Background: an optimization exercise with open tools, aiming at small area, a short achievable clock period and few clock cycles. Do not read the settings as production practice. RTL that was checked went through simulation tests only; none was proved equivalent to the original. The series may have gaps, and a smaller design here may also do less where the tests do not look. For run 3, only the layout was checked, not whether the RTL still works.

### flow/config.mk
export PLATFORM = sky130hd
export DESIGN_NAME = math24_async
export DESIGN_NICKNAME = math24_async
export VERILOG_FILES = /design/flow/design.v
export SDC_FILE = /design/flow/constraint.sdc
export NUM_CORES = 4
export LEC_CHECK = 0
export CAP_MARGIN = 40
export CORE_MARGIN = 2
export CORE_UTILIZATION = 45
export SLEW_MARGIN = 40
### flow/constraint.sdc
create_clock -name core_clock -period 75.0 [get_ports {iw_clk}]
set_input_delay 15.0000 -clock core_clock [delete_from_list [all_inputs] [get_ports {iw_clk}]]
set_output_delay 15.0000 -clock core_clock [all_outputs]
set_load 0.01 [all_outputs]
### flow/design.v
module math24_async(
    input  wire                iw_clk,
    input  wire                iw_rst,
    input  wire [23:0] iw_math_ctrl,
    input  wire [23:0] iw_math_opa,
    input  wire [23:0] iw_math_opb,
    input  wire [23:0] iw_math_opc,
    output reg                 ow_csr_wen,
    output reg  [11:0] ow_csr_waddr,
    output reg  [23:0] ow_csr_wdata
);
    wire start = iw_math_ctrl[0];
    wire [4:0] op = iw_math_ctrl[5:1];
    reg  busy;
    reg  ready;
    reg  div0;
    reg  [2:0] wstep;  
    reg  [47:0] prod;
    reg  [23:0] quot;
    reg  [23:0] rem;
    reg  [23:0] root;
    reg  [4:0]  latched_op;
    reg  [23:0] opa_l;
    reg  [23:0] opb_l;
    function automatic [23:0] isqrt24;
        input [23:0] x;
        reg [11:0] r;
        reg [11:0] t;
        integer k;
        begin
            r = 12'd0;
            for (k = 11; k >= 0; k = k - 1) begin
                t = r | (12'd1 << k);
                if ((t * t) <= x)
                    r = t;
            end
            isqrt24 = {12'd0, r};
        end
    endfunction
    function automatic [23:0] add12_diad;
        input [23:0] a;
        input [23:0] b;
        reg [11:0] al, ah, bl, bh;
        reg [11:0] sl, sh;
        begin
            al = a[11:0];  ah = a[23:12];
            bl = b[11:0];  bh = b[23:12];
            sl = (al + bl) & 12'hFFF;
            sh = (ah + bh) & 12'hFFF;
            add12_diad = {sh, sl};
        end
    endfunction
    function automatic [23:0] sub12_diad;
        input [23:0] a;
        input [23:0] b;
        reg [11:0] al, ah, bl, bh;
        reg [11:0] rl, rh;
        begin
            al = a[11:0];  ah = a[23:12];
            bl = b[11:0];  bh = b[23:12];
            rl = (al - bl) & 12'hFFF;
            rh = (ah - bh) & 12'hFFF;
            sub12_diad = {rh, rl};
        end
    endfunction
    function automatic [23:0] neg12_diad;
        input [23:0] a;
        reg [11:0] al, ah;
        reg [11:0] nl, nh;
        begin
            al = a[11:0];  ah = a[23:12];
            nl = (~al + 12'd1) & 12'hFFF;
            nh = (~ah + 12'd1) & 12'hFFF;
            neg12_diad = {nh, nl};
        end
    endfunction
    function automatic [23:0] mul12_diad;
        input [23:0] a;
        input [23:0] b;
        reg [11:0] al, ah, bl, bh;
        reg [11:0] pl, ph;
        begin
            al = a[11:0];  ah = a[23:12];
            bl = b[11:0];  bh = b[23:12];
            pl = (al * bl) & 12'hFFF;
            ph = (ah * bh) & 12'hFFF;
            mul12_diad = {ph, pl};
        end
    endfunction
    function automatic [11:0] isqrt12;
        input [11:0] x;
        reg [5:0] r;
        reg [5:0] t;
        integer k;
        begin
            r = 6'd0;
            for (k = 5; k >= 0; k = k - 1) begin
                t = r | (6'd1 << k);
                if ((t * t) <= x)
                    r = t;
            end
            isqrt12 = {6'd0, r};
        end
    endfunction
    always @* begin
        ow_csr_wen   = 1'b0;
        ow_csr_waddr = {(11+1){1'b0}};
        ow_csr_wdata = {(23+1){1'b0}};
        if (wstep != 3'd0) begin
            ow_csr_wen = 1'b1;
            case (wstep)
                3'd1: begin
                    ow_csr_waddr = 12'h010;
                    ow_csr_wdata = {iw_math_ctrl[23:1], 1'b0};
                end
                3'd2: begin
                    ow_csr_waddr = 12'h011;
                    ow_csr_wdata = div0 ? {21'd0, 1'b1, 1'b0, 1'b1}
                                         : {21'd0, 1'b0, 1'b1, 1'b0};
                end
                3'd3: begin
                    ow_csr_waddr = 12'h014;
                    case (latched_op)
                        5'h00: ow_csr_wdata = prod[23:0];         
                        5'h01: ow_csr_wdata = quot;                
                        5'h02: ow_csr_wdata = rem;                 
                        5'h03: ow_csr_wdata = root;                
                        5'h04: ow_csr_wdata = prod[23:0];         
                        5'h05: ow_csr_wdata = quot;                
                        5'h06: ow_csr_wdata = rem;                 
                        5'h07: ow_csr_wdata = root;                
                        5'h08: ow_csr_wdata = quot;                
                        5'h09: ow_csr_wdata = quot;                
                        5'h0A: ow_csr_wdata = quot;                
                        5'h0B: ow_csr_wdata = quot;                
                        5'h0C: ow_csr_wdata = rem;                 
                        5'h0D: ow_csr_wdata = rem;                 
                        5'h0E: ow_csr_wdata = quot;                
                        5'h0F: ow_csr_wdata = quot;                
                        5'h10: ow_csr_wdata = quot;                
                        5'h11: ow_csr_wdata = quot;                
                        5'h12: ow_csr_wdata = quot;                
                        5'h13: ow_csr_wdata = quot;                
                        5'h14: ow_csr_wdata = quot;                
                        5'h15: ow_csr_wdata = quot;                
                        5'h16: ow_csr_wdata = rem;                 
                        5'h17: ow_csr_wdata = root;                
                        5'h18: ow_csr_wdata = root;                
                        5'h19: ow_csr_wdata = quot;                
                        5'h1A: ow_csr_wdata = quot;                
                        5'h1B: ow_csr_wdata = quot;                
                        5'h1C: ow_csr_wdata = quot;                
                        5'h1D: ow_csr_wdata = rem;                 
                        5'h1E: ow_csr_wdata = rem;                 
                        default: ow_csr_wdata = {(23+1){1'b0}};
                    endcase
                end
                3'd4: begin
                    ow_csr_waddr = 12'h015;
                    case (latched_op)
                        5'h00: ow_csr_wdata = prod[47:24];        
                        5'h01: ow_csr_wdata = rem;                
                        5'h04: ow_csr_wdata = prod[47:24];        
                        5'h05: ow_csr_wdata = rem;                
                        5'h15: ow_csr_wdata = rem;                
                        default: ow_csr_wdata = {(23+1){1'b0}};
                    endcase
                end
                3'd5: begin
                    ow_csr_waddr = 12'h011;
                    ow_csr_wdata = {21'd0, div0, 1'b0, 1'b1};
                end
                default: begin
                    ow_csr_wen   = 1'b0;
                end
            endcase
        end
    end
    always @(posedge iw_clk or posedge iw_rst) begin
        if (iw_rst) begin
            busy       <= 1'b0;
            ready      <= 1'b0;
            div0       <= 1'b0;
            wstep      <= 3'd0;
            prod       <= 48'd0;
            quot       <= 24'd0;
            rem        <= 24'd0;
            root       <= 24'd0;
            latched_op <= 5'd0;
            opa_l      <= 24'd0;
            opb_l      <= 24'd0;
        end else begin
            if (wstep != 3'd0) begin
                if (wstep == 3'd5) begin
                    wstep <= 3'd0;  
                    busy  <= 1'b0;
                    ready <= 1'b1;
                end else begin
                    wstep <= wstep + 3'd1;
                end
            end else if (start && !busy) begin
                busy       <= 1'b1;
                ready      <= 1'b0;
                div0       <= 1'b0;
            latched_op <= op;
            opa_l      <= iw_math_opa;
            opb_l      <= iw_math_opb;
                case (op)
                    5'h00: begin  
                        prod <= iw_math_opa * iw_math_opb;
                        quot <= 24'd0; rem  <= 24'd0; root <= 24'd0;
                    end
                    5'h01: begin  
                        if (iw_math_opb == 24'd0) begin
                            div0 <= 1'b1; quot <= 24'd0; rem  <= 24'd0;
                        end else begin
                            quot <= iw_math_opa / iw_math_opb;
                            rem  <= iw_math_opa % iw_math_opb;
                        end
                        prod <= 48'd0; root <= 24'd0;
                    end
                    5'h02: begin  
                        if (iw_math_opb == 24'd0) begin
                            div0 <= 1'b1; rem  <= 24'd0;
                        end else begin
                            rem  <= iw_math_opa % iw_math_opb;
                        end
                        prod <= 48'd0; quot <= 24'd0; root <= 24'd0;
                    end
                    5'h03: begin  
                        root <= isqrt24(iw_math_opa);
                        prod <= 48'd0; quot <= 24'd0; rem  <= 24'd0;
                    end
                    5'h04: begin  
                        prod <= $signed(iw_math_opa) * $signed(iw_math_opb);
                        quot <= 24'd0; rem  <= 24'd0; root <= 24'd0;
                    end
                    5'h05: begin  
                        if (iw_math_opb == 24'd0) begin
                            div0 <= 1'b1; quot <= 24'd0; rem <= 24'd0;
                        end else begin
                            quot <= $signed(iw_math_opa) / $signed(iw_math_opb);
                            rem  <= $signed(iw_math_opa) % $signed(iw_math_opb);
                        end
                        prod <= 48'd0; root <= 24'd0;
                    end
                    5'h06: begin  
                        if (iw_math_opb == 24'd0) begin
                            div0 <= 1'b1; rem <= 24'd0;
                        end else begin
                            rem  <= $signed(iw_math_opa) % $signed(iw_math_opb);
                        end
                        prod <= 48'd0; quot <= 24'd0; root <= 24'd0;
                    end
                    5'h07: begin  
                        root <= ($signed(iw_math_opa) < 0) ? -$signed(iw_math_opa) : iw_math_opa;
                        prod <= 48'd0; quot <= 24'd0; rem  <= 24'd0;
                    end
                    5'h08: begin  
                        quot <= (iw_math_opa < iw_math_opb) ? iw_math_opa : iw_math_opb;
                        prod <= 48'd0; rem  <= 24'd0; root <= 24'd0;
                    end
                    5'h09: begin  
                        quot <= (iw_math_opa > iw_math_opb) ? iw_math_opa : iw_math_opb;
                        prod <= 48'd0; rem  <= 24'd0; root <= 24'd0;
                    end
                    5'h0A: begin  
                        quot <= ($signed(iw_math_opa) < $signed(iw_math_opb)) ? iw_math_opa : iw_math_opb;
                        prod <= 48'd0; rem  <= 24'd0; root <= 24'd0;
                    end
                    5'h0B: begin  
                        quot <= ($signed(iw_math_opa) > $signed(iw_math_opb)) ? iw_math_opa : iw_math_opb;
                        prod <= 48'd0; rem  <= 24'd0; root <= 24'd0;
                    end
                    5'h0C: begin  
                        if (iw_math_opa < iw_math_opc)      rem <= iw_math_opc;
                        else if (iw_math_opa > iw_math_opb) rem <= iw_math_opb;
                        else                                rem <= iw_math_opa;
                        prod <= 48'd0; quot <= 24'd0; root <= 24'd0;
                    end
                    5'h0D: begin  
                        if ($signed(iw_math_opa) < $signed(iw_math_opc))      rem <= iw_math_opc;
                        else if ($signed(iw_math_opa) > $signed(iw_math_opb)) rem <= iw_math_opb;
                        else                                                  rem <= iw_math_opa;
                        prod <= 48'd0; quot <= 24'd0; root <= 24'd0;
                    end
                    5'h0E: begin  
                        quot <= (iw_math_opa + iw_math_opb) & 24'hFFFFFF;
                        prod <= 48'd0; rem <= 24'd0; root <= 24'd0; div0 <= 1'b0;
                    end
                    5'h0F: begin  
                        quot <= (iw_math_opa - iw_math_opb) & 24'hFFFFFF;
                        prod <= 48'd0; rem <= 24'd0; root <= 24'd0; div0 <= 1'b0;
                    end
                    5'h10: begin  
                        quot <= ((~iw_math_opa) + 24'd1) & 24'hFFFFFF;
                        prod <= 48'd0; rem <= 24'd0; root <= 24'd0; div0 <= 1'b0;
                    end
                    5'h11: begin  
                        quot <= add12_diad(iw_math_opa, iw_math_opb);
                        prod <= 48'd0; rem <= 24'd0; root <= 24'd0; div0 <= 1'b0;
                    end
                    5'h12: begin  
                        quot <= sub12_diad(iw_math_opa, iw_math_opb);
                        prod <= 48'd0; rem <= 24'd0; root <= 24'd0; div0 <= 1'b0;
                    end
                    5'h13: begin  
                        quot <= neg12_diad(iw_math_opa);
                        prod <= 48'd0; rem <= 24'd0; root <= 24'd0; div0 <= 1'b0;
                    end
                    5'h14: begin  
                        quot <= mul12_diad(iw_math_opa, iw_math_opb);
                        prod <= 48'd0; rem <= 24'd0; root <= 24'd0; div0 <= 1'b0;
                    end
                    5'h15: begin  
                        reg [11:0] al, ah, bl, bh;
                        reg [11:0] ql, qh, rl, rh;
                        reg any_div0;
                        al = iw_math_opa[11:0];  ah = iw_math_opa[23:12];
                        bl = iw_math_opb[11:0];  bh = iw_math_opb[23:12];
                        any_div0 = 1'b0;
                        if (bl == 12'd0) begin ql = 12'd0; rl = 12'd0; any_div0 = 1'b1; end
                        else begin ql = (al / bl) & 12'hFFF; rl = (al % bl) & 12'hFFF; end
                        if (bh == 12'd0) begin qh = 12'd0; rh = 12'd0; any_div0 = 1'b1; end
                        else begin qh = (ah / bh) & 12'hFFF; rh = (ah % bh) & 12'hFFF; end
                        quot <= {qh, ql};
                        rem  <= {rh, rl};
                        div0 <= any_div0;
                        prod <= 48'd0; root <= 24'd0;
                    end
                    5'h16: begin  
                        reg [11:0] al, ah, bl, bh;
                        reg [11:0] rl, rh;
                        reg any_div0;
                        al = iw_math_opa[11:0];  ah = iw_math_opa[23:12];
                        bl = iw_math_opb[11:0];  bh = iw_math_opb[23:12];
                        any_div0 = 1'b0;
                        if (bl == 12'd0) begin rl = 12'd0; any_div0 = 1'b1; end
                        else begin rl = (al % bl) & 12'hFFF; end
                        if (bh == 12'd0) begin rh = 12'd0; any_div0 = 1'b1; end
                        else begin rh = (ah % bh) & 12'hFFF; end
                        quot <= 24'd0; rem <= {rh, rl}; prod <= 48'd0; root <= 24'd0; div0 <= any_div0;
                    end
                    5'h17: begin  
                        reg [11:0] al, ah;
                        al = iw_math_opa[11:0];  ah = iw_math_opa[23:12];
                        root <= {isqrt12(ah), isqrt12(al)};
                        prod <= 48'd0; quot <= 24'd0; rem  <= 24'd0; div0 <= 1'b0;
                    end
                    5'h18: begin  
                        reg [11:0] al, ah;
                        reg [11:0] nl, nh;
                        al = iw_math_opa[11:0];  ah = iw_math_opa[23:12];
                        nl = al[11] ? ((~al + 12'd1) & 12'hFFF) : al;
                        nh = ah[11] ? ((~ah + 12'd1) & 12'hFFF) : ah;
                        root <= {nh, nl};
                        prod <= 48'd0; quot <= 24'd0; rem  <= 24'd0; div0 <= 1'b0;
                    end
                    5'h19: begin  
                        reg [11:0] al, ah, bl, bh;
                        reg [11:0] rl, rh;
                        al = iw_math_opa[11:0];  ah = iw_math_opa[23:12];
                        bl = iw_math_opb[11:0];  bh = iw_math_opb[23:12];
                        rl = (al < bl) ? al : bl;
                        rh = (ah < bh) ? ah : bh;
                        quot <= {rh, rl};
                        prod <= 48'd0; rem  <= 24'd0; root <= 24'd0; div0 <= 1'b0;
                    end
                    5'h1A: begin  
                        reg [11:0] al, ah, bl, bh;
                        reg [11:0] rl, rh;
                        al = iw_math_opa[11:0];  ah = iw_math_opa[23:12];
                        bl = iw_math_opb[11:0];  bh = iw_math_opb[23:12];
                        rl = (al > bl) ? al : bl;
                        rh = (ah > bh) ? ah : bh;
                        quot <= {rh, rl};
                        prod <= 48'd0; rem  <= 24'd0; root <= 24'd0; div0 <= 1'b0;
                    end
                    5'h1B: begin  
                        reg  signed [11:0] al, ah, bl, bh;
                        reg  signed [11:0] rl, rh;
                        al = iw_math_opa[11:0];  ah = iw_math_opa[23:12];
                        bl = iw_math_opb[11:0];  bh = iw_math_opb[23:12];
                        rl = (al < bl) ? al : bl;
                        rh = (ah < bh) ? ah : bh;
                        quot <= {rh, rl};
                        prod <= 48'd0; rem  <= 24'd0; root <= 24'd0; div0 <= 1'b0;
                    end
                    5'h1C: begin  
                        reg  signed [11:0] al, ah, bl, bh;
                        reg  signed [11:0] rl, rh;
                        al = iw_math_opa[11:0];  ah = iw_math_opa[23:12];
                        bl = iw_math_opb[11:0];  bh = iw_math_opb[23:12];
                        rl = (al > bl) ? al : bl;
                        rh = (ah > bh) ? ah : bh;
                        quot <= {rh, rl};
                        prod <= 48'd0; rem  <= 24'd0; root <= 24'd0; div0 <= 1'b0;
                    end
                    5'h1D: begin  
                        reg [11:0] al, ah, bl, bh, cl, ch;
                        reg [11:0] rl, rh;
                        al = iw_math_opa[11:0];  ah = iw_math_opa[23:12];
                        bl = iw_math_opb[11:0];  bh = iw_math_opb[23:12];  
                        cl = iw_math_opc[11:0];  ch = iw_math_opc[23:12];  
                        rl = (al < cl) ? cl : ((al > bl) ? bl : al);
                        rh = (ah < ch) ? ch : ((ah > bh) ? bh : ah);
                        rem <= {rh, rl};
                        prod <= 48'd0; quot <= 24'd0; root <= 24'd0; div0 <= 1'b0;
                    end
                    5'h1E: begin  
                        reg  signed [11:0] al, ah, bl, bh, cl, ch;
                        reg  signed [11:0] rl, rh;
                        al = iw_math_opa[11:0];  ah = iw_math_opa[23:12];
                        bl = iw_math_opb[11:0];  bh = iw_math_opb[23:12];  
                        cl = iw_math_opc[11:0];  ch = iw_math_opc[23:12];  
                        rl = (al < cl) ? cl : ((al > bl) ? bl : al);
                        rh = (ah < ch) ? ch : ((ah > bh) ? bh : ah);
                        rem <= {rh, rl};
                        prod <= 48'd0; quot <= 24'd0; root <= 24'd0; div0 <= 1'b0;
                    end
                    default: begin
                        prod <= 48'd0; quot <= 24'd0; rem  <= 24'd0; root <= 24'd0;
                    end
                endcase
                wstep <= 3'd1;
            end else begin
                ready <= ready;  
            end
        end
    end
endmodule
### flow/run.sh
#!/bin/bash
# synth_recipe.tcl (not shown) runs the flow's synth.tcl, then flattens the netlist and writes it again
# the make line also repeats each setting of config.mk as NAME=value (left out here)
make -C /OpenROAD-flow-scripts/flow DESIGN_CONFIG=/design/flow/config.mk WORK_HOME=/design/flow/orfs CLKGATE_MAP_FILE= SYNTH_SCRIPT=/design/flow/synth_recipe.tcl finish
run_1/pinout.png
Scale bar: 100 microns. Pins as bars across the die edge, other pins in gray.
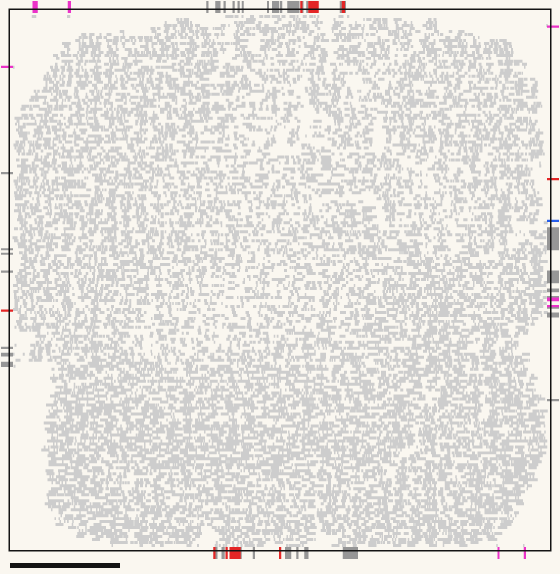
Key: red = iw_math_opa [pins 24, direction input, edge 11 top, 11 bottom, 1 right, 1 left]; blue = iw_rst [pins 1, direction input, edge right]; magenta = ow_csr_waddr [pins 12, direction output, edge 5 top, 4 right, 2 bottom, 1 left]

run_1/routed.png
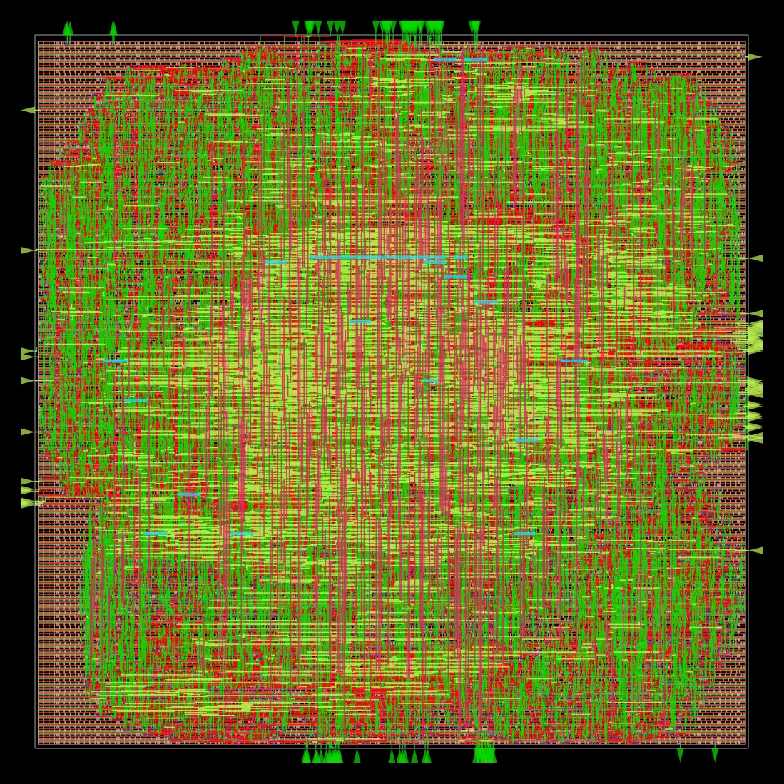
routed wl met2: 209 mm
met3 wire length: 62.9 mm

run_1/route_heat.png
The die is cut into 25 by 25 equal tiles; white is low, dark blue is high, scaled to the fullest tile. Values are wire area over tile area, all layers added.
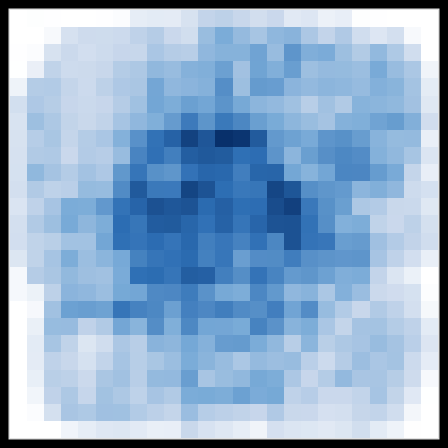
30% of the tiles are over half the peak. The mean over all tiles is 0.38. The fullest tile reaches 0.95. The densest ninth of the die: center. 5.8% of the tiles are nearly empty.

==> impl_results.md, run 1 <==
* Worst r2r dst: rem[23]
* I/O Buffers at 125
* Signal buffers share of area at 4.29%
* Iter 0 DRT Violations at 13.3k
* Layout cells sized above 1 at 8.11%
* Hold_buf cts at 0
* Crit path launch type: input port
* End of the critical path: rem[16]
* Cell taking the most area after synthesis: fa_1
* I/O pin cnt at 135
* DR vias/cell at 6.39
* Critical Path Stages at 228
* Fin crit share at 96.6%
* Vias in the first global route at 104k
* Main synth FF type: dfrtp_1
* Post-synthesis cell area at 0.107 sq mm
* Area occupied by registers at 0.00325 sq mm
* Ys Warns at 1
* Cell Count, Final, Fillers Out at 17.2k
* Worst hold path class: flop to flop
* # H-tree levels at 4
* Slew Limit Headroom at 26.3%
* Placed Cells at 17.1k
* Row count at 178
* Cells after Synth at 13.9k
* Top cell category: multi-input combinational cells
* Hold Path Cell Cnt at 2
* Critical Path AT at 72.83 ns
* Status: no timing/DRC/antenna violations
* Slew Limit Fails at 0
* Worst-path clk slew at 0.08 ns
* Die height at 491 microns
* Total Routed Length at 512 mm
* Synthesized area per cell at 7.70 sq um
* Hold Fails Final Rpt at 0
* First-pass detailed-route iteration total at 17
* Multi-input gates at 11.6k
Testbench counts for the RTL of run 1, summed over its fixed seeds: cycles 144,000.
==> run 1: flip-flops by register name (all words and copies together), names as in the netlist <==
signal and cells:
latched_op 5, div0 1, busy 1, prod 48, root 24, wstep 3, quot 24, rem 24
==> run 1: logic make-up after synthesis <==
kind of cell             count (synthesis)  share of synthesized area (%)
AO/OA/AOI/OAI                         3636                           22.9
XOR/XNOR                               772                           6.32
adder cells (fa/ha/maj)               2762                           39.9
buffers and inverters                 2174                           7.70
flip-flops                             130                           3.04
multiplexers                           203                           2.06
other                                    1                        0.00351
AND/OR/NAND/NOR                       4209                           18.1
==> run 1: per-layer routing <==
metal	share of wire, %	global-route usage [%]	up-vias	wire length (microns)
met5	0.061	0.0397	-	311
li1	-	-	49000	-
met1	39	52.2	52900	199000
met3	12	13.3	1591	62900
met2	41	60.2	6237	209000
met4	7.9	25.9	36	40400
==> run 1: repair_timing <==
item / in CTS / in global routing
resized for setup: 0 / 105
setup buffers: 0 / 11
setup endpoints to repair: 0 / 48
run_1/closeup.png
Scale bar: 20 microns. Window x 221 to 271, y 221 to 271 microns. Cells in gray, sequential cells in the stronger gray; small squares are vias.
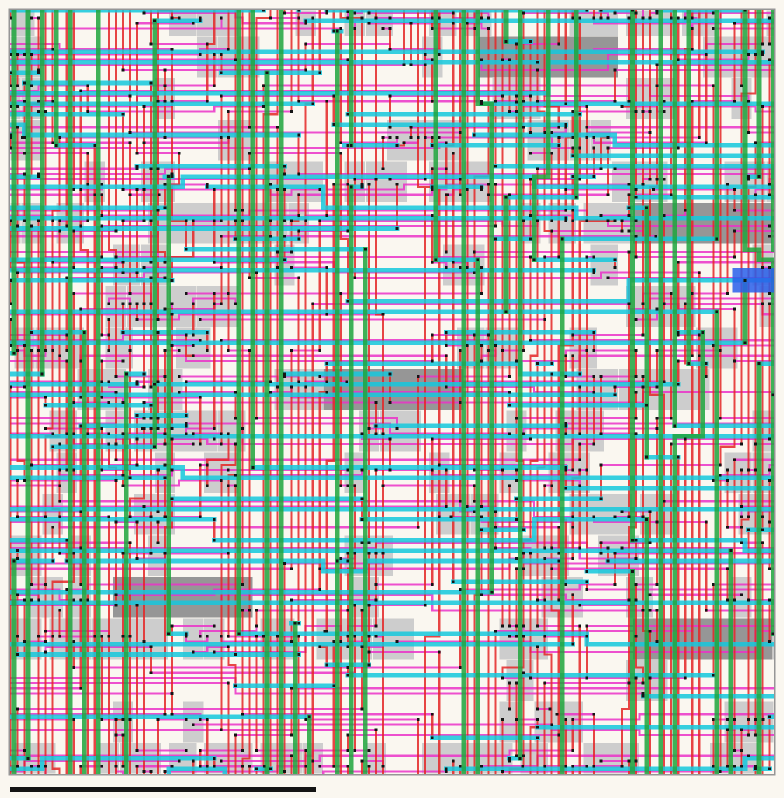

## Run 2: files that changed since run 1, shown whole
==> flow/design.v <==
module math24_async(
    input  wire                iw_clk,
    input  wire                iw_rst,
    input  wire [23:0] iw_math_ctrl,
    input  wire [23:0] iw_math_opa,
    input  wire [23:0] iw_math_opb,
    input  wire [23:0] iw_math_opc,
    output wire                ow_csr_wen,
    output wire [11:0] ow_csr_waddr,
    output wire [23:0] ow_csr_wdata
);
    localparam integer K = 2;            
    localparam integer M_DIV    = 0;
    localparam integer M_DIV12  = 1;
    localparam integer M_MUL    = 2;
    localparam integer M_MUL12  = 3;
    localparam integer M_SQRT   = 4;
    localparam integer M_SQRT12 = 5;
    localparam integer M_NEGQ   = 6;
    localparam integer M_NEGR   = 7;
    localparam integer M_ADD    = 8;
    localparam integer M_CMP    = 9;
    localparam integer M_CLAMP  = 10;
    localparam [2:0] P_IDLE = 3'd0;
    localparam [2:0] P_CTRL = 3'd1;
    localparam [2:0] P_ST1  = 3'd2;
    localparam [2:0] P_WAIT = 3'd3;
    localparam [2:0] P_RES0 = 3'd4;
    localparam [2:0] P_RES1 = 3'd5;
    localparam [2:0] P_ST2  = 3'd6;
    reg  [2:0]  ph;
    reg         wen_r;
    reg         a0_r, a2_r;
    reg  [23:0] W;
    reg  [23:0] R, Q, D;
    reg  [4:0]  op;
    reg         sa;
    reg  [5:0]  cnt;
    assign ow_csr_wen   = wen_r;
    assign ow_csr_waddr = {7'd0, 1'b1, 1'b0, a2_r, 1'b0, a0_r};
    assign ow_csr_wdata = W;
    wire lane = (op >= 5'h11) && (op != 5'h1F);
    wire sgn  = (op == 5'h04) || (op == 5'h05) || (op == 5'h06) || (op == 5'h0A) ||
                (op == 5'h0B) || (op == 5'h0D) || (op == 5'h1B) || (op == 5'h1C) ||
                (op == 5'h1E);
    wire sub  = (op == 5'h0F) || (op == 5'h12);
    wire mx   = (op == 5'h09) || (op == 5'h0B) || (op == 5'h1A) || (op == 5'h1C);
    reg [5:0] nsteps;
    always @* begin
        case (op)
            5'h00, 5'h01, 5'h02, 5'h04: nsteps = 6'd24;
            5'h05:                      nsteps = 6'd27;
            5'h06:                      nsteps = 6'd26;
            5'h03, 5'h14, 5'h15, 5'h16: nsteps = 6'd12;
            5'h17:                      nsteps = 6'd6;
            5'h0C, 5'h0D, 5'h1D, 5'h1E: nsteps = 6'd2;
            5'h1F:                      nsteps = 6'd0;
            default:                    nsteps = 6'd1;
        endcase
    end
    function automatic [13:0] modef(input [4:0] o, input [5:0] idx);
        reg [10:0] m;
        reg        mneg;
        reg [1:0]  nsel;   
        begin
            m = 11'd0; mneg = 1'b0; nsel = 2'd0;
            case (o)
                5'h00: m[M_MUL] = 1'b1;
                5'h04: begin m[M_MUL] = 1'b1; mneg = (idx == 6'd23); end
                5'h01, 5'h02: m[M_DIV] = 1'b1;
                5'h03: m[M_SQRT] = 1'b1;
                5'h05: begin
                    if (idx == 6'd0)       begin m[M_NEGQ] = 1'b1; nsel = 2'd1; end
                    else if (idx <= 6'd24) m[M_DIV] = 1'b1;
                    else if (idx == 6'd25) begin m[M_NEGQ] = 1'b1; nsel = 2'd2; end
                    else                   m[M_NEGR] = 1'b1;
                end
                5'h06: begin
                    if (idx == 6'd0)       begin m[M_NEGQ] = 1'b1; nsel = 2'd1; end
                    else if (idx <= 6'd24) m[M_DIV] = 1'b1;
                    else                   m[M_NEGR] = 1'b1;
                end
                5'h07, 5'h18: begin m[M_NEGQ] = 1'b1; nsel = 2'd1; end
                5'h10, 5'h13: m[M_NEGQ] = 1'b1;
                5'h08, 5'h09, 5'h0A, 5'h0B,
                5'h19, 5'h1A, 5'h1B, 5'h1C: m[M_CMP] = 1'b1;
                5'h0C, 5'h0D, 5'h1D, 5'h1E: begin
                    if (idx == 6'd0) m[M_CMP] = 1'b1;
                    else             m[M_CLAMP] = 1'b1;
                end
                5'h0E, 5'h0F, 5'h11, 5'h12: m[M_ADD] = 1'b1;
                5'h14: m[M_MUL12] = 1'b1;
                5'h15, 5'h16: m[M_DIV12] = 1'b1;
                5'h17: m[M_SQRT12] = 1'b1;
                default: ;
            endcase
            modef = {mneg, nsel, m};
        end
    endfunction
    function automatic [25:0] p24x(input [24:0] v);
        p24x = {v[24:12], 1'b1, v[11:0]};
    endfunction
    function automatic [25:0] p24y(input [24:0] v);
        p24y = {v[24:12], 1'b0, v[11:0]};
    endfunction
    function automatic [71:0] step(input [23:0] r, input [23:0] q, input [23:0] d,
                                   input [10:0] m, input ln, input sg, input sbt, input mxx,
                                   input mng, input [1:0] nsl, input sa_);
        reg [25:0] X, Y;
        reg        cin, cinh, ch;
        reg [13:0] sl, sh;
        reg [24:0] yv;
        reg        sb, lt24, ltl, lth, cl, chh, fl, fh, sel_l, sel_h;
        reg [23:0] rn, qn, dn;
        begin
            X = 26'd0; Y = 26'd0; cin = 1'b0; cinh = 1'b0;
            sb = sg & d[23];
            yv = {sg & d[23], d};
            if (m[M_DIV]) begin
                X = p24x({r, q[23]});
                Y = p24y({1'b1, d ^ {24{~sb}}});
                cin = ~sb;
            end
            if (m[M_DIV12]) begin
                X = {r[23:12], q[23], r[11:0], q[11]};
                Y = {1'b1, ~d[23:12], 1'b1, ~d[11:0]};
                cin = 1'b1; cinh = 1'b1;
            end
            if (m[M_MUL]) begin
                X = p24x({sg & r[23], r});
                Y = p24y(q[0] ? (mng ? ~yv : yv) : 25'd0);
                cin = q[0] & mng;
            end
            if (m[M_MUL12]) begin
                X = {1'b0, r[23:12], 1'b0, r[11:0]};
                Y = {1'b0, q[12] ? d[23:12] : 12'd0, 1'b0, q[0] ? d[11:0] : 12'd0};
            end
            if (m[M_SQRT]) begin
                X = p24x({r[22:0], q[23:22]});
                Y = p24y({11'h7FF, ~d[11:0], 2'b10});
                cin = 1'b1;
            end
            if (m[M_SQRT12]) begin
                X = {r[22:12], q[23:22], r[10:0], q[11:10]};
                Y = {5'h1F, ~d[17:12], 2'b10, 5'h1F, ~d[5:0], 2'b10};
                cin = 1'b1; cinh = 1'b1;
            end
            if (m[M_NEGQ]) begin
                X = ln ? {1'b0, ~q[23:12], 1'b0, ~q[11:0]} : p24x({1'b0, ~q});
                cin = 1'b1; cinh = 1'b1;
            end
            if (m[M_NEGR]) begin
                X = p24x({1'b0, ~r});
                cin = 1'b1;
            end
            if (m[M_ADD]) begin
                X = ln ? {1'b0, q[23:12], 1'b0, q[11:0]} : p24x({1'b0, q});
                Y = ln ? {sbt, d[23:12] ^ {12{sbt}}, sbt, d[11:0] ^ {12{sbt}}}
                       : p24y({sbt, d ^ {24{sbt}}});
                cin = sbt; cinh = sbt;
            end
            if (m[M_CMP]) begin
                X = ln ? {sg & q[23], q[23:12], sg & q[11], q[11:0]} : p24x({sg & q[23], q});
                Y = ln ? ~{sg & d[23], d[23:12], sg & d[11], d[11:0]} : p24y(~{sg & d[23], d});
                cin = 1'b1; cinh = 1'b1;
            end
            if (m[M_CLAMP]) begin
                X = ln ? {sg & r[23], r[23:12], sg & r[11], r[11:0]} : p24x({sg & r[23], r});
                Y = ln ? ~{sg & q[23], q[23:12], sg & q[11], q[11:0]} : p24y(~{sg & q[23], q});
            end
            sl = {1'b0, X[12:0]} + {1'b0, Y[12:0]} + {13'd0, cin};
            ch = ln ? cinh : sl[13];
            sh = {1'b0, X[25:13]} + {1'b0, Y[25:13]} + {13'd0, ch};
            rn = r; qn = q; dn = d;
            if (m[M_DIV]) begin
                rn = sh[13] ? {sh[11:0], sl[11:0]} : {r[22:0], q[23]};
                qn = {q[22:0], sh[13]};
            end
            if (m[M_DIV12]) begin
                rn = {sh[13] ? sh[11:0] : {r[22:12], q[23]}, sl[13] ? sl[11:0] : {r[10:0], q[11]}};
                qn = {q[22:12], sh[13], q[10:0], sl[13]};
            end
            if (m[M_MUL]) begin
                rn = {sh[12:0], sl[11:1]};
                qn = {sl[0], q[23:1]};
            end
            if (m[M_MUL12]) begin
                rn = {sh[12:1], sl[12:1]};
                qn = {sh[0], q[23:13], sl[0], q[11:1]};
            end
            if (m[M_SQRT]) begin
                rn = sh[13] ? {sh[11:0], sl[11:0]} : {r[21:0], q[23:22]};
                dn = {d[22:0], sh[13]};
                qn = {q[21:0], 2'b00};
            end
            if (m[M_SQRT12]) begin
                rn = {sh[13] ? sh[11:0] : {r[21:12], q[23:22]}, sl[13] ? sl[11:0] : {r[9:0], q[11:10]}};
                dn = {d[22:12], sh[13], d[10:0], sl[13]};
                qn = {q[21:12], 2'b00, q[9:0], 2'b00};
            end
            if (m[M_NEGQ]) begin
                cl  = (nsl == 2'd0) ? 1'b1 : (nsl == 2'd1) ? (ln ? q[11] : q[23]) : (sa_ ^ d[23]);
                chh = (nsl == 2'd0) ? 1'b1 : (nsl == 2'd1) ? q[23] : (sa_ ^ d[23]);
                qn = {chh ? sh[11:0] : q[23:12], cl ? sl[11:0] : q[11:0]};
            end
            if (m[M_NEGR]) begin
                rn = sa_ ? {sh[11:0], sl[11:0]} : r;
            end
            if (m[M_ADD]) begin
                qn = {sh[11:0], sl[11:0]};
            end
            if (m[M_CMP]) begin
                lth = sh[12];
                ltl = ln ? sl[12] : sh[12];
                dn = {(lth ^ mxx) ? q[23:12] : d[23:12], (ltl ^ mxx) ? q[11:0] : d[11:0]};
            end
            if (m[M_CLAMP]) begin
                fh = ~sh[12];
                fl = ln ? ~sl[12] : ~sh[12];
                dn = {fh ? r[23:12] : d[23:12], fl ? r[11:0] : d[11:0]};
            end
            step = {rn, qn, dn};
        end
    endfunction
    reg  [23:0] cr [0:K];
    reg  [23:0] cq [0:K];
    reg  [23:0] cd [0:K];
    reg  [13:0] md;
    reg  [71:0] so;
    integer j;
    always @* begin
        cr[0] = R; cq[0] = Q; cd[0] = D;
        for (j = 0; j < K; j = j + 1) begin
            md = ((cnt + j) < nsteps) ? modef(op, cnt + j) : 14'd0;
            so = step(cr[j], cq[j], cd[j], md[10:0], lane, sgn, sub, mx, md[13], md[12:11], sa);
            cr[j+1] = so[71:48]; cq[j+1] = so[47:24]; cd[j+1] = so[23:0];
        end
    end
    wire [23:0] Rn = cr[K];
    wire [23:0] Qn = cq[K];
    wire [23:0] Dn = cd[K];
    wire dzl  = (D[11:0] == 12'd0);
    wire dzh  = (D[23:12] == 12'd0);
    wire div24 = (op == 5'h01) || (op == 5'h02) || (op == 5'h05) || (op == 5'h06);
    wire div12 = (op == 5'h15) || (op == 5'h16);
    wire div0  = (div24 & dzl & dzh) | (div12 & (dzl | dzh));
    wire mzl   = (div24 & dzl & dzh) | (div12 & dzl);
    wire mzh   = (div24 & dzl & dzh) | (div12 & dzh);
    wire src0_q = (op == 5'h00) || (op == 5'h01) || (op == 5'h04) || (op == 5'h05) ||
                  (op == 5'h07) || (op == 5'h0E) || (op == 5'h0F) || (op == 5'h10) ||
                  (op == 5'h11) || (op == 5'h12) || (op == 5'h13) || (op == 5'h14) ||
                  (op == 5'h15) || (op == 5'h18);
    wire src0_r = (op == 5'h02) || (op == 5'h06) || (op == 5'h16);
    wire src0_d = (op == 5'h03) || ((op >= 5'h08) && (op <= 5'h0D)) || (op == 5'h17) ||
                  ((op >= 5'h19) && (op <= 5'h1E));
    wire src1_r = (op == 5'h00) || (op == 5'h04) || (op == 5'h01) || (op == 5'h05) ||
                  (op == 5'h15);
    wire [23:0] res0_raw = ({24{src0_q}} & Qn) | ({24{src0_r}} & Rn) | ({24{src0_d}} & Dn);
    wire [23:0] res0 = {mzh ? 12'd0 : res0_raw[23:12], mzl ? 12'd0 : res0_raw[11:0]};
    wire [23:0] res1_raw = {24{src1_r}} & R;
    wire [23:0] res1 = {mzh ? 12'd0 : res1_raw[23:12], mzl ? 12'd0 : res1_raw[11:0]};
    wire running = (ph == P_CTRL) || (ph == P_ST1) || (ph == P_WAIT);
    wire done    = (cnt + K) >= nsteps;
    wire start   = (ph == P_IDLE) && iw_math_ctrl[0];
    always @(posedge iw_clk or posedge iw_rst) begin
        if (iw_rst) begin
            ph    <= P_IDLE;
            wen_r <= 1'b0;
        end else begin
            case (ph)
                P_IDLE: if (iw_math_ctrl[0]) begin ph <= P_CTRL; wen_r <= 1'b1; end
                P_CTRL: ph <= P_ST1;
                P_ST1, P_WAIT: begin
                    if (done) begin ph <= P_RES0; wen_r <= 1'b1; end
                    else      begin ph <= P_WAIT; wen_r <= 1'b0; end
                end
                P_RES0: ph <= P_RES1;
                P_RES1: ph <= P_ST2;
                default: begin ph <= P_IDLE; wen_r <= 1'b0; end
            endcase
        end
    end
    always @(posedge iw_clk) begin
        if (start) begin
            Q   <= iw_math_opa;
            D   <= (iw_math_ctrl[5:1] == 5'h03 || iw_math_ctrl[5:1] == 5'h17) ? 24'd0 : iw_math_opb;
            R   <= (iw_math_ctrl[5:1] == 5'h0C || iw_math_ctrl[5:1] == 5'h0D ||
                    iw_math_ctrl[5:1] == 5'h1D || iw_math_ctrl[5:1] == 5'h1E) ? iw_math_opc : 24'd0;
            op  <= iw_math_ctrl[5:1];
            sa  <= iw_math_opa[23];
            cnt <= 6'd0;
            W   <= {iw_math_ctrl[23:1], 1'b0};
            a0_r <= 1'b0; a2_r <= 1'b0;
        end else begin
            if (running) begin
                R <= Rn; Q <= Qn; D <= Dn;
                if (!done) cnt <= cnt + K;
                else       cnt <= nsteps;
            end
            case (ph)
                P_CTRL: begin W <= div0 ? 24'h5 : 24'h2; a0_r <= 1'b1; a2_r <= 1'b0; end
                P_ST1, P_WAIT: if (done) begin W <= res0; a0_r <= 1'b0; a2_r <= 1'b1; end
                P_RES0: begin W <= res1; a0_r <= 1'b1; a2_r <= 1'b1; end
                P_RES1: begin W <= div0 ? 24'h5 : 24'h1; a0_r <= 1'b1; a2_r <= 1'b0; end
                default: ;
            endcase
        end
    end
endmodule
run_2/closeup.png
Scale bar: 20 microns. Window x 91 to 141, y 91 to 141 microns. Cells in gray, sequential cells in the stronger gray; small squares are vias.
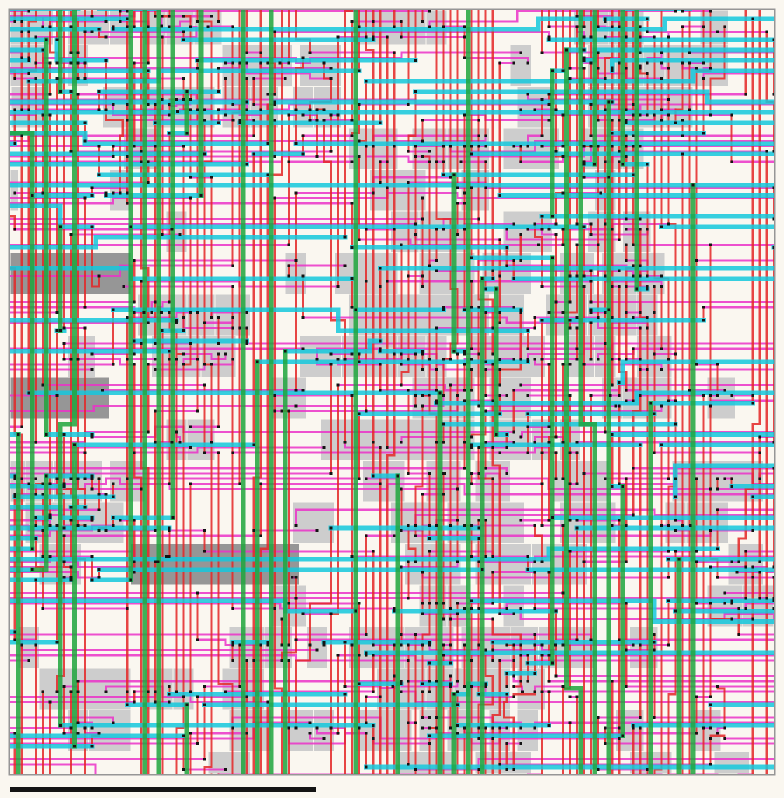
Key: cyan = M3; green = M4; magenta = M1; red = M2
160 logic cells have their middle in the window. Netlist names of flops here include D (3). Most frequent: o21ai_0 (17), nor2_1 (16). Sequential cells in the window: 3.

==> run 2 against run 1 <==
  * Critical path type is now flop to flop
  * Highest routed layer unchanged
  * Critical endpoint is now W[7]
  * Still clean on timing, DRC and antenna
  * Setup slack improved by 52 ns
  * Cell area shrank 77%
==> impl_results.md, run 2 <==
* Synthesized area per cell at 6.88 sq um
* Fin crit share at 27.2%
* Status: no timing/DRC/antenna violations
* Simple-Gate Fraction of Synth Area at 21.5%
* Layout cells sized above 1 at 10.6%
* Crit path launch type: flop
* Compound-Gate Fraction of Synth Area at 45.8%
* Critical Path AT at 20.61 ns
* Seq_cells at 119
* First-pass detailed-route iteration total at 10
* Routing usage on met1 at 67.0%
* I/O Buffers at 124
* Row count at 83
* Main combinational cell family by area after synthesis: compound AO/OA/AOI/OAI gates
* Signal buffers share of area at 9.02%
* Hold Fails Final Rpt at 0
* GR Util met3 at 26.3%
* Vias in the first global route at 29.1k
* Cell Count, Final, Fillers Out at 4091
* Die height at 233 microns
* Cells after Synth at 3423
* # H-tree levels at 4
* Worst hold path class: flop to flop
* Placed Cells at 4051
* Hold_buf cts at 0
* Cts repair resizes at 0
* XOR/XNOR Fraction of Synth Area at 2.08%
* Post-synth ARST share at 3.36%
* DR vias/cell at 8.00
* Top cell category: multi-input combinational cells
* Slew Limit Headroom at 33.2%
* Main synth FF type: edfxtp_1
* Ys Warns at 4
* Worst-path clk slew at 0.07 ns
* Worst-skew pair later-pin latency at 0.50 ns
* Area occupied by registers at 0.00341 sq mm
* Grt met2 use at 71.9%
* Iter 0 DRT Violations at 6999
* Final worst slack at 54.60 ns
* I/O pin cnt at 135
* Gr busiest metal: met2
* Cell taking the most area after synthesis: edfxtp_1
* Hold Slack at 0.484 ns
* Multi-input gates at 2927
* Slew Limit Fails at 0
* Setup repair bufs after CTS at 0
* Post-Synth Adder-Cell Area at 4.50%
Testbench counts for the RTL of run 2, summed over its fixed seeds: cycles 207,435.
run_2/route_heat.png
The die is cut into 23 by 23 equal tiles; white is low, dark blue is high, scaled to the fullest tile. Values are wire area over tile area, all layers added.
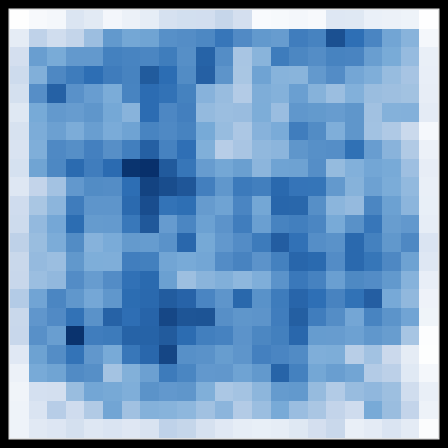
57% of the tiles are over half the peak. The mean over all tiles is 0.53. 0.90% of the tiles are nearly empty. The fullest tile reaches 1.1. The densest ninth of the die: center.
Total Routed Length: 149 mm
Routed wire per std cell: 36.5 microns
DR vias: 32.7k
All-Layer GR Usage: 53.3%

-- run 2: changes by cell type after synthesis, sizes merged, moves of 314 or more --
cell	previous run	this run
ha	1675	71
o21ai	688	374
inv	1572	57
fa	1087	8
nand2	1290	405
nor3	397	78
a21oi	861	325
xnor2	549	33
nor2	1370	326
-- run 2: path summary, 6_finish.rpt --
kind	from	slack, ns	cells after the start	to
max reg2reg	cnt[4]	54.60	64	W[7]
max	cnt[4]	54.60	64	W[7]
max in group asynchronous	iw_rst	60.19	2	ph[2]
min reg2reg	wen_r	0.48	1	wen_r
min in group asynchronous	iw_rst	14.67	2	wen_r
min	wen_r	0.48	1	wen_r
-- run 2: worst max-delay path, delay by kind of cell, from the launching register on --
| kind | cells | cell delay [ns] |
|---|---|---|
| AOI/OAI and AO/OA | 35 | 10.83 |
| and+or+nand+nor | 14 | 3.73 |
| adders and majority gates | 7 | 2.68 |
| buffers and inverters | 6 | 1.62 |
| DFF | 1 | 0.71 |
| muxes | 2 | 0.47 |
-- run 2: routing by layer --
layer	part of all wire, %	vias to the layer above
met5	0.14	-
met4	8.5	14
met3	18	888
met2	38	3351
met1	36	15300
li1	-	13200
run_2/pinout.png
Scale bar: 50 microns. Pins as bars across the die edge, other pins in gray.
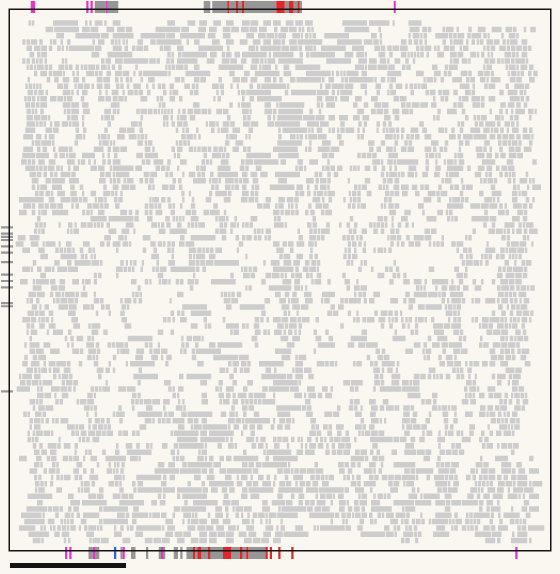

## Run 3: files that changed since run 2, shown whole
==> flow/design.v <==
module math24_async(
    input  wire                iw_clk,
    input  wire                iw_rst,
    input  wire [23:0] iw_math_ctrl,
    input  wire [23:0] iw_math_opa,
    input  wire [23:0] iw_math_opb,
    input  wire [23:0] iw_math_opc,
    output wire                ow_csr_wen,
    output wire [11:0] ow_csr_waddr,
    output wire [23:0] ow_csr_wdata
);
    localparam integer K = 1;            
    localparam integer M_DIV   = 0;      
    localparam integer M_SQRT  = 1;      
    localparam integer M_MUL   = 2;      
    localparam integer M_NEGQ  = 3;      
    localparam integer M_NEGR  = 4;      
    localparam integer M_ADD   = 5;      
    localparam integer M_CMP   = 6;      
    localparam integer M_CLAMP = 7;      
    localparam integer NM      = 8;
    localparam [2:0] P_IDLE = 3'b100;
    localparam [2:0] P_CTRL = 3'b000;
    localparam [2:0] P_ST1  = 3'b001;
    localparam [2:0] P_WAIT = 3'b110;
    localparam [2:0] P_RES0 = 3'b010;
    localparam [2:0] P_RES1 = 3'b011;
    localparam [2:0] P_ST2  = 3'b101;
    reg  [2:0]  ph;
    reg         wen_r;
    reg  [23:0] W;
    reg  [23:0] R, Q, D;
    reg  [4:0]  op;
    reg         sa;
    reg  [5:0]  cnt;
    assign ow_csr_wen   = wen_r;
    assign ow_csr_waddr = {7'd0, 1'b1, 1'b0, ph[1], 1'b0, ph[0]};
    assign ow_csr_wdata = W;
    wire idle = (ph == P_IDLE);
    wire lane = (op >= 5'h11) && (op != 5'h1F);
    wire sgn  = (op == 5'h04) || (op == 5'h05) || (op == 5'h06) || (op == 5'h0A) ||
                (op == 5'h0B) || (op == 5'h0D) || (op == 5'h1B) || (op == 5'h1C) ||
                (op == 5'h1E);
    wire sub  = (op == 5'h0F) || (op == 5'h12);
    wire mx   = (op == 5'h09) || (op == 5'h0B) || (op == 5'h1A) || (op == 5'h1C);
    wire clampop = (op == 5'h0C) || (op == 5'h0D) || (op == 5'h1D) || (op == 5'h1E);
    wire sqrtop  = (op == 5'h03) || (op == 5'h17);
    reg [5:0] nsteps;
    always @* begin
        case (op)
            5'h00, 5'h01, 5'h02, 5'h04: nsteps = 6'd24;
            5'h05:                      nsteps = 6'd27;
            5'h06:                      nsteps = 6'd26;
            5'h03, 5'h14, 5'h15, 5'h16: nsteps = 6'd12;
            5'h17:                      nsteps = 6'd6;
            5'h0C, 5'h0D, 5'h1D, 5'h1E: nsteps = 6'd2;
            5'h1F:                      nsteps = 6'd0;
            default:                    nsteps = 6'd1;
        endcase
    end
    function automatic [NM+2:0] modef(input [4:0] o, input [5:0] idx);
        reg [NM-1:0] m;
        reg        mneg;
        reg [1:0]  nsel;   
        begin
            m = {NM{1'b0}}; mneg = 1'b0; nsel = 2'd0;
            case (o)
                5'h00, 5'h14: m[M_MUL] = 1'b1;
                5'h04: begin m[M_MUL] = 1'b1; mneg = (idx == 6'd23); end
                5'h01, 5'h02, 5'h15, 5'h16: m[M_DIV] = 1'b1;
                5'h03, 5'h17: m[M_SQRT] = 1'b1;
                5'h05: begin
                    if (idx == 6'd0)       begin m[M_NEGQ] = 1'b1; nsel = 2'd1; end
                    else if (idx <= 6'd24) m[M_DIV] = 1'b1;
                    else if (idx == 6'd25) begin m[M_NEGQ] = 1'b1; nsel = 2'd2; end
                    else                   m[M_NEGR] = 1'b1;
                end
                5'h06: begin
                    if (idx == 6'd0)       begin m[M_NEGQ] = 1'b1; nsel = 2'd1; end
                    else if (idx <= 6'd24) m[M_DIV] = 1'b1;
                    else                   m[M_NEGR] = 1'b1;
                end
                5'h07, 5'h18: begin m[M_NEGQ] = 1'b1; nsel = 2'd1; end
                5'h10, 5'h13: m[M_NEGQ] = 1'b1;
                5'h08, 5'h09, 5'h0A, 5'h0B,
                5'h19, 5'h1A, 5'h1B, 5'h1C: m[M_CMP] = 1'b1;
                5'h0C, 5'h0D, 5'h1D, 5'h1E: begin
                    if (idx == 6'd0) m[M_CMP] = 1'b1;
                    else             m[M_CLAMP] = 1'b1;
                end
                5'h0E, 5'h0F, 5'h11, 5'h12: m[M_ADD] = 1'b1;
                default: ;
            endcase
            modef = {mneg, nsel, m};
        end
    endfunction
    function automatic [25:0] rep26(input b);
        rep26 = {26{b}};
    endfunction
    function automatic [23:0] rep24(input b);
        rep24 = {24{b}};
    endfunction
    function automatic [13:0] radd13(input [12:0] a, input [12:0] b, input c0);
        reg [13:0] c;
        reg [12:0] s;
        integer i;
        begin
            c[0] = c0;
            for (i = 0; i < 13; i = i + 1) begin
                s[i]   = a[i] ^ b[i] ^ c[i];
                c[i+1] = (a[i] & b[i]) | (c[i] & (a[i] ^ b[i]));
            end
            radd13 = {c[13], s};
        end
    endfunction
    function automatic [71:0] step(input [23:0] r, input [23:0] q, input [23:0] d,
                                   input [NM-1:0] m, input ln, input sg, input sbt,
                                   input mxx, input mng, input [1:0] nsl, input sa_);
        reg [25:0] X, Y, XA, XB, XC, XD, YA, YB, YC;
        reg        cin, cinh, ch, dum;
        reg [13:0] sl, sh;
        reg [23:0] S, XV;
        reg        yinv, ga, gh, yel, yeh, ql, qh, ltl, lth, cl, chh, nq, xcinv;
        reg        k_hold_r, k_hold_q, k_hold_d;
        reg [23:0] rn, qn, dn;
        begin
            dum = ~ln & (m[M_DIV] | m[M_SQRT] | m[M_MUL] | m[M_NEGQ] | m[M_NEGR] |
                         m[M_ADD] | m[M_CMP] | m[M_CLAMP]);
            XA = {r[23:12], ln ? q[23] : r[11], ln ? r[11] : 1'b0, r[10:0], ln ? q[11] : q[23]};
            XB = {r[22:12], ln ? q[23:22] : r[11:10], ln ? r[10] : 1'b0,
                  r[9:0], ln ? q[11:10] : q[23:22]};
            xcinv = m[M_NEGR];
            XC = {sg & r[23], r[23:12], ln & sg & r[11], r[11:0]} ^ {{13{xcinv}}, 1'b0, {12{xcinv}}};
            XD = {sg & q[23], q[23:12], ln & sg & q[11], q[11:0]};
            X = (rep26(m[M_DIV]) & XA) | (rep26(m[M_SQRT]) & XB) |
                (rep26(m[M_MUL] | m[M_NEGR] | m[M_CLAMP]) & XC) |
                (rep26(m[M_ADD] | m[M_CMP]) & XD) | {13'd0, dum, 12'd0};
            yinv = (m[M_DIV] & ~(sg & d[23])) | (m[M_MUL] & mng) | (m[M_ADD] & sbt) | m[M_CMP];
            yeh  = m[M_DIV] | (m[M_MUL] & ((sg & d[23]) ^ mng)) | (m[M_ADD] & sbt) |
                   (m[M_CMP] & ~(sg & d[23]));
            yel  = ln & (m[M_DIV] | (m[M_ADD] & sbt) | (m[M_CMP] & ~(sg & d[11])));
            ga   = m[M_DIV] | m[M_ADD] | m[M_CMP] | (m[M_MUL] & q[0]);
            gh   = m[M_DIV] | m[M_ADD] | m[M_CMP] | (m[M_MUL] & (ln ? q[12] : q[0]));
            YA = {gh & yeh, {12{gh}} & (d[23:12] ^ {12{yinv}}),
                  ga & yel, {12{ga}} & (d[11:0] ^ {12{yinv}})};
            YB = ln ? {5'h1F, ~d[17:12], 2'b10, 5'h1F, ~d[5:0], 2'b10}
                    : {11'h7FF, ~d[11:10], 1'b0, ~d[9:0], 2'b10};
            YC = {~(sg & q[23]), ~q[23:12], ln & ~(sg & q[11]), ~q[11:0]};
            Y = (rep26(m[M_DIV] | m[M_MUL] | m[M_ADD] | m[M_CMP]) & YA) |
                (rep26(m[M_SQRT]) & YB) | (rep26(m[M_NEGQ] | m[M_CLAMP]) & YC);
            cin  = (m[M_DIV] & ~(sg & d[23])) | (m[M_MUL] & q[0] & mng) | m[M_SQRT] |
                   m[M_NEGQ] | m[M_NEGR] | (m[M_ADD] & sbt) | m[M_CMP];
            cinh = m[M_DIV] | m[M_SQRT] | m[M_NEGQ] | (m[M_ADD] & sbt) | m[M_CMP];
            sl = radd13(X[12:0], Y[12:0], cin);
            ch = ln ? cinh : sl[13];
            sh = radd13(X[25:13], Y[25:13], ch);
            S  = {sh[11:0], sl[11:0]};
            qh = sh[13];
            ql = ln ? sl[13] : sh[13];
            XV = {X[24:13], X[11:0]};
            k_hold_r = ~(m[M_DIV] | m[M_SQRT] | m[M_MUL] | m[M_NEGR]);
            rn = ({24{m[M_DIV] | m[M_SQRT]}} &
                     {qh ? S[23:12] : XV[23:12], ql ? S[11:0] : XV[11:0]}) |
                 ({24{m[M_MUL]}} & {sh[12:1], ln ? sl[12] : sh[0], sl[11:1]}) |
                 ({24{m[M_NEGR]}} & (sa_ ? S : r)) |
                 ({24{k_hold_r}} & r);
            nq  = m[M_NEGQ];
            cl  = (nsl == 2'd0) | ((nsl == 2'd1) & (ln ? q[11] : q[23])) | ((nsl == 2'd2) & (sa_ ^ d[23]));
            chh = (nsl == 2'd0) | ((nsl == 2'd1) & q[23]) | ((nsl == 2'd2) & (sa_ ^ d[23]));
            k_hold_q = ~(m[M_DIV] | m[M_SQRT] | m[M_MUL] | m[M_NEGQ] | m[M_ADD]);
            qn = ({24{m[M_DIV]}} & {q[22:12], ln ? qh : q[11], q[10:0], ql}) |
                 ({24{m[M_SQRT]}} & {q[21:12], ln ? 2'b00 : q[11:10], q[9:0], 2'b00}) |
                 ({24{m[M_MUL]}} & {ln ? sh[0] : sl[0], q[23:13], ln ? sl[0] : q[12], q[11:1]}) |
                 ({24{nq}} & {chh ? S[23:12] : q[23:12], cl ? S[11:0] : q[11:0]}) |
                 ({24{m[M_ADD]}} & S) |
                 ({24{k_hold_q}} & q);
            ltl = ln ? sl[12] : sh[12];
            lth = sh[12];
            k_hold_d = ~(m[M_SQRT] | m[M_CMP] | m[M_CLAMP]);
            dn = ({24{m[M_SQRT]}} & {d[22:12], ln ? qh : d[11], d[10:0], ql}) |
                 ({24{m[M_CMP]}} & {((lth ^ mxx) ? q[23:12] : d[23:12]),
                                    ((ltl ^ mxx) ? q[11:0] : d[11:0])}) |
                 ({24{m[M_CLAMP]}} & {(~lth ? r[23:12] : d[23:12]), (~ltl ? r[11:0] : d[11:0])}) |
                 ({24{k_hold_d}} & d);
            step = {rn, qn, dn};
        end
    endfunction
    wire first = (cnt == 6'd0);
    wire [23:0] R0 = R & {24{~(first & ~clampop)}};
    wire [23:0] D0 = D & {24{~(first & sqrtop)}};
    reg  [23:0] cr [0:K];
    reg  [23:0] cq [0:K];
    reg  [23:0] cd [0:K];
    reg  [NM+2:0] md;
    reg  [71:0] so;
    integer j;
    always @* begin
        cr[0] = R0; cq[0] = Q; cd[0] = D0;
        for (j = 0; j < K; j = j + 1) begin
            md = ((cnt + j) < nsteps) ? modef(op, cnt + j) : {(NM+3){1'b0}};
            so = step(cr[j], cq[j], cd[j], md[NM-1:0], lane, sgn, sub, mx, md[NM+2],
                      md[NM+1:NM], sa);
            cr[j+1] = so[71:48]; cq[j+1] = so[47:24]; cd[j+1] = so[23:0];
        end
    end
    wire [23:0] Rn = cr[K];
    wire [23:0] Qn = cq[K];
    wire [23:0] Dn = cd[K];
    wire dzl  = (D[11:0] == 12'd0);
    wire dzh  = (D[23:12] == 12'd0);
    wire div24 = (op == 5'h01) || (op == 5'h02) || (op == 5'h05) || (op == 5'h06);
    wire div12 = (op == 5'h15) || (op == 5'h16);
    wire div0  = (div24 & dzl & dzh) | (div12 & (dzl | dzh));
    wire mzl   = (div24 & dzl & dzh) | (div12 & dzl);
    wire mzh   = (div24 & dzl & dzh) | (div12 & dzh);
    wire src0_q = (op == 5'h00) || (op == 5'h01) || (op == 5'h04) || (op == 5'h05) ||
                  (op == 5'h07) || (op == 5'h0E) || (op == 5'h0F) || (op == 5'h10) ||
                  (op == 5'h11) || (op == 5'h12) || (op == 5'h13) || (op == 5'h14) ||
                  (op == 5'h15) || (op == 5'h18);
    wire src0_r = (op == 5'h02) || (op == 5'h06) || (op == 5'h16);
    wire src0_d = (op == 5'h03) || ((op >= 5'h08) && (op <= 5'h0D)) || (op == 5'h17) ||
                  ((op >= 5'h19) && (op <= 5'h1E));
    wire src1_r = (op == 5'h00) || (op == 5'h04) || (op == 5'h01) || (op == 5'h05) ||
                  (op == 5'h15);
    wire s0ql = src0_q & ~mzl, s0qh = src0_q & ~mzh;
    wire s0rl = src0_r & ~mzl, s0rh = src0_r & ~mzh;
    wire s1l  = src1_r & ~mzl, s1h  = src1_r & ~mzh;
    wire [23:0] res0 = ({{12{s0qh}}, {12{s0ql}}} & Qn) | ({{12{s0rh}}, {12{s0rl}}} & Rn) |
                       ({24{src0_d}} & Dn);
    wire [23:0] res1 = {{12{s1h}}, {12{s1l}}} & R;
    wire done = (cnt + K) >= nsteps;
    always @(posedge iw_clk or posedge iw_rst) begin
        if (iw_rst) begin
            ph    <= P_IDLE;
            wen_r <= 1'b0;
        end else begin
            case (ph)
                P_IDLE: if (iw_math_ctrl[0]) begin ph <= P_CTRL; wen_r <= 1'b1; end
                P_CTRL: ph <= P_ST1;
                P_ST1, P_WAIT: begin
                    if (done) begin ph <= P_RES0; wen_r <= 1'b1; end
                    else      begin ph <= P_WAIT; wen_r <= 1'b0; end
                end
                P_RES0: ph <= P_RES1;
                P_RES1: ph <= P_ST2;
                default: begin ph <= P_IDLE; wen_r <= 1'b0; end
            endcase
        end
    end
    always @(posedge iw_clk) begin
        if (idle) begin
            Q   <= iw_math_opa;
            D   <= iw_math_opb;
            R   <= iw_math_opc;
            op  <= iw_math_ctrl[5:1];
            sa  <= iw_math_opa[23];
            cnt <= 6'd0;
            W   <= {iw_math_ctrl[23:1], 1'b0};
        end else begin
            R <= Rn; Q <= Qn; D <= Dn;
            cnt <= cnt + K;
            case (ph)
                P_CTRL:        W <= div0 ? 24'h5 : 24'h2;
                P_ST1, P_WAIT: W <= res0;
                P_RES0:        W <= res1;
                default:       W <= div0 ? 24'h5 : 24'h1;
            endcase
        end
    end
endmodule
run_3/pinout.png
Scale bar: 50 microns. Pins as bars across the die edge, other pins in gray.
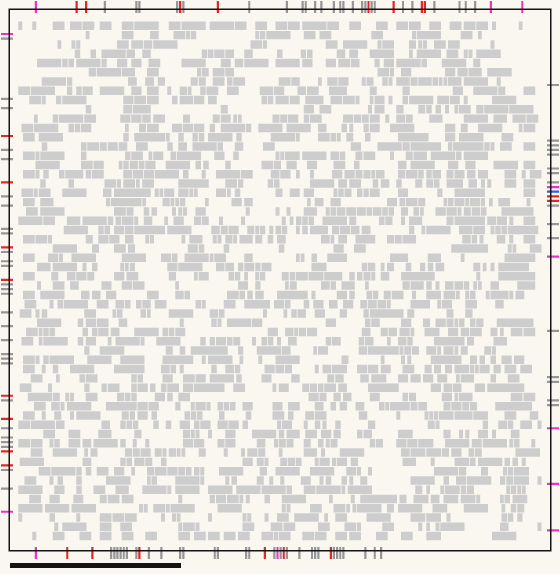
Key: blue = iw_rst [pins 1, direction input, edge right]; magenta = ow_csr_waddr [pins 12, direction output, edge 5 right, 3 top, 2 left, 2 bottom]; red = iw_math_opa [pins 24, direction input, edge 8 left, 8 top, 6 bottom, 2 right]
I/O Buffers: 124
die height: 158 microns

==> run 3 against run 2 <==
  * Utilization rose by 3.0 points
  * Die area fell by 54%
  * Sequential share of layout area rose by 6.2 points
  * Routed wire length fell by 68%
  * Critical path depth fell by 19
  * Worst hold slack improved by 0.014 ns
  * Fmax rose by 18%
==> impl_results.md, run 3 <==
* Status: no timing/DRC/antenna violations
* All-Layer GR Usage at 38.0%
* XOR/XNOR Fraction of Synth Area at 3.01%
* Worst-path clk slew at 0.06 ns
* Post-synth ARST share at 3.42%
* Cell family with most CP delay: adder cells
* Layout cells sized above 1 at 9.42%
* Worst hold endpoint: wen_r
* Compound-Gate Fraction of Synth Area at 36.4%
* Fin crit share at 23.1%
* Simple-Gate Fraction of Synth Area at 19.8%
* Post-synthesis cell area at 0.0107 sq mm
* Slew Limit Headroom at 39.2%
* Setup repair bufs after CTS at 0
* Routed wire per std cell at 27.2 microns
* Total Routed Length at 48.0 mm
* Worst hold path class: flop to flop
* First-pass detailed-route iteration total at 13
* Ys Warns at 4
* Worst r2r dst: W[2]
* I/O pin cnt at 135
* Crit path launch type: flop
* R2R Setup Slk at 57.67 ns
* Placed Cells at 1727
* Hold Fails Final Rpt at 0
* Row count at 56
* Main synth FF type: dfxtp_1
* Final worst slack at 57.67 ns
* DR vias at 12.3k
* Slew Limit Fails at 0
* Cell Count, Final, Fillers Out at 1762
* Worst-skew pair later-pin latency at 0.44 ns
* Number of buffers and inverters on the critical path at 4
* Vias in the first global route at 11.5k
* Hold Slack at 0.498 ns
* Critical Path AT at 17.65 ns
* Worst Setup SP: cnt[3]
* DR vias/cell at 6.98
* Post-Synth Adder-Cell Area at 6.72%
run_3/ff_map.png
Scale bar: 50 microns. Other sequential cells in the stronger gray, the rest of the logic in the fainter gray.
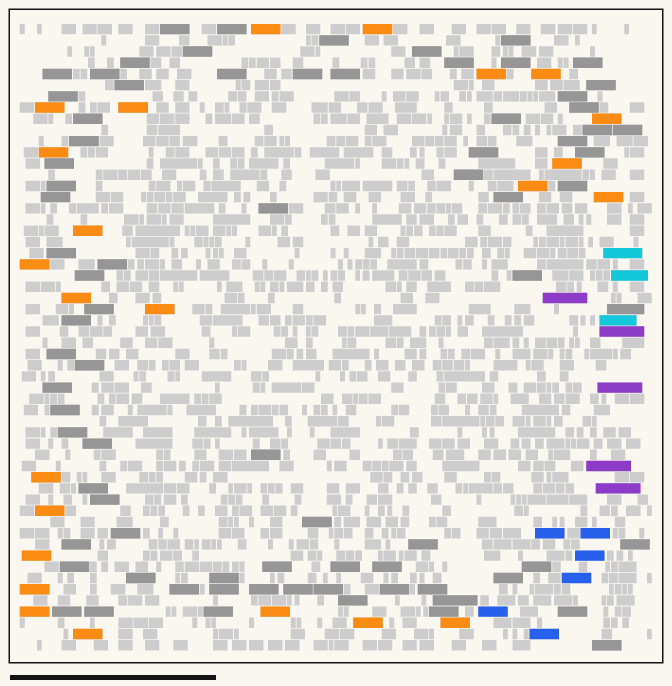
Key: purple = op [placed flops 5, where middle right]; cyan = ph [placed flops 3]; orange = W [placed flops 24, where spread over the die]; blue = cnt [placed flops 6, where lower right]

==> run 3: final cells by class <==
| cell class | instances | area, sq um |
|---|---|---|
| fillers | 2282 | 10700 |
| multi-input cells | 1095 | 7590 |
| flip-flops and latches | 117 | 2420 |
| repair buffers | 160 | 1530 |
| clock buffers | 20 | 468 |
| well taps | 319 | 399 |
| inverters | 39 | 146 |
| clock inverters | 12 | 141 |
==> run 3: how the worst max path moves through the flow <==
| stage | endpoint | slack, ns | depth (start not counted) |
|---|---|---|---|
| 2_1_floorplan | nsteps[0] | 59.20 | 4 |
| 3_3_place_gp | W[2] | 57.86 | 43 |
| 3_5_place_dp | W[2] | 57.82 | 45 |
| 4_1_cts | W[2] | 57.79 | 45 |
| 5_1_grt | W[2] | 56.97 | 45 |
| 6_report | W[2] | 57.67 | 45 |
==> run 3: per-layer routing <==
layer | track usage (%) | vias up | part of all wire, %
li1 | - | 5352 | -
met2 | 54.3 | 979 | 41
met4 | 19.6 | 0 | 5.5
met1 | 51.5 | 5792 | 41
met3 | 11.5 | 177 | 13
met5 | 0 | - | 0
run_3/route_heat.png
The die is cut into 32 by 32 equal tiles; white is low, dark blue is high, scaled to the fullest tile. Values are wire area over tile area, all layers added.
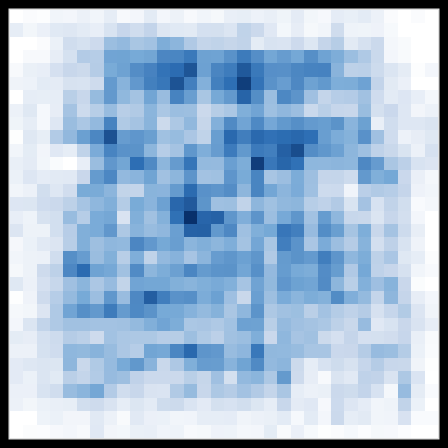

## Run 4: what changed since run 3
--- a/flow/design.v
+++ b/flow/design.v
@@ -11,3 +11,2 @@
 );
-    localparam integer K = 1;            
     localparam integer M_DIV   = 0;      
@@ -29,2 +28,3 @@
     reg  [2:0]  ph;
+    reg  [1:0]  wa;
     reg         wen_r;
@@ -36,3 +36,3 @@
     assign ow_csr_wen   = wen_r;
-    assign ow_csr_waddr = {7'd0, 1'b1, 1'b0, ph[1], 1'b0, ph[0]};
+    assign ow_csr_waddr = {7'd0, 1'b1, 1'b0, wa[1], 1'b0, wa[0]};
     assign ow_csr_wdata = W;
@@ -117,3 +117,4 @@
                                    input [NM-1:0] m, input ln, input sg, input sbt,
-                                   input mxx, input mng, input [1:0] nsl, input sa_);
+                                   input mxx, input mng, input [1:0] nsl, input sa_,
+                                   input [23:0] dx);
         reg [25:0] X, Y, XA, XB, XC, XD, YA, YB, YC;
@@ -143,4 +144,3 @@
             gh   = m[M_DIV] | m[M_ADD] | m[M_CMP] | (m[M_MUL] & (ln ? q[12] : q[0]));
-            YA = {gh & yeh, {12{gh}} & (d[23:12] ^ {12{yinv}}),
-                  ga & yel, {12{ga}} & (d[11:0] ^ {12{yinv}})};
+            YA = {gh & yeh, {12{gh}} & dx[23:12], ga & yel, {12{ga}} & dx[11:0]};
             YB = ln ? {5'h1F, ~d[17:12], 2'b10, 5'h1F, ~d[5:0], 2'b10}
@@ -187,23 +187,40 @@
     endfunction
-    wire first = (cnt == 6'd0);
+    reg  [NM+2:0] md_r;                  
+    wire first = (ph == P_CTRL);
     wire [23:0] R0 = R & {24{~(first & ~clampop)}};
     wire [23:0] D0 = D & {24{~(first & sqrtop)}};
-    reg  [23:0] cr [0:K];
-    reg  [23:0] cq [0:K];
-    reg  [23:0] cd [0:K];
-    reg  [NM+2:0] md;
-    reg  [71:0] so;
-    integer j;
+    wire        yinv = (md_r[M_DIV] & ~(sgn & D0[23])) | (md_r[M_MUL] & md_r[NM+2]) |
+                       (md_r[M_ADD] & sub) | md_r[M_CMP];
+    wire [23:0] dx = D0 ^ {24{yinv}};
+    wire [71:0] so = step(R0, Q, D0, md_r[NM-1:0], lane, sgn, sub, mx, md_r[NM+2],
+                          md_r[NM+1:NM], sa, dx);
+    function automatic rcarry24(input [23:0] a, input [23:0] b, input c0);
+        reg c;
+        integer i;
+        begin
+            c = c0;
+            for (i = 0; i < 24; i = i + 1)
+                c = (a[i] & b[i]) | (c & (a[i] ^ b[i]));
+            rcarry24 = c;
+        end
+    endfunction
+    wire [23:0] t8  = {R0[15:0], Q[23:16]};
+    wire        ge8 = rcarry24(t8, dx, yinv);
+    wire        skok = (cnt <= (sgn ? 6'd17 : 6'd16));
+    wire        skip = md_r[M_DIV] & ~lane & skok & (R0[23:16] == 8'd0) & ~ge8;
+    wire [23:0] Rn = skip ? t8 : so[71:48];
+    wire [23:0] Qn = skip ? {Q[15:0], 8'd0} : so[47:24];
+    wire [23:0] Dn = so[23:0];
+    wire [5:0]  cnt_1 = cnt + 6'd1;
+    wire [NM+2:0] md_1 = (cnt_1 < nsteps) ? modef(op, cnt_1) : {(NM+3){1'b0}};
+    wire        skend = sgn ? (cnt == 6'd17) : (cnt == 6'd16);
+    reg  [NM+2:0] md_s;
     always @* begin
-        cr[0] = R0; cq[0] = Q; cd[0] = D0;
-        for (j = 0; j < K; j = j + 1) begin
-            md = ((cnt + j) < nsteps) ? modef(op, cnt + j) : {(NM+3){1'b0}};
-            so = step(cr[j], cq[j], cd[j], md[NM-1:0], lane, sgn, sub, mx, md[NM+2],
-                      md[NM+1:NM], sa);
-            cr[j+1] = so[71:48]; cq[j+1] = so[47:24]; cd[j+1] = so[23:0];
-        end
-    end
-    wire [23:0] Rn = cr[K];
-    wire [23:0] Qn = cq[K];
-    wire [23:0] Dn = cd[K];
+        md_s = {(NM+3){1'b0}};
+        if (!skend)              md_s[M_DIV] = 1'b1;
+        else if (op == 5'h05)    begin md_s[M_NEGQ] = 1'b1; md_s[NM+1:NM] = 2'd2; end
+        else if (op == 5'h06)    md_s[M_NEGR] = 1'b1;
+    end
+    wire [5:0]  cnt_n = skip ? cnt + 6'd8 : cnt_1;
+    wire [NM+2:0] md_n = skip ? md_s : md_1;
     wire dzl  = (D[11:0] == 12'd0);
@@ -230,3 +247,19 @@
     wire [23:0] res1 = {{12{s1h}}, {12{s1l}}} & R;
-    wire done = (cnt + K) >= nsteps;
+    wire done = skip ? (skend & ~sgn) : (cnt_1 >= nsteps);
+    reg  [2:0] ph_n;
+    reg        wen_n;
+    always @* begin
+        ph_n = ph; wen_n = wen_r;
+        case (ph)
+            P_IDLE: if (iw_math_ctrl[0]) begin ph_n = P_CTRL; wen_n = 1'b1; end
+            P_CTRL: ph_n = P_ST1;
+            P_ST1, P_WAIT: begin
+                if (done) begin ph_n = P_RES0; wen_n = 1'b1; end
+                else      begin ph_n = P_WAIT; wen_n = 1'b0; end
+            end
+            P_RES0: ph_n = P_RES1;
+            P_RES1: ph_n = P_ST2;
+            default: begin ph_n = P_IDLE; wen_n = 1'b0; end
+        endcase
+    end
     always @(posedge iw_clk or posedge iw_rst) begin
@@ -236,15 +269,7 @@
         end else begin
-            case (ph)
-                P_IDLE: if (iw_math_ctrl[0]) begin ph <= P_CTRL; wen_r <= 1'b1; end
-                P_CTRL: ph <= P_ST1;
-                P_ST1, P_WAIT: begin
-                    if (done) begin ph <= P_RES0; wen_r <= 1'b1; end
-                    else      begin ph <= P_WAIT; wen_r <= 1'b0; end
-                end
-                P_RES0: ph <= P_RES1;
-                P_RES1: ph <= P_ST2;
-                default: begin ph <= P_IDLE; wen_r <= 1'b0; end
-            endcase
-        end
-    end
+            ph    <= ph_n;
+            wen_r <= wen_n;
+        end
+    end
+    always @(posedge iw_clk) wa <= ph_n[1:0];
     always @(posedge iw_clk) begin
@@ -257,2 +282,3 @@
             cnt <= 6'd0;
+            md_r <= modef(iw_math_ctrl[5:1], 6'd0);
             W   <= {iw_math_ctrl[23:1], 1'b0};
@@ -260,3 +286,4 @@
             R <= Rn; Q <= Qn; D <= Dn;
-            cnt <= cnt + K;
+            cnt <= cnt_n;
+            md_r <= md_n;
             case (ph)
run_4/route_heat.png
The die is cut into 34 by 34 equal tiles; white is low, dark blue is high, scaled to the fullest tile. Values are wire area over tile area, all layers added.
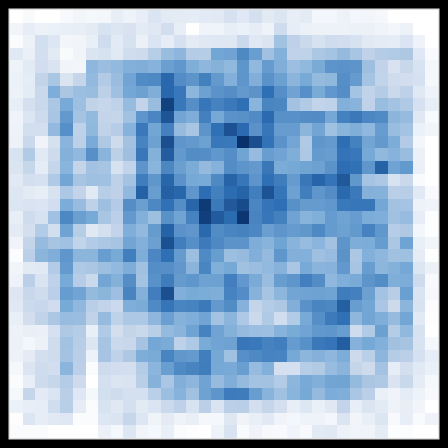
The emptiest ninth of the die: lower left. The mean over all tiles is 0.38. 2.9% of the tiles are nearly empty.
DR vias: 14.7k
Total Routed Length: 61.3 mm
Routed wire per std cell: 29.9 microns

==> run 4 against run 3 <==
  * Largest cell class unchanged
  * Via count grew 20%
  * Highest routed layer is now met5
  * Register-to-register slack better by 0.33 ns
  * Sequential cell count rose by 13
  * Area after synthesis is 15% higher
  * Sequential share of layout area fell by 0.29 points
  * Cell area rose by 13%
==> impl_results.md, run 4 <==
* Area occupied by multi-input gates at 0.00874 sq mm
* Worst Setup SP: op[3]
* Multi-input gates at 1312
* Die height at 170 microns
* DR vias/cell at 7.19
* Sequential portion of the cell area at 18.8%
* Non-CTS inverters at 62
* Final worst slack at 58.00 ns
* Cell family with most CP delay: adder cells
* Critical Path AT at 17.36 ns
* Layout cells sized above 1 at 7.72%
* Hold Startpoint: cnt[1]
* Clkbuf count at 19
* N_taps at 341
* Worst r2r dst: W[1]
* Setup repair bufs after CTS at 0
* Reg2reg start: op[3]
* Placed Cells at 2016
* Mux share of post-synthesis cell area at 5.26%
* Cts repair resizes at 0
* Worst-path clk slew at 0.07 ns
* Synthesized area per cell at 7.34 sq um
* Row count at 60
* Clock-cell share of area at 4.15%
* Post-synth ARST share at 3.08%
* R2R Setup Slk at 58.00 ns
* Fraction of area in multi-input gates at 61.1%
* Crit path launch type: flop
* Ys Warns at 1
* Top cell category: multi-input combinational cells
* Hold Fails Final Rpt at 0
* Slew Limit Headroom at 34.0%
* Main synth FF type: dfxtp_1
* Reg2Reg Depth at 43
* I/O Buffers at 124
* Main combinational cell family by area after synthesis: compound AO/OA/AOI/OAI gates
* Fin crit share at 22.7%
* Post-Synth Adder-Cell Area at 7.95%
* Status: no timing/DRC/antenna violations
* Seq_cells at 130
* Simple-Gate Fraction of Synth Area at 19.6%
* I/O pin cnt at 135
Testbench counts for the RTL of run 4, summed over its fixed seeds: cycles 237,492.
run_4/closeup.png
Scale bar: 20 microns. Window x 60 to 110, y 60 to 110 microns. Cells in gray, sequential cells in the stronger gray; small squares are vias.
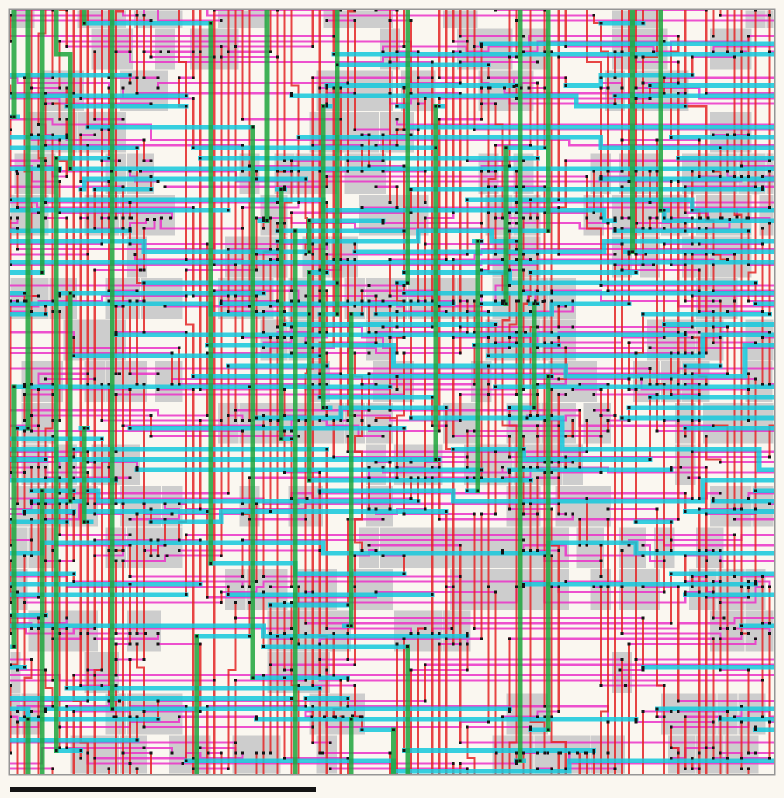
Key: red = M2; cyan = M3; green = M4; magenta = M1
Sequential cells in the window: 0. 173 logic cells have their middle in the window. Most frequent: nand2_1 (23), a21oi_1 (20), o21ai_0 (12).

-- run 4: cell count changes in the layout (fill, tap and decap cells not counted), moves of 15 or more --
cell      change
nand2_1     +108
ha_1         +20
inv_1        +20
buf_4        +15
a22oi_1      +33
a31oi_1      -16
xor2_1       +19
o21ai_0      +77
a221oi_1     +23
mux2i_1      +15
a21oi_1      -17
a221o_1      +27
-- run 4: metal layers --
layer	vias up	track usage (%)	wire length, microns
met3	237	16.0	9560
li1	6307	-	-
met2	1237	60.8	25400
met5	-	0	9
met4	2	20.2	3100
met1	6962	54.5	23200
-- run 4: worst min-delay path by stage --
stage	endpoint	slack, ns	cells past startpoint
floorplan	W[11]	0.48	2
global placement	cnt[1]	0.54	2
detailed placement	cnt[1]	0.54	2
CTS	cnt[1]	0.55	2
global route	cnt[1]	0.59	2
finish	cnt[1]	0.55	2
run_4/ff_map.png
Scale bar: 50 microns. Other sequential cells in the stronger gray, the rest of the logic in the fainter gray.
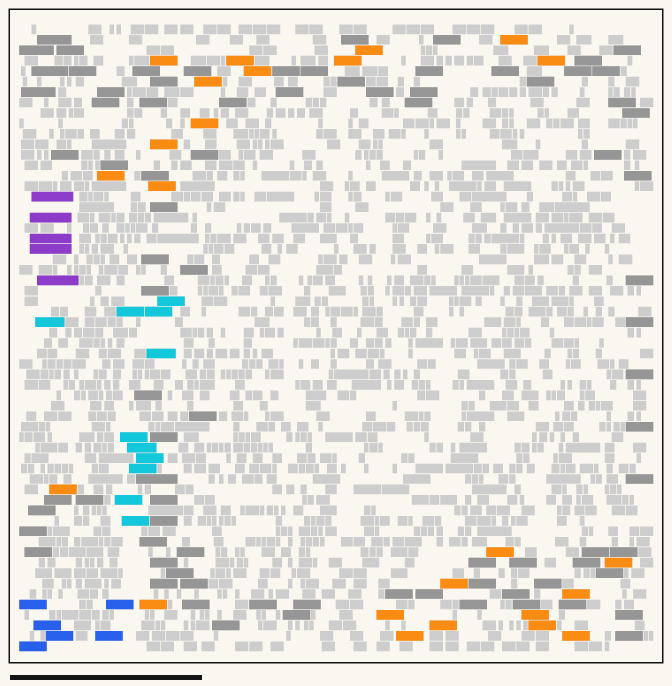

## Run 5: what changed since run 4
--- a/flow/design.v
+++ b/flow/design.v
@@ -39,10 +39,19 @@
     wire idle = (ph == P_IDLE);
-    wire lane = (op >= 5'h11) && (op != 5'h1F);
-    wire sgn  = (op == 5'h04) || (op == 5'h05) || (op == 5'h06) || (op == 5'h0A) ||
-                (op == 5'h0B) || (op == 5'h0D) || (op == 5'h1B) || (op == 5'h1C) ||
-                (op == 5'h1E);
-    wire sub  = (op == 5'h0F) || (op == 5'h12);
-    wire mx   = (op == 5'h09) || (op == 5'h0B) || (op == 5'h1A) || (op == 5'h1C);
-    wire clampop = (op == 5'h0C) || (op == 5'h0D) || (op == 5'h1D) || (op == 5'h1E);
-    wire sqrtop  = (op == 5'h03) || (op == 5'h17);
+    function automatic [5:0] opflags(input [4:0] o);
+        opflags = {(o >= 5'h11) && (o != 5'h1F),
+                   (o == 5'h04) || (o == 5'h05) || (o == 5'h06) || (o == 5'h0A) ||
+                   (o == 5'h0B) || (o == 5'h0D) || (o == 5'h1B) || (o == 5'h1C) ||
+                   (o == 5'h1E),
+                   (o == 5'h0F) || (o == 5'h12),
+                   (o == 5'h09) || (o == 5'h0B) || (o == 5'h1A) || (o == 5'h1C),
+                   (o == 5'h0C) || (o == 5'h0D) || (o == 5'h1D) || (o == 5'h1E),
+                   (o == 5'h03) || (o == 5'h17)};
+    endfunction
+    reg  [5:0] fl;
+    wire lane    = fl[5];
+    wire sgn     = fl[4];
+    wire sub     = fl[3];
+    wire mx      = fl[2];
+    wire clampop = fl[1];
+    wire sqrtop  = fl[0];
     reg [5:0] nsteps;
@@ -280,2 +289,3 @@
             op  <= iw_math_ctrl[5:1];
+            fl  <= opflags(iw_math_ctrl[5:1]);
             sa  <= iw_math_opa[23];
==> flow/flow/run.sh (new file) <==
#!/bin/bash
# Standard layout, with plain buf_1 cells as the port buffers instead of the
# delay buffers buffer_ports picks by default.
set -e
export BUFFER_PORTS_ARGS="-buffer_cell sky130_fd_sc_hd__buf_1"
bash standard.sh > standard.log 2>&1
==> flow/standard.sh (new file) <==
#!/bin/bash
# synth_recipe.tcl (not shown) runs the flow's synth.tcl, then flattens the netlist and writes it again
# the make line also repeats each setting of config.mk as NAME=value (left out here)
make -C /OpenROAD-flow-scripts/flow DESIGN_CONFIG=/design/flow/config.mk WORK_HOME=/design/flow/orfs CLKGATE_MAP_FILE= SYNTH_SCRIPT=/design/flow/synth_recipe.tcl "${@:-finish}"
--- a/flow/config.mk
+++ b/flow/config.mk
@@ -9,3 +9,3 @@
 export CORE_MARGIN = 2
-export CORE_UTILIZATION = 45
+export CORE_UTILIZATION = 65
 export SLEW_MARGIN = 40
removed: flow/run.sh
run_5/ff_map.png
Scale bar: 50 microns. Other sequential cells in the stronger gray, the rest of the logic in the fainter gray.
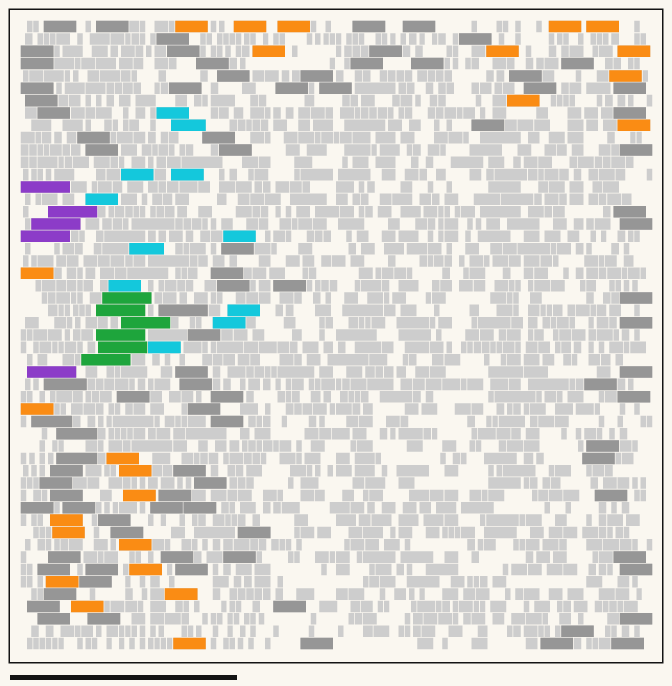
Key: purple = op [placed flops 5]; cyan = md_r [placed flops 11]; green = fl [placed flops 6, where middle left]; orange = W [placed flops 24, where spread over the die]

==> run 5 against run 4 <==
  * Die area fell by 28%
  * Worst hold slack worse by 0.033 ns
  * Synthesized cell count is 2.2% higher
  * Utilization grew 18 points
  * Critical path type unchanged
  * Sequential cell count grew 6
  * Fmax up 3.6%
  * Non-clock buffer count decreased by 14
==> impl_results.md, run 5 <==
* Status: no timing/DRC/antenna violations
* Cell taking the most area after synthesis: dfxtp_1
* Seq_cells at 136
* GR Util met3 at 22.0%
* DRT met1 WL at 19.2 mm
* Setup repair bufs after CTS at 0
* Routing usage on met1 at 65.0%
* First-pass detailed-route iteration total at 17
* Gr busiest metal: met2
* Slew Limit Headroom at 42.1%
* I/O Buffers at 124
* Area occupied by multi-input gates at 0.00894 sq mm
* Hold_buf cts at 0
* Hold Path Cell Cnt at 2
* Clkbuf count at 17
* Area occupied by registers at 0.00287 sq mm
* All-Layer GR Usage at 50.4%
* Synthesized area per cell at 7.39 sq um
* Cell family with most CP delay: adder cells
* Worst-path clk slew at 0.07 ns
* Routed wire per std cell at 26.4 microns
* Top cell category: multi-input combinational cells
* Sequential portion of the cell area at 20.9%
* Crit path launch type: flop
* Worst-skew pair later-pin latency at 0.46 ns
* Cts repair resizes at 0
* Cells after Synth at 1718
* I/O pin cnt at 135
* Worst hold path class: flop to flop
Testbench counts for the RTL of run 5, summed over its fixed seeds: cycles 237,492.
run_5/closeup.png
Scale bar: 20 microns. Window x 47 to 97, y 47 to 97 microns. Cells in gray, sequential cells in the stronger gray; small squares are vias.
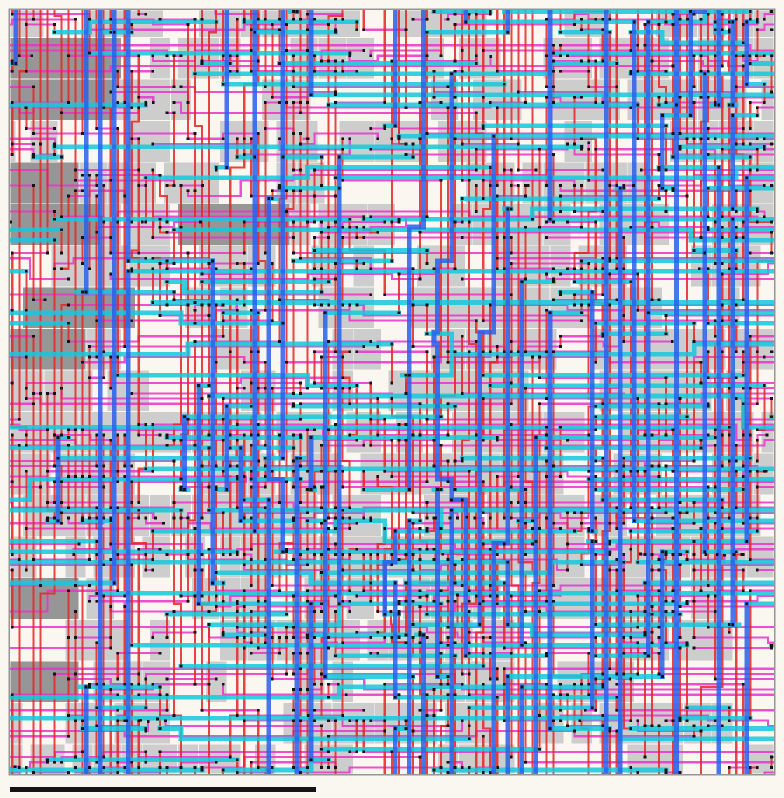
Key: magenta = M1; cyan = M3; red = M2; blue = M4
230 logic cells have their middle in the window. Most frequent: nand2_1 (31), o21ai_0 (23). Sequential cells in the window: 9. Netlist names of flops here include D (3), md_r (3), R (2).

run 5: stage by stage:
step	worst slack (ns)	cells	hold WS (ns)
after floorplan	58.86	1726	0.454
after global placement	58.59	1970	0.490
after detailed placement	58.57	1973	0.499
after CTS	58.82	2005	0.525
after global routing	58.08	2008	0.557
final	58.59	2008	0.520
run 5: worst min-delay path, delay by kind of cell, from the launching register on:
kind	cells	cell delay, ns
and+or+nand+nor	1	0.06
AOI/OAI and AO/OA	1	0.08
DFF	1	0.35
run 5: worst max path at each step:
stage | from | end | cells after the start
floorplan | iw_math_ctrl[2] | nsteps[2] | 7
global placement | iw_math_ctrl[3] | md_r[5] | 6
detailed placement | iw_math_ctrl[4] | nsteps[0] | 6
CTS | ph[1] | W[10] | 45
global route | ph[1] | W[10] | 45
finish | ph[1] | W[10] | 45
run 5: cells by family (layout without fill, tap and decap cells):
kind of cell	after synthesis	after routing	share of synthesized area, %
AOI/OAI and AO/OA	570	570	31.6
other	2	10	0.0592
muxes	58	58	4.80
and+or+nand+nor	593	593	21.1
xor gates and xnor gates	61	61	4.21
adders and majority gates	64	64	7.81
DFF	136	136	22.6
buffers and inverters	234	251	7.80
run_5/routed.png
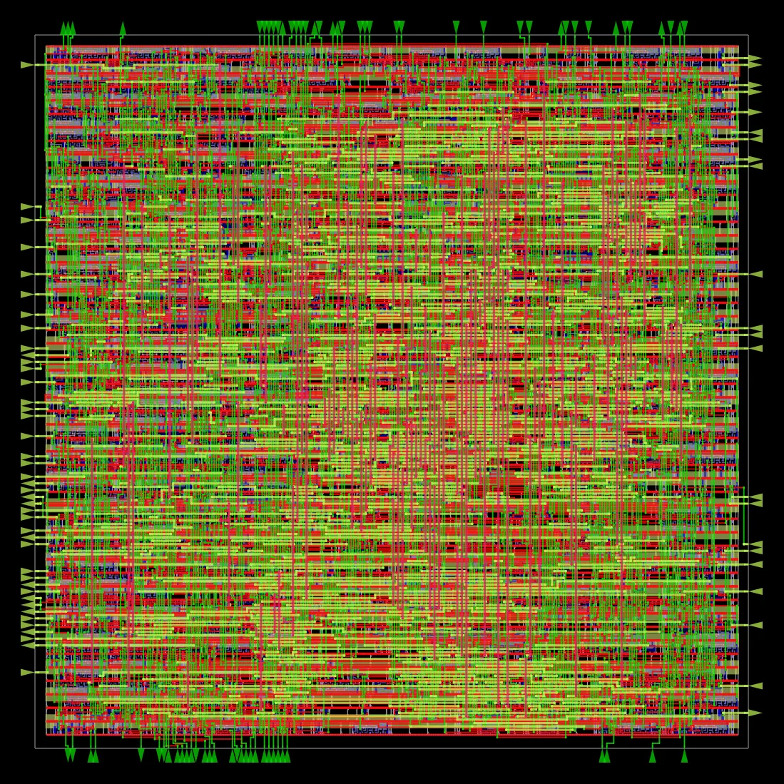

## Run 6: what changed since run 5
--- a/flow/design.v
+++ b/flow/design.v
@@ -69,3 +69,3 @@
     end
-    function automatic [NM+2:0] modef(input [4:0] o, input [5:0] idx);
+    function automatic [NM+2:0] modef(input [4:0] o, input f0, input e23, input e25, input g24);
         reg [NM-1:0] m;
@@ -77,3 +77,3 @@
                 5'h00, 5'h14: m[M_MUL] = 1'b1;
-                5'h04: begin m[M_MUL] = 1'b1; mneg = (idx == 6'd23); end
+                5'h04: begin m[M_MUL] = 1'b1; mneg = e23; end
                 5'h01, 5'h02, 5'h15, 5'h16: m[M_DIV] = 1'b1;
@@ -81,11 +81,11 @@
                 5'h05: begin
-                    if (idx == 6'd0)       begin m[M_NEGQ] = 1'b1; nsel = 2'd1; end
-                    else if (idx <= 6'd24) m[M_DIV] = 1'b1;
-                    else if (idx == 6'd25) begin m[M_NEGQ] = 1'b1; nsel = 2'd2; end
-                    else                   m[M_NEGR] = 1'b1;
+                    if (f0)       begin m[M_NEGQ] = 1'b1; nsel = 2'd1; end
+                    else if (!g24) m[M_DIV] = 1'b1;
+                    else if (e25) begin m[M_NEGQ] = 1'b1; nsel = 2'd2; end
+                    else          m[M_NEGR] = 1'b1;
                 end
                 5'h06: begin
-                    if (idx == 6'd0)       begin m[M_NEGQ] = 1'b1; nsel = 2'd1; end
-                    else if (idx <= 6'd24) m[M_DIV] = 1'b1;
-                    else                   m[M_NEGR] = 1'b1;
+                    if (f0)       begin m[M_NEGQ] = 1'b1; nsel = 2'd1; end
+                    else if (!g24) m[M_DIV] = 1'b1;
+                    else          m[M_NEGR] = 1'b1;
                 end
@@ -96,4 +96,4 @@
                 5'h0C, 5'h0D, 5'h1D, 5'h1E: begin
-                    if (idx == 6'd0) m[M_CMP] = 1'b1;
-                    else             m[M_CLAMP] = 1'b1;
+                    if (f0) m[M_CMP] = 1'b1;
+                    else    m[M_CLAMP] = 1'b1;
                 end
@@ -196,3 +196,5 @@
     endfunction
-    reg  [NM+2:0] md_r;                  
+    reg         act;                     
+    reg         e23, e25, g24;           
+    wire [NM+2:0] md_r = act ? modef(op, ph == P_CTRL, e23, e25, g24) : {(NM+3){1'b0}};
     wire first = (ph == P_CTRL);
@@ -223,13 +225,4 @@
     wire [5:0]  cnt_1 = cnt + 6'd1;
-    wire [NM+2:0] md_1 = (cnt_1 < nsteps) ? modef(op, cnt_1) : {(NM+3){1'b0}};
     wire        skend = sgn ? (cnt == 6'd17) : (cnt == 6'd16);
-    reg  [NM+2:0] md_s;
-    always @* begin
-        md_s = {(NM+3){1'b0}};
-        if (!skend)              md_s[M_DIV] = 1'b1;
-        else if (op == 5'h05)    begin md_s[M_NEGQ] = 1'b1; md_s[NM+1:NM] = 2'd2; end
-        else if (op == 5'h06)    md_s[M_NEGR] = 1'b1;
-    end
     wire [5:0]  cnt_n = skip ? cnt + 6'd8 : cnt_1;
-    wire [NM+2:0] md_n = skip ? md_s : md_1;
     wire dzl  = (D[11:0] == 12'd0);
@@ -292,3 +285,4 @@
             cnt <= 6'd0;
-            md_r <= modef(iw_math_ctrl[5:1], 6'd0);
+            act <= (iw_math_ctrl[5:1] != 5'h1F);
+            e23 <= 1'b0; e25 <= 1'b0; g24 <= 1'b0;
             W   <= {iw_math_ctrl[23:1], 1'b0};
@@ -297,3 +291,4 @@
             cnt <= cnt_n;
-            md_r <= md_n;
+            act <= (cnt_n < nsteps);
+            e23 <= (cnt_n == 6'd23); e25 <= (cnt_n == 6'd25); g24 <= (cnt_n > 6'd24);
             case (ph)
run_6/routed.png
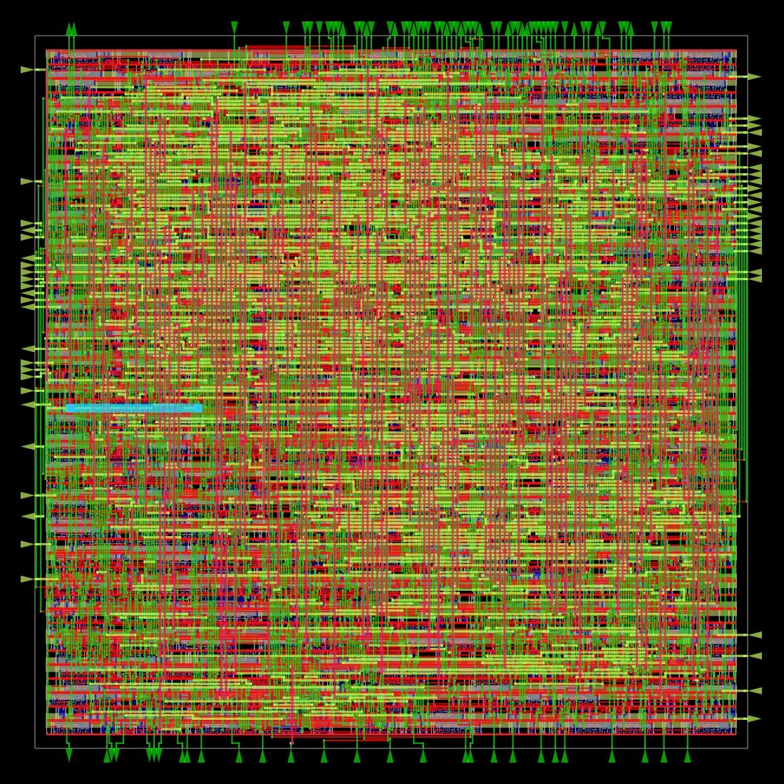
Routed wire per std cell: 29.4 microns
met3 wire length: 8.89 mm
All-Layer GR Usage: 54.9%
routed wl met2: 21.6 mm

==> run 6 against run 5 <==
  * Sequential share of layout area rose by 0.32 points
  * Non-clock buffer count is the same
  * Still clean on timing, DRC and antenna
  * Count of clock-buffer cells in the layout is the same
  * Global-route usage grew 4.5 points
  * Via count down 2.1%
  * Critical path depth increased by 1
  * Worst hold slack lost 0.0045 ns
==> impl_results.md, run 6 <==
* Repair and plain buffers at 160
* Clock-cell share of area at 4.42%
* Worst-skew pair later-pin latency at 0.46 ns
* Post-Synth Adder-Cell Area at 8.42%
* Worst-path clk slew at 0.07 ns
* Fillers at 1543
* Area occupied by registers at 0.00272 sq mm
* Clkbuf count at 17
* N_taps at 229
* Post-synth ARST share at 3.10%
* Vias in the first global route at 13.5k
* Cell taking the most area after synthesis: dfxtp_1
* Status: no timing/DRC/antenna violations
* I/O pin cnt at 135
* Fraction of area in multi-input gates at 64.9%
* Simple-Gate Fraction of Synth Area at 19.3%
* Cts repair resizes at 0
* DR vias/cell at 7.86
* Layout cells sized above 1 at 7.63%
* Critical Path AT at 17.54 ns
* Die height at 139 microns
* Number of buffers and inverters on the critical path at 6
* Slew Limit Fails at 0
* Routing usage on met1 at 63.1%
Testbench counts for the RTL of run 6, summed over its fixed seeds: cycles 237,492.
run_6/closeup.png
Scale bar: 20 microns. Window x 44 to 94, y 44 to 94 microns. Cells in gray, sequential cells in the stronger gray; small squares are vias.
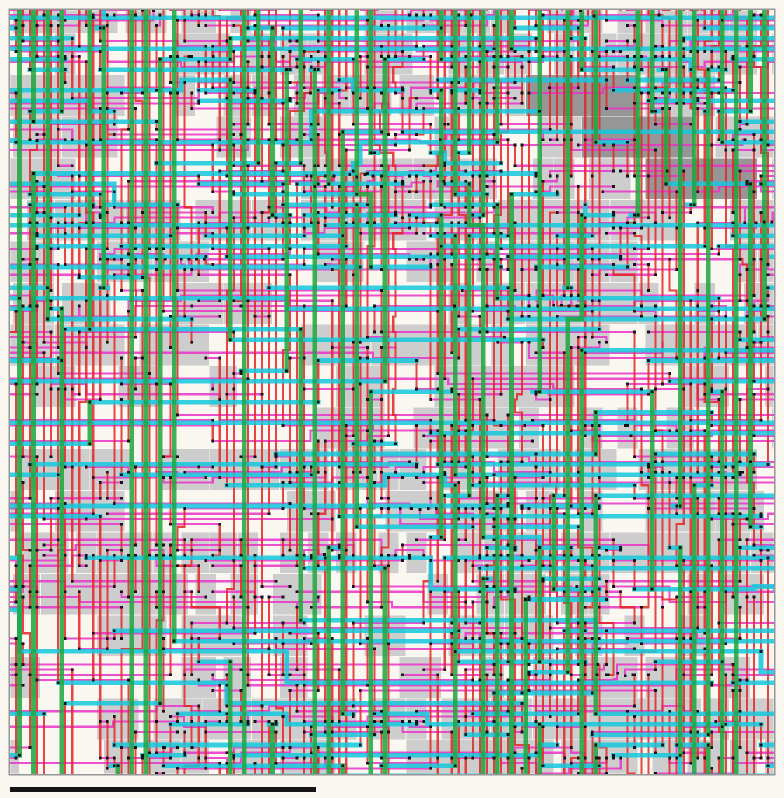
Key: magenta = M1; cyan = M3; red = M2; green = M4
225 logic cells have their middle in the window. Netlist names of flops here include W (2), R (1). Sequential cells in the window: 3. Most frequent: nand2_1 (34), o21ai_0 (22), a21oi_1 (15).

[run 6: cell types whose count changed after synthesis, moves of 16 or more]
cell and delta:
o21ai_0 -39, clkbuf_1 -22, o211ai_1 +23, a22oi_1 -20, nor2_1 +16, nand3_1 -20, a222oi_1 +17, a21oi_1 +22
nand2_1 -55, a221oi_1 -28
[run 6: path summary, 6_finish.rpt]
path,slack (ns),end,cells after the start,start
setup / recovery,57.75,W[6],46,op[4]
max in group asynchronous,60.36,ph[2],2,iw_rst
setup reg to reg,57.75,W[6],46,op[4]
min in group asynchronous,14.41,ph[1],2,iw_rst
hold / removal,0.52,W[7],2,R[7]
hold reg to reg,0.52,W[7],2,R[7]
[run 6: metrics by stage]
step           worst slack [ns]  hold WS [ns]  instances  cell area [sq um]
2_1_floorplan             58.91         0.458       1571              11900
3_3_place_gp              58.48         0.483       1805              12200
3_5_place_dp              58.33         0.485       1805              12200
4_1_cts                   58.21         0.506       1837              12800
5_1_grt                   57.24         0.534       1841              12900
6_report                  57.75         0.516       1841              12900
run_6/ff_map.png
Scale bar: 50 microns. Other sequential cells in the stronger gray, the rest of the logic in the fainter gray.
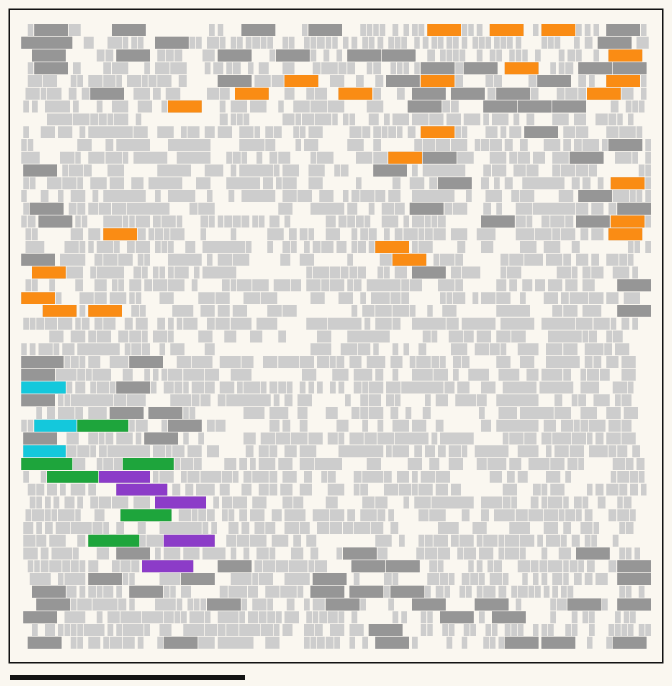

## Run 7: what changed since run 6
--- a/flow/design.v
+++ b/flow/design.v
@@ -124,2 +124,34 @@
     endfunction
+    function automatic [13:0] radd13s(input [12:0] a, input [12:0] b, input cin);
+        reg [13:0] c, pa;
+        reg [12:0] s, p;
+        integer i;
+        begin
+            p = a ^ b;
+            c[0] = cin;
+            for (i = 0; i < 9; i = i + 1)
+                c[i+1] = (a[i] & b[i]) | (c[i] & p[i]);
+            for (i = 0; i < 9; i = i + 1)
+                s[i] = p[i] ^ c[i];
+            pa[9] = 1'b1;
+            c[9]  = 1'b0;
+            for (i = 9; i < 13; i = i + 1) begin
+                c[i+1]  = (a[i] & b[i]) | (c[i] & p[i]);
+                pa[i+1] = pa[i] & p[i];
+            end
+            for (i = 9; i < 13; i = i + 1)
+                s[i] = p[i] ^ (c[i] | (radd9c(a, b, cin) & pa[i]));
+            radd13s = {c[13] | (radd9c(a, b, cin) & pa[13]), s};
+        end
+    endfunction
+    function automatic radd9c(input [12:0] a, input [12:0] b, input cin);
+        reg c;
+        integer i;
+        begin
+            c = cin;
+            for (i = 0; i < 9; i = i + 1)
+                c = (a[i] & b[i]) | (c & (a[i] ^ b[i]));
+            radd9c = c;
+        end
+    endfunction
     function automatic [71:0] step(input [23:0] r, input [23:0] q, input [23:0] d,
@@ -164,3 +196,3 @@
             ch = ln ? cinh : sl[13];
-            sh = radd13(X[25:13], Y[25:13], ch);
+            sh = radd13s(X[25:13], Y[25:13], ch);
             S  = {sh[11:0], sl[11:0]};
@@ -198,3 +230,34 @@
     reg         e23, e25, g24;           
-    wire [NM+2:0] md_r = act ? modef(op, ph == P_CTRL, e23, e25, g24) : {(NM+3){1'b0}};
+    function automatic [9:0] opclass(input [4:0] o);
+        opclass = {(o == 5'h00) || (o == 5'h04) || (o == 5'h14),
+                   (o == 5'h04),
+                   (o == 5'h01) || (o == 5'h02) || (o == 5'h15) || (o == 5'h16),
+                   (o == 5'h03) || (o == 5'h17),
+                   (o == 5'h05) || (o == 5'h06),
+                   (o == 5'h05),
+                   (o == 5'h07) || (o == 5'h18),
+                   (o == 5'h10) || (o == 5'h13),
+                   ((o >= 5'h08) && (o <= 5'h0B)) || ((o >= 5'h19) && (o <= 5'h1C)),
+                   (o == 5'h0E) || (o == 5'h0F) || (o == 5'h11) || (o == 5'h12)};
+    endfunction
+    reg  [9:0] cf;
+    wire c_mul = cf[9], c_muls = cf[8], c_div = cf[7], c_sqrt = cf[6], c_sdiv = cf[5],
+         c_divs = cf[4], c_negs = cf[3], c_neg = cf[2], c_cmp = cf[1], c_add = cf[0];
+    wire f0 = (ph == P_CTRL);
+    wire negq2 = c_divs & e25;
+    reg  [NM+2:0] md_r;
+    always @* begin
+        md_r = {(NM+3){1'b0}};
+        md_r[M_MUL]   = act & c_mul;
+        md_r[NM+2]    = act & c_muls & e23;
+        md_r[M_DIV]   = act & (c_div | (c_sdiv & ~f0 & ~g24));
+        md_r[M_SQRT]  = act & c_sqrt;
+        md_r[M_NEGQ]  = act & (c_negs | c_neg | (c_sdiv & f0) | negq2);
+        md_r[NM]      = c_negs | (c_sdiv & f0);
+        md_r[NM+1]    = negq2;
+        md_r[M_NEGR]  = act & c_sdiv & g24 & ~negq2;
+        md_r[M_ADD]   = act & c_add;
+        md_r[M_CMP]   = act & (c_cmp | (clampop & f0));
+        md_r[M_CLAMP] = act & clampop & ~f0;
+    end
     wire first = (ph == P_CTRL);
@@ -283,2 +346,3 @@
             fl  <= opflags(iw_math_ctrl[5:1]);
+            cf  <= opclass(iw_math_ctrl[5:1]);
             sa  <= iw_math_opa[23];
run_7/ff_map.png
Scale bar: 50 microns. Other sequential cells in the stronger gray, the rest of the logic in the fainter gray.
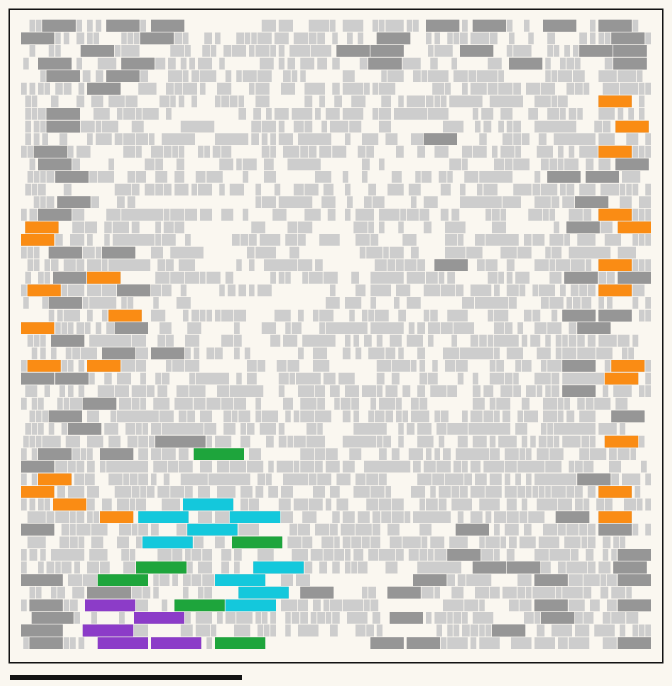
Key: orange = W [placed flops 24]; cyan = cf [placed flops 9]; purple = op [placed flops 5, where lower left]; green = fl [placed flops 6]
Another 94 sequential cells are not colored.

run_7/routed.png
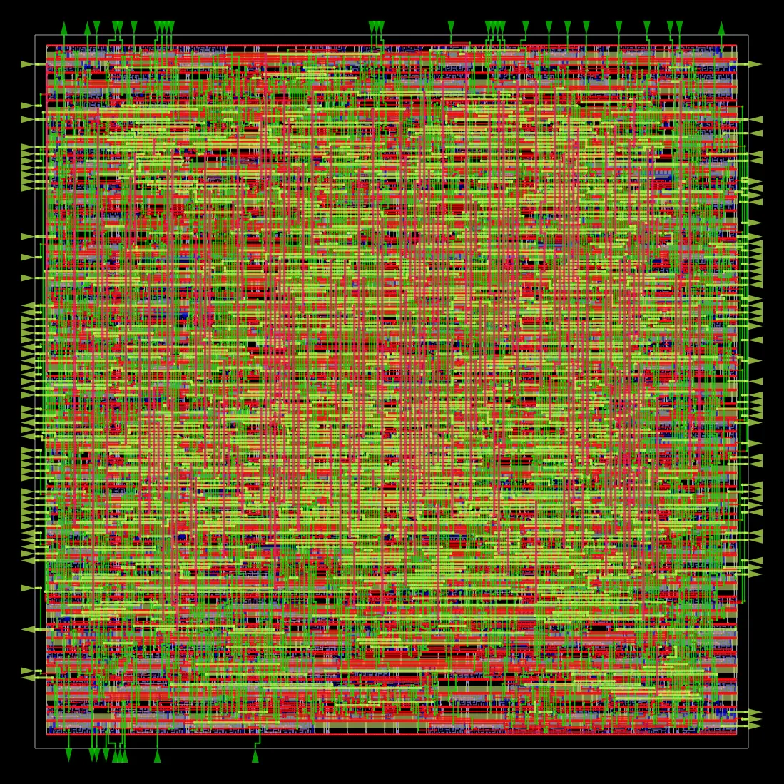
All-Layer GR Usage: 51.5%
DRT met1 WL: 18.0 mm
DR vias: 14.3k

==> run 7 against run 6 <==
  * Highest routed layer is now met4
  * Register-to-register slack better by 1.3 ns
  * Still clean on timing, DRC and antenna
  * Critical path depth down 39
  * Cell count up 2.5%
  * Non-clock buffer count down 2
  * Setup slack better by 1.2 ns
  * Die area up 2.7%
  * Fmax up 7.4%
  * Synthesized cell count up 2.8%
  * First-iteration DRC count down 2.3%
  * Cell area up 2.8%
==> impl_results.md, run 7 <==
* Status: no timing/DRC/antenna violations
* Reg2reg start: ph[1]
* Hold Fails Final Rpt at 0
* Area occupied by multi-input gates at 0.00836 sq mm
* Fin crit share at 21.4%
* Worst-skew pair later-pin latency at 0.46 ns
* Slew Limit Headroom at 41.3%
* Gr busiest metal: met2
* Placed Cells at 1853
* Pre-CTS WS at 58.54 ns
* Cell Count, Final, Fillers Out at 1887
* I/O pin cnt at 135
* Area occupied by registers at 0.00299 sq mm
* Cell family with most CP delay: simple AND/OR/NAND/NOR gates
* Layout cells sized above 1 at 7.63%
* Routed wire per std cell at 27.5 microns
* Met3 wire length at 8.68 mm
* Post-synthesis cell area at 0.0122 sq mm
* Grt met2 use at 74.5%
* Number of buffers and inverters on the critical path at 1
* R2R Setup Slk at 59.06 ns
* Main synth FF type: dfxtp_1
* Row count at 50
* Die height at 141 microns
* Post-synth ARST share at 2.90%
* Hold Startpoint: wen_r
* Area of placed instances at 0.0126 sq mm
* Vias in the first global route at 13.2k
* Worst-path clk slew at 0.07 ns
* Non-Filler Cell Area, Final at 0.0132 sq mm
Testbench counts for the RTL of run 7, summed over its fixed seeds: cycles 237,492.
run 7: changes by cell type after synthesis, moves of 18 or more:
cell,before,now
a21oi_1,88,126
a22oi_1,10,47
o211ai_1,53,16
xnor2_1,54,31
a222oi_1,47,27
mux2_2,11,29
run 7: cell families after synthesis:
kind of cell             after synthesis  share of synthesized area [%]
flip-flops                           138                           24.6
AND/OR/NAND/NOR                      517                           19.1
buffers and inverters                221                           7.41
adder cells (fa/ha/maj)               65                           8.11
XOR/XNOR                              39                           2.92
other                                  2                         0.0618
AO/OA/AOI/OAI                        570                           32.9
multiplexers                          55                           4.86
run 7: final cells by class:
| type | instances | area share [%] |
|---|---|---|
| sequential | 138 | 22.7 |
| antenna | 2 | 0.0379 |
| tap | 234 | 2.22 |
| multi-input combinational | 1256 | 63.3 |
| clock buffer | 17 | 3.22 |
| timing repair buffer | 158 | 5.48 |
| clock inverter | 15 | 1.14 |
| inverter | 67 | 1.91 |
run 7: final timing paths:
check                      endpoint  cells past startpoint
setup / recovery                act                      7
hold / removal                wen_r                      2
setup reg to reg               W[2]                     44
hold reg to reg               wen_r                      2
max in group asynchronous     ph[2]                      2
min in group asynchronous     wen_r                      2
run_7/closeup.png
Scale bar: 20 microns. Window x 45 to 95, y 45 to 95 microns. Cells in gray, sequential cells in the stronger gray; small squares are vias.
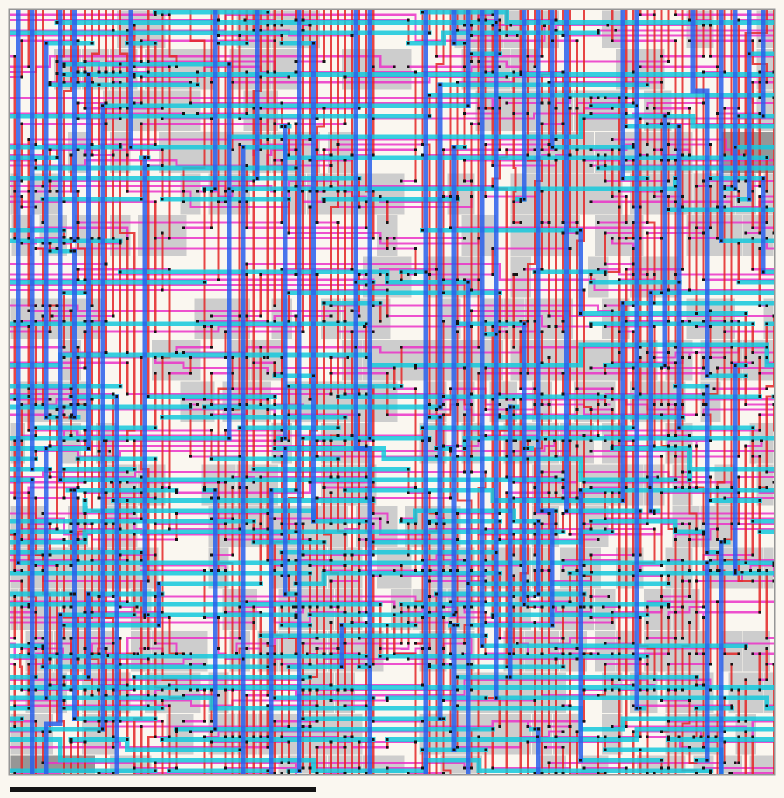

## Run 8: what changed since run 7
==> flow/flow/run.sh (replaced) <==
#!/bin/bash
# Standard layout with two changes to how cells are chosen:
#  - plain buf_1 cells as the port buffers instead of delay buffers
#  - a clock tree of clkbuf_8 buffers without dummy loads
set -e
export BUFFER_PORTS_ARGS="-buffer_cell sky130_fd_sc_hd__buf_1"
export CTS_ARGS="-sink_clustering_enable -repair_clock_nets -buf_list sky130_fd_sc_hd__clkbuf_8 -dont_use_dummy_load"
bash standard.sh > standard.log 2>&1
--- a/flow/config.mk
+++ b/flow/config.mk
@@ -7,5 +7,5 @@
 export LEC_CHECK = 0
-export CAP_MARGIN = 40
+export CAP_MARGIN = 15
 export CORE_MARGIN = 2
-export CORE_UTILIZATION = 65
-export SLEW_MARGIN = 40
+export CORE_UTILIZATION = 60
+export SLEW_MARGIN = 15
run_8/closeup.png
Scale bar: 20 microns. Window x 48 to 98, y 48 to 98 microns. Cells in gray, sequential cells in the stronger gray; small squares are vias.
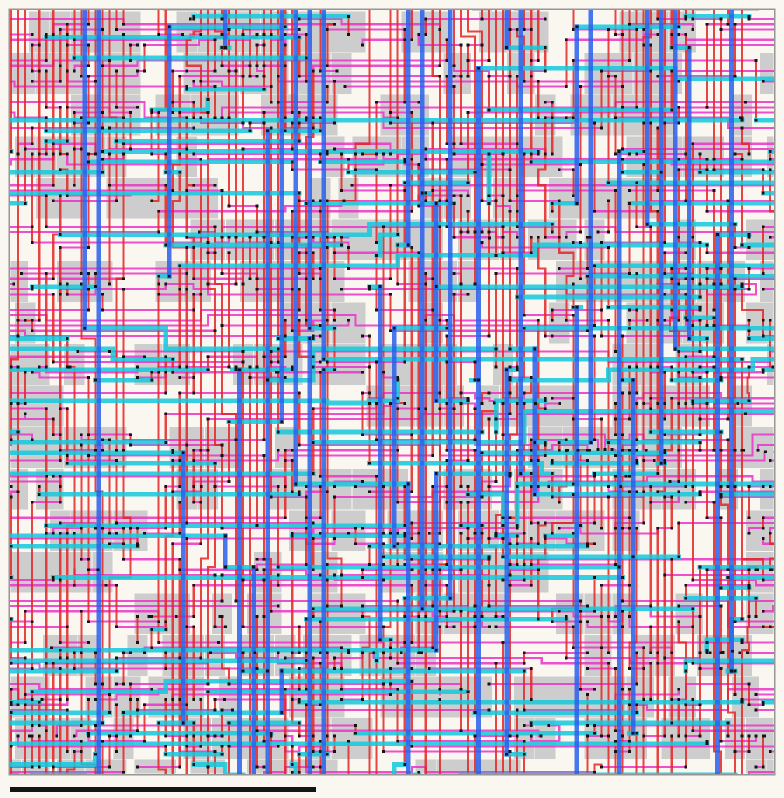
Key: magenta = M1; cyan = M3; blue = M4; red = M2
204 logic cells have their middle in the window. Most frequent: nor2_1 (24), nand2_1 (23), a21oi_1 (17). Sequential cells in the window: 0.

run_8/congestion_map.png
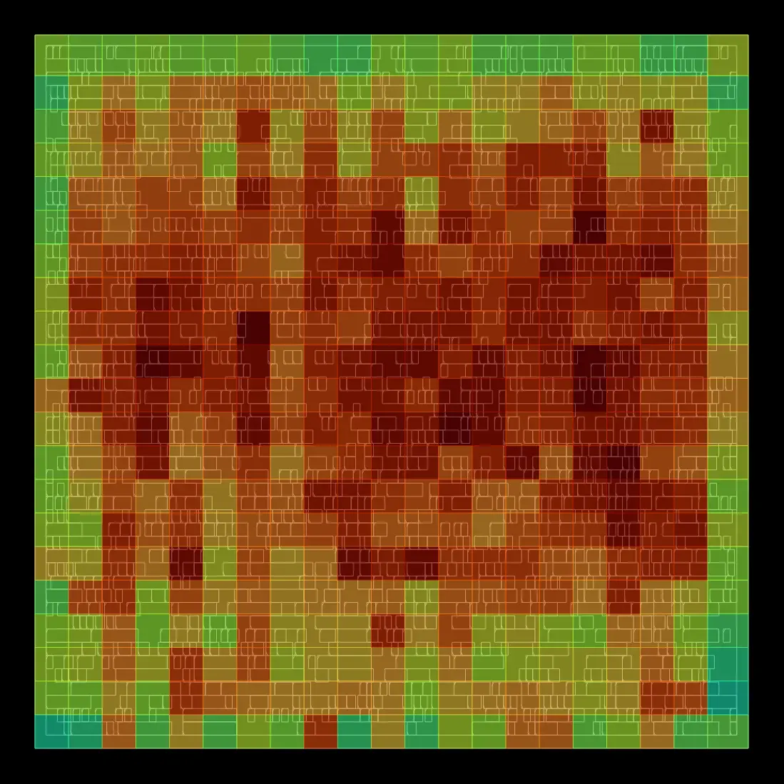
routing usage on met1: 62.0%
Routed wire per std cell: 26.7 microns
gr busiest metal: met2
All-Layer GR Usage: 46.6%

==> run 8 against run 7 <==
  * Critical path depth is 6 lower
  * Sequential cell count stayed put
  * Routed wire length is 2.0% lower
  * Clock skew up 0.031 ns
  * Cell area decreased by 2.7%
  * Register-to-register slack improved by 0.04 ns
  * Die area grew 8.1%
  * Worst hold slack better by 0.012 ns
  * Count of clock-buffer cells in the layout unchanged
  * Sequential share of layout area rose by 0.64 points
  * Largest cell class unchanged
==> impl_results.md, run 8 <==
* Area of placed instances at 0.0126 sq mm
* Worst r2r dst: W[1]
* Hold Slack at 0.548 ns
* Simple-Gate Fraction of Synth Area at 19.1%
* First-pass detailed-route iteration total at 8
* XOR/XNOR Fraction of Synth Area at 2.92%
* Fin crit share at 21.4%
* Iter 0 DRT Violations at 2354
* Layout cells sized above 1 at 6.24%
* Post-Synth Adder-Cell Area at 8.11%
* I/O pin cnt at 135
* Cells after Synth at 1607
* Vias in the first global route at 12.8k
* DR vias at 13.9k
* Number of buffers and inverters on the critical path at 1
* Hold Startpoint: wen_r
* Main synth FF type: dfxtp_1
* Cell taking the most area after synthesis: dfxtp_1
* Critical Path AT at 1.02 ns
* Reg2Reg Depth at 40
* Status: no timing/DRC/antenna violations
* DR vias/cell at 7.31
* Non-Filler Cell Area, Final at 0.0128 sq mm
* Compound-Gate Fraction of Synth Area at 32.9%
* Cell family with most CP delay: flip-flops
* Cts repair resizes at 0
* Hold Fails Final Rpt at 0
* Total Routed Length at 50.9 mm
* Worst-skew pair later-pin latency at 0.50 ns
* Placed Cells at 1888
* Post-synthesis cell area at 0.0122 sq mm
* Ys Warns at 1
* Hold Path Cell Cnt at 2
==> run 8: how the worst max path moves through the flow <==
stage,from,end,depth (start not counted)
floorplan,iw_math_ctrl[1],nsteps[1],5
global placement,iw_math_ctrl[4],act,7
detailed placement,iw_math_ctrl[4],act,7
CTS,wen_r,ow_csr_wen,1
global route,ph[1],W[1],42
finish,wen_r,ow_csr_wen,1
==> run 8: per-layer routing <==
metal | up-vias | part of all wire, % | global-route usage, %
li1 | 6000 | - | -
met1 | 6277 | 38 | 62.0
met2 | 1353 | 41 | 68.9
met3 | 296 | 14 | 11.2
met4 | 0 | 7.5 | 27.9
met5 | - | 0 | 0
==> run 8: final cells by class <==
cell class	count	share of cell area, %
timing repair buffer	157	5.55
tap	270	2.63
multi-input combinational	1256	64.7
sequential	138	23.3
inverter	67	1.97
clock buffer	17	1.82
run_8/route_heat.png
The die is cut into 29 by 29 equal tiles; white is low, dark blue is high, scaled to the fullest tile. Values are wire area over tile area, all layers added.
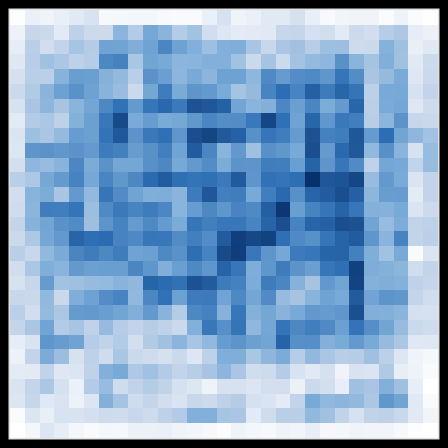

## Run 9: what changed since run 8
--- a/flow/config.mk
+++ b/flow/config.mk
@@ -7,5 +7,5 @@
 export LEC_CHECK = 0
-export CAP_MARGIN = 15
+export CAP_MARGIN = 40
 export CORE_MARGIN = 2
-export CORE_UTILIZATION = 60
-export SLEW_MARGIN = 15
+export CORE_UTILIZATION = 55
+export SLEW_MARGIN = 40
run_9/route_heat.png
The die is cut into 31 by 31 equal tiles; white is low, dark blue is high, scaled to the fullest tile. Values are wire area over tile area, all layers added.
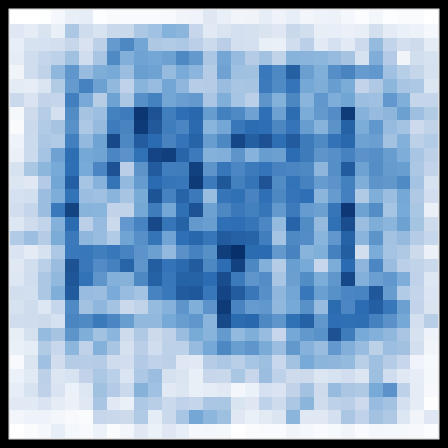
1.1% of the tiles are nearly empty. 38% of the tiles are over half the peak. The fullest tile reaches 0.96. The mean over all tiles is 0.40. The densest ninth of the die: center.
Routed wire per std cell: 27.2 microns
Total Routed Length: 52.1 mm
DR vias: 13.7k

==> run 9 against run 8 <==
  * Sequential cell count unchanged
  * Critical path type unchanged
  * Critical path depth did not move
  * Still clean
  * Cell area grew 0.40%
  * Critical endpoint unchanged
==> impl_results.md, run 9 <==
* Status: no timing/DRC/antenna violations
* Mux share of post-synthesis cell area at 4.86%
* Post-synthesis cell area at 0.0122 sq mm
* End of the critical path: ow_csr_wen
* Ys Warns at 1
* Slew Limit Headroom at 40.7%
* Critical Path AT at 1.00 ns
* Post-synth ARST share at 2.90%
* DR vias/cell at 7.13
* Pre-CTS WS at 58.54 ns
* Critical Path Stages at 1
* Hold Fails Final Rpt at 0
* I/O Buffers at 124
* I/O pin cnt at 135
* Main combinational cell family by area after synthesis: compound AO/OA/AOI/OAI gates
* Cts repair resizes at 0
* Layout cells sized above 1 at 6.79%
* Placed Cells at 1898
* Synthesized area per cell at 7.57 sq um
* Non-Filler Cell Area, Final at 0.0129 sq mm
* Reg2reg start: ph[1]
* Worst-skew pair later-pin latency at 0.49 ns
* Vias in the first global route at 12.8k
* Worst hold path class: flop to flop
* Setup repair bufs after CTS at 0
* Worst hold endpoint: wen_r
* Cell family with most CP delay: flip-flops
* Worst r2r dst: W[13]
* Number of buffers and inverters on the critical path at 1
* Hold Startpoint: wen_r
* XOR/XNOR Fraction of Synth Area at 2.92%
* Iter 0 DRT Violations at 2341
* Worst Setup SP: wen_r
* Cell taking the most area after synthesis: dfxtp_1
* Post-Synth Adder-Cell Area at 8.11%
* Simple-Gate Fraction of Synth Area at 19.1%
* # H-tree levels at 4
* N_diodes at 0
* Compound-Gate Fraction of Synth Area at 32.9%
* Reg2Reg Depth at 42
* Final worst slack at 59.00 ns
run_9/routed.png
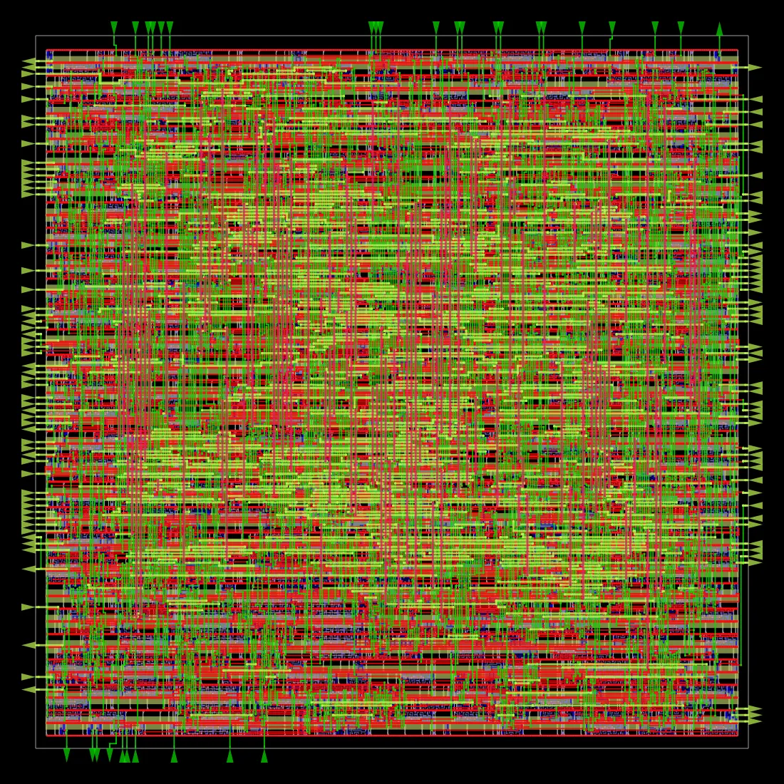
routed wl met2: 21.5 mm
All-Layer GR Usage: 43.5%
met3 wire length: 7.21 mm
DRT met1 WL: 19.8 mm
highest metal layer with signal wires: met4

[run 9: worst register-to-register path, delay by kind of cell (launching register included)]
kind                       cells  cell delay, ns
adders and majority gates     22            9.48
AOI/OAI and AO/OA              9            3.08
and+or+nand+nor                5            1.47
buffers and inverters          5            0.75
DFF                            1            0.63
xor gates and xnor gates       1            0.22
[run 9: per-layer routing]
layer	track usage, %	vias to the layer above	wire (microns)
li1	-	6007	-
met1	57.4	6228	19800
met2	64.0	1156	21500
met3	12.4	266	7210
met4	24.4	0	3640
met5	0	-	0
[run 9: cell type report]
class | instances | area (sq um)
Sequential cell | 138 | 2990
Multi-Input combinational cell | 1256 | 8360
Timing Repair Buffer | 157 | 711
Clock buffer | 17 | 234
Inverter | 67 | 253
Tap cell | 280 | 350
Fill cell | 2133 | 8860

-- separate check: timing with driven ports --
No port has a modelled driver above. Below, the same layouts with a new extraction and two added sets of constraints. Step 1 sets driving cells, clkbuf_16 on the clock port and buf_2 on the other inputs (assumed; they add their load-dependent delay and slew). Step 2 adds t to the input delays and takes it off the output delays; t is the mean of the earliest and latest rising clock arrival at the registers after step 1. Input paths then give back, and output paths get back, about the clock's delay inside the block. a / b / c = ideal ports / drivers / drivers and shift; a / b = the first two.
run	shift t [ns]	slack for setup (ns)	worst setup path at the end
run 1	0.593	2.584 / 2.628 / 2.035	input to register
run 2	0.563	54.601 / 54.601 / 54.601	register to register
run 3	0.487	57.671 / 57.671 / 57.671	register to register
run 4	0.500	58.004 / 58.004 / 58.004	register to register
run 5	0.498	58.588 / 58.588 / 58.514	input to register
run 6	0.504	57.754 / 57.754 / 57.754	register to register
run 7	0.500	58.942 / 58.966 / 58.466	input to register
run 8	0.522	58.978 / 58.929 / 58.482	input to register
run 9	0.513	59.001 / 58.954 / 58.524	input to register
After both steps setup and hold are still met in every run listed. For run 1, which loses most, drivers alone change the setup slack by +0.044 ns; drivers and shift together by -0.549 ns.
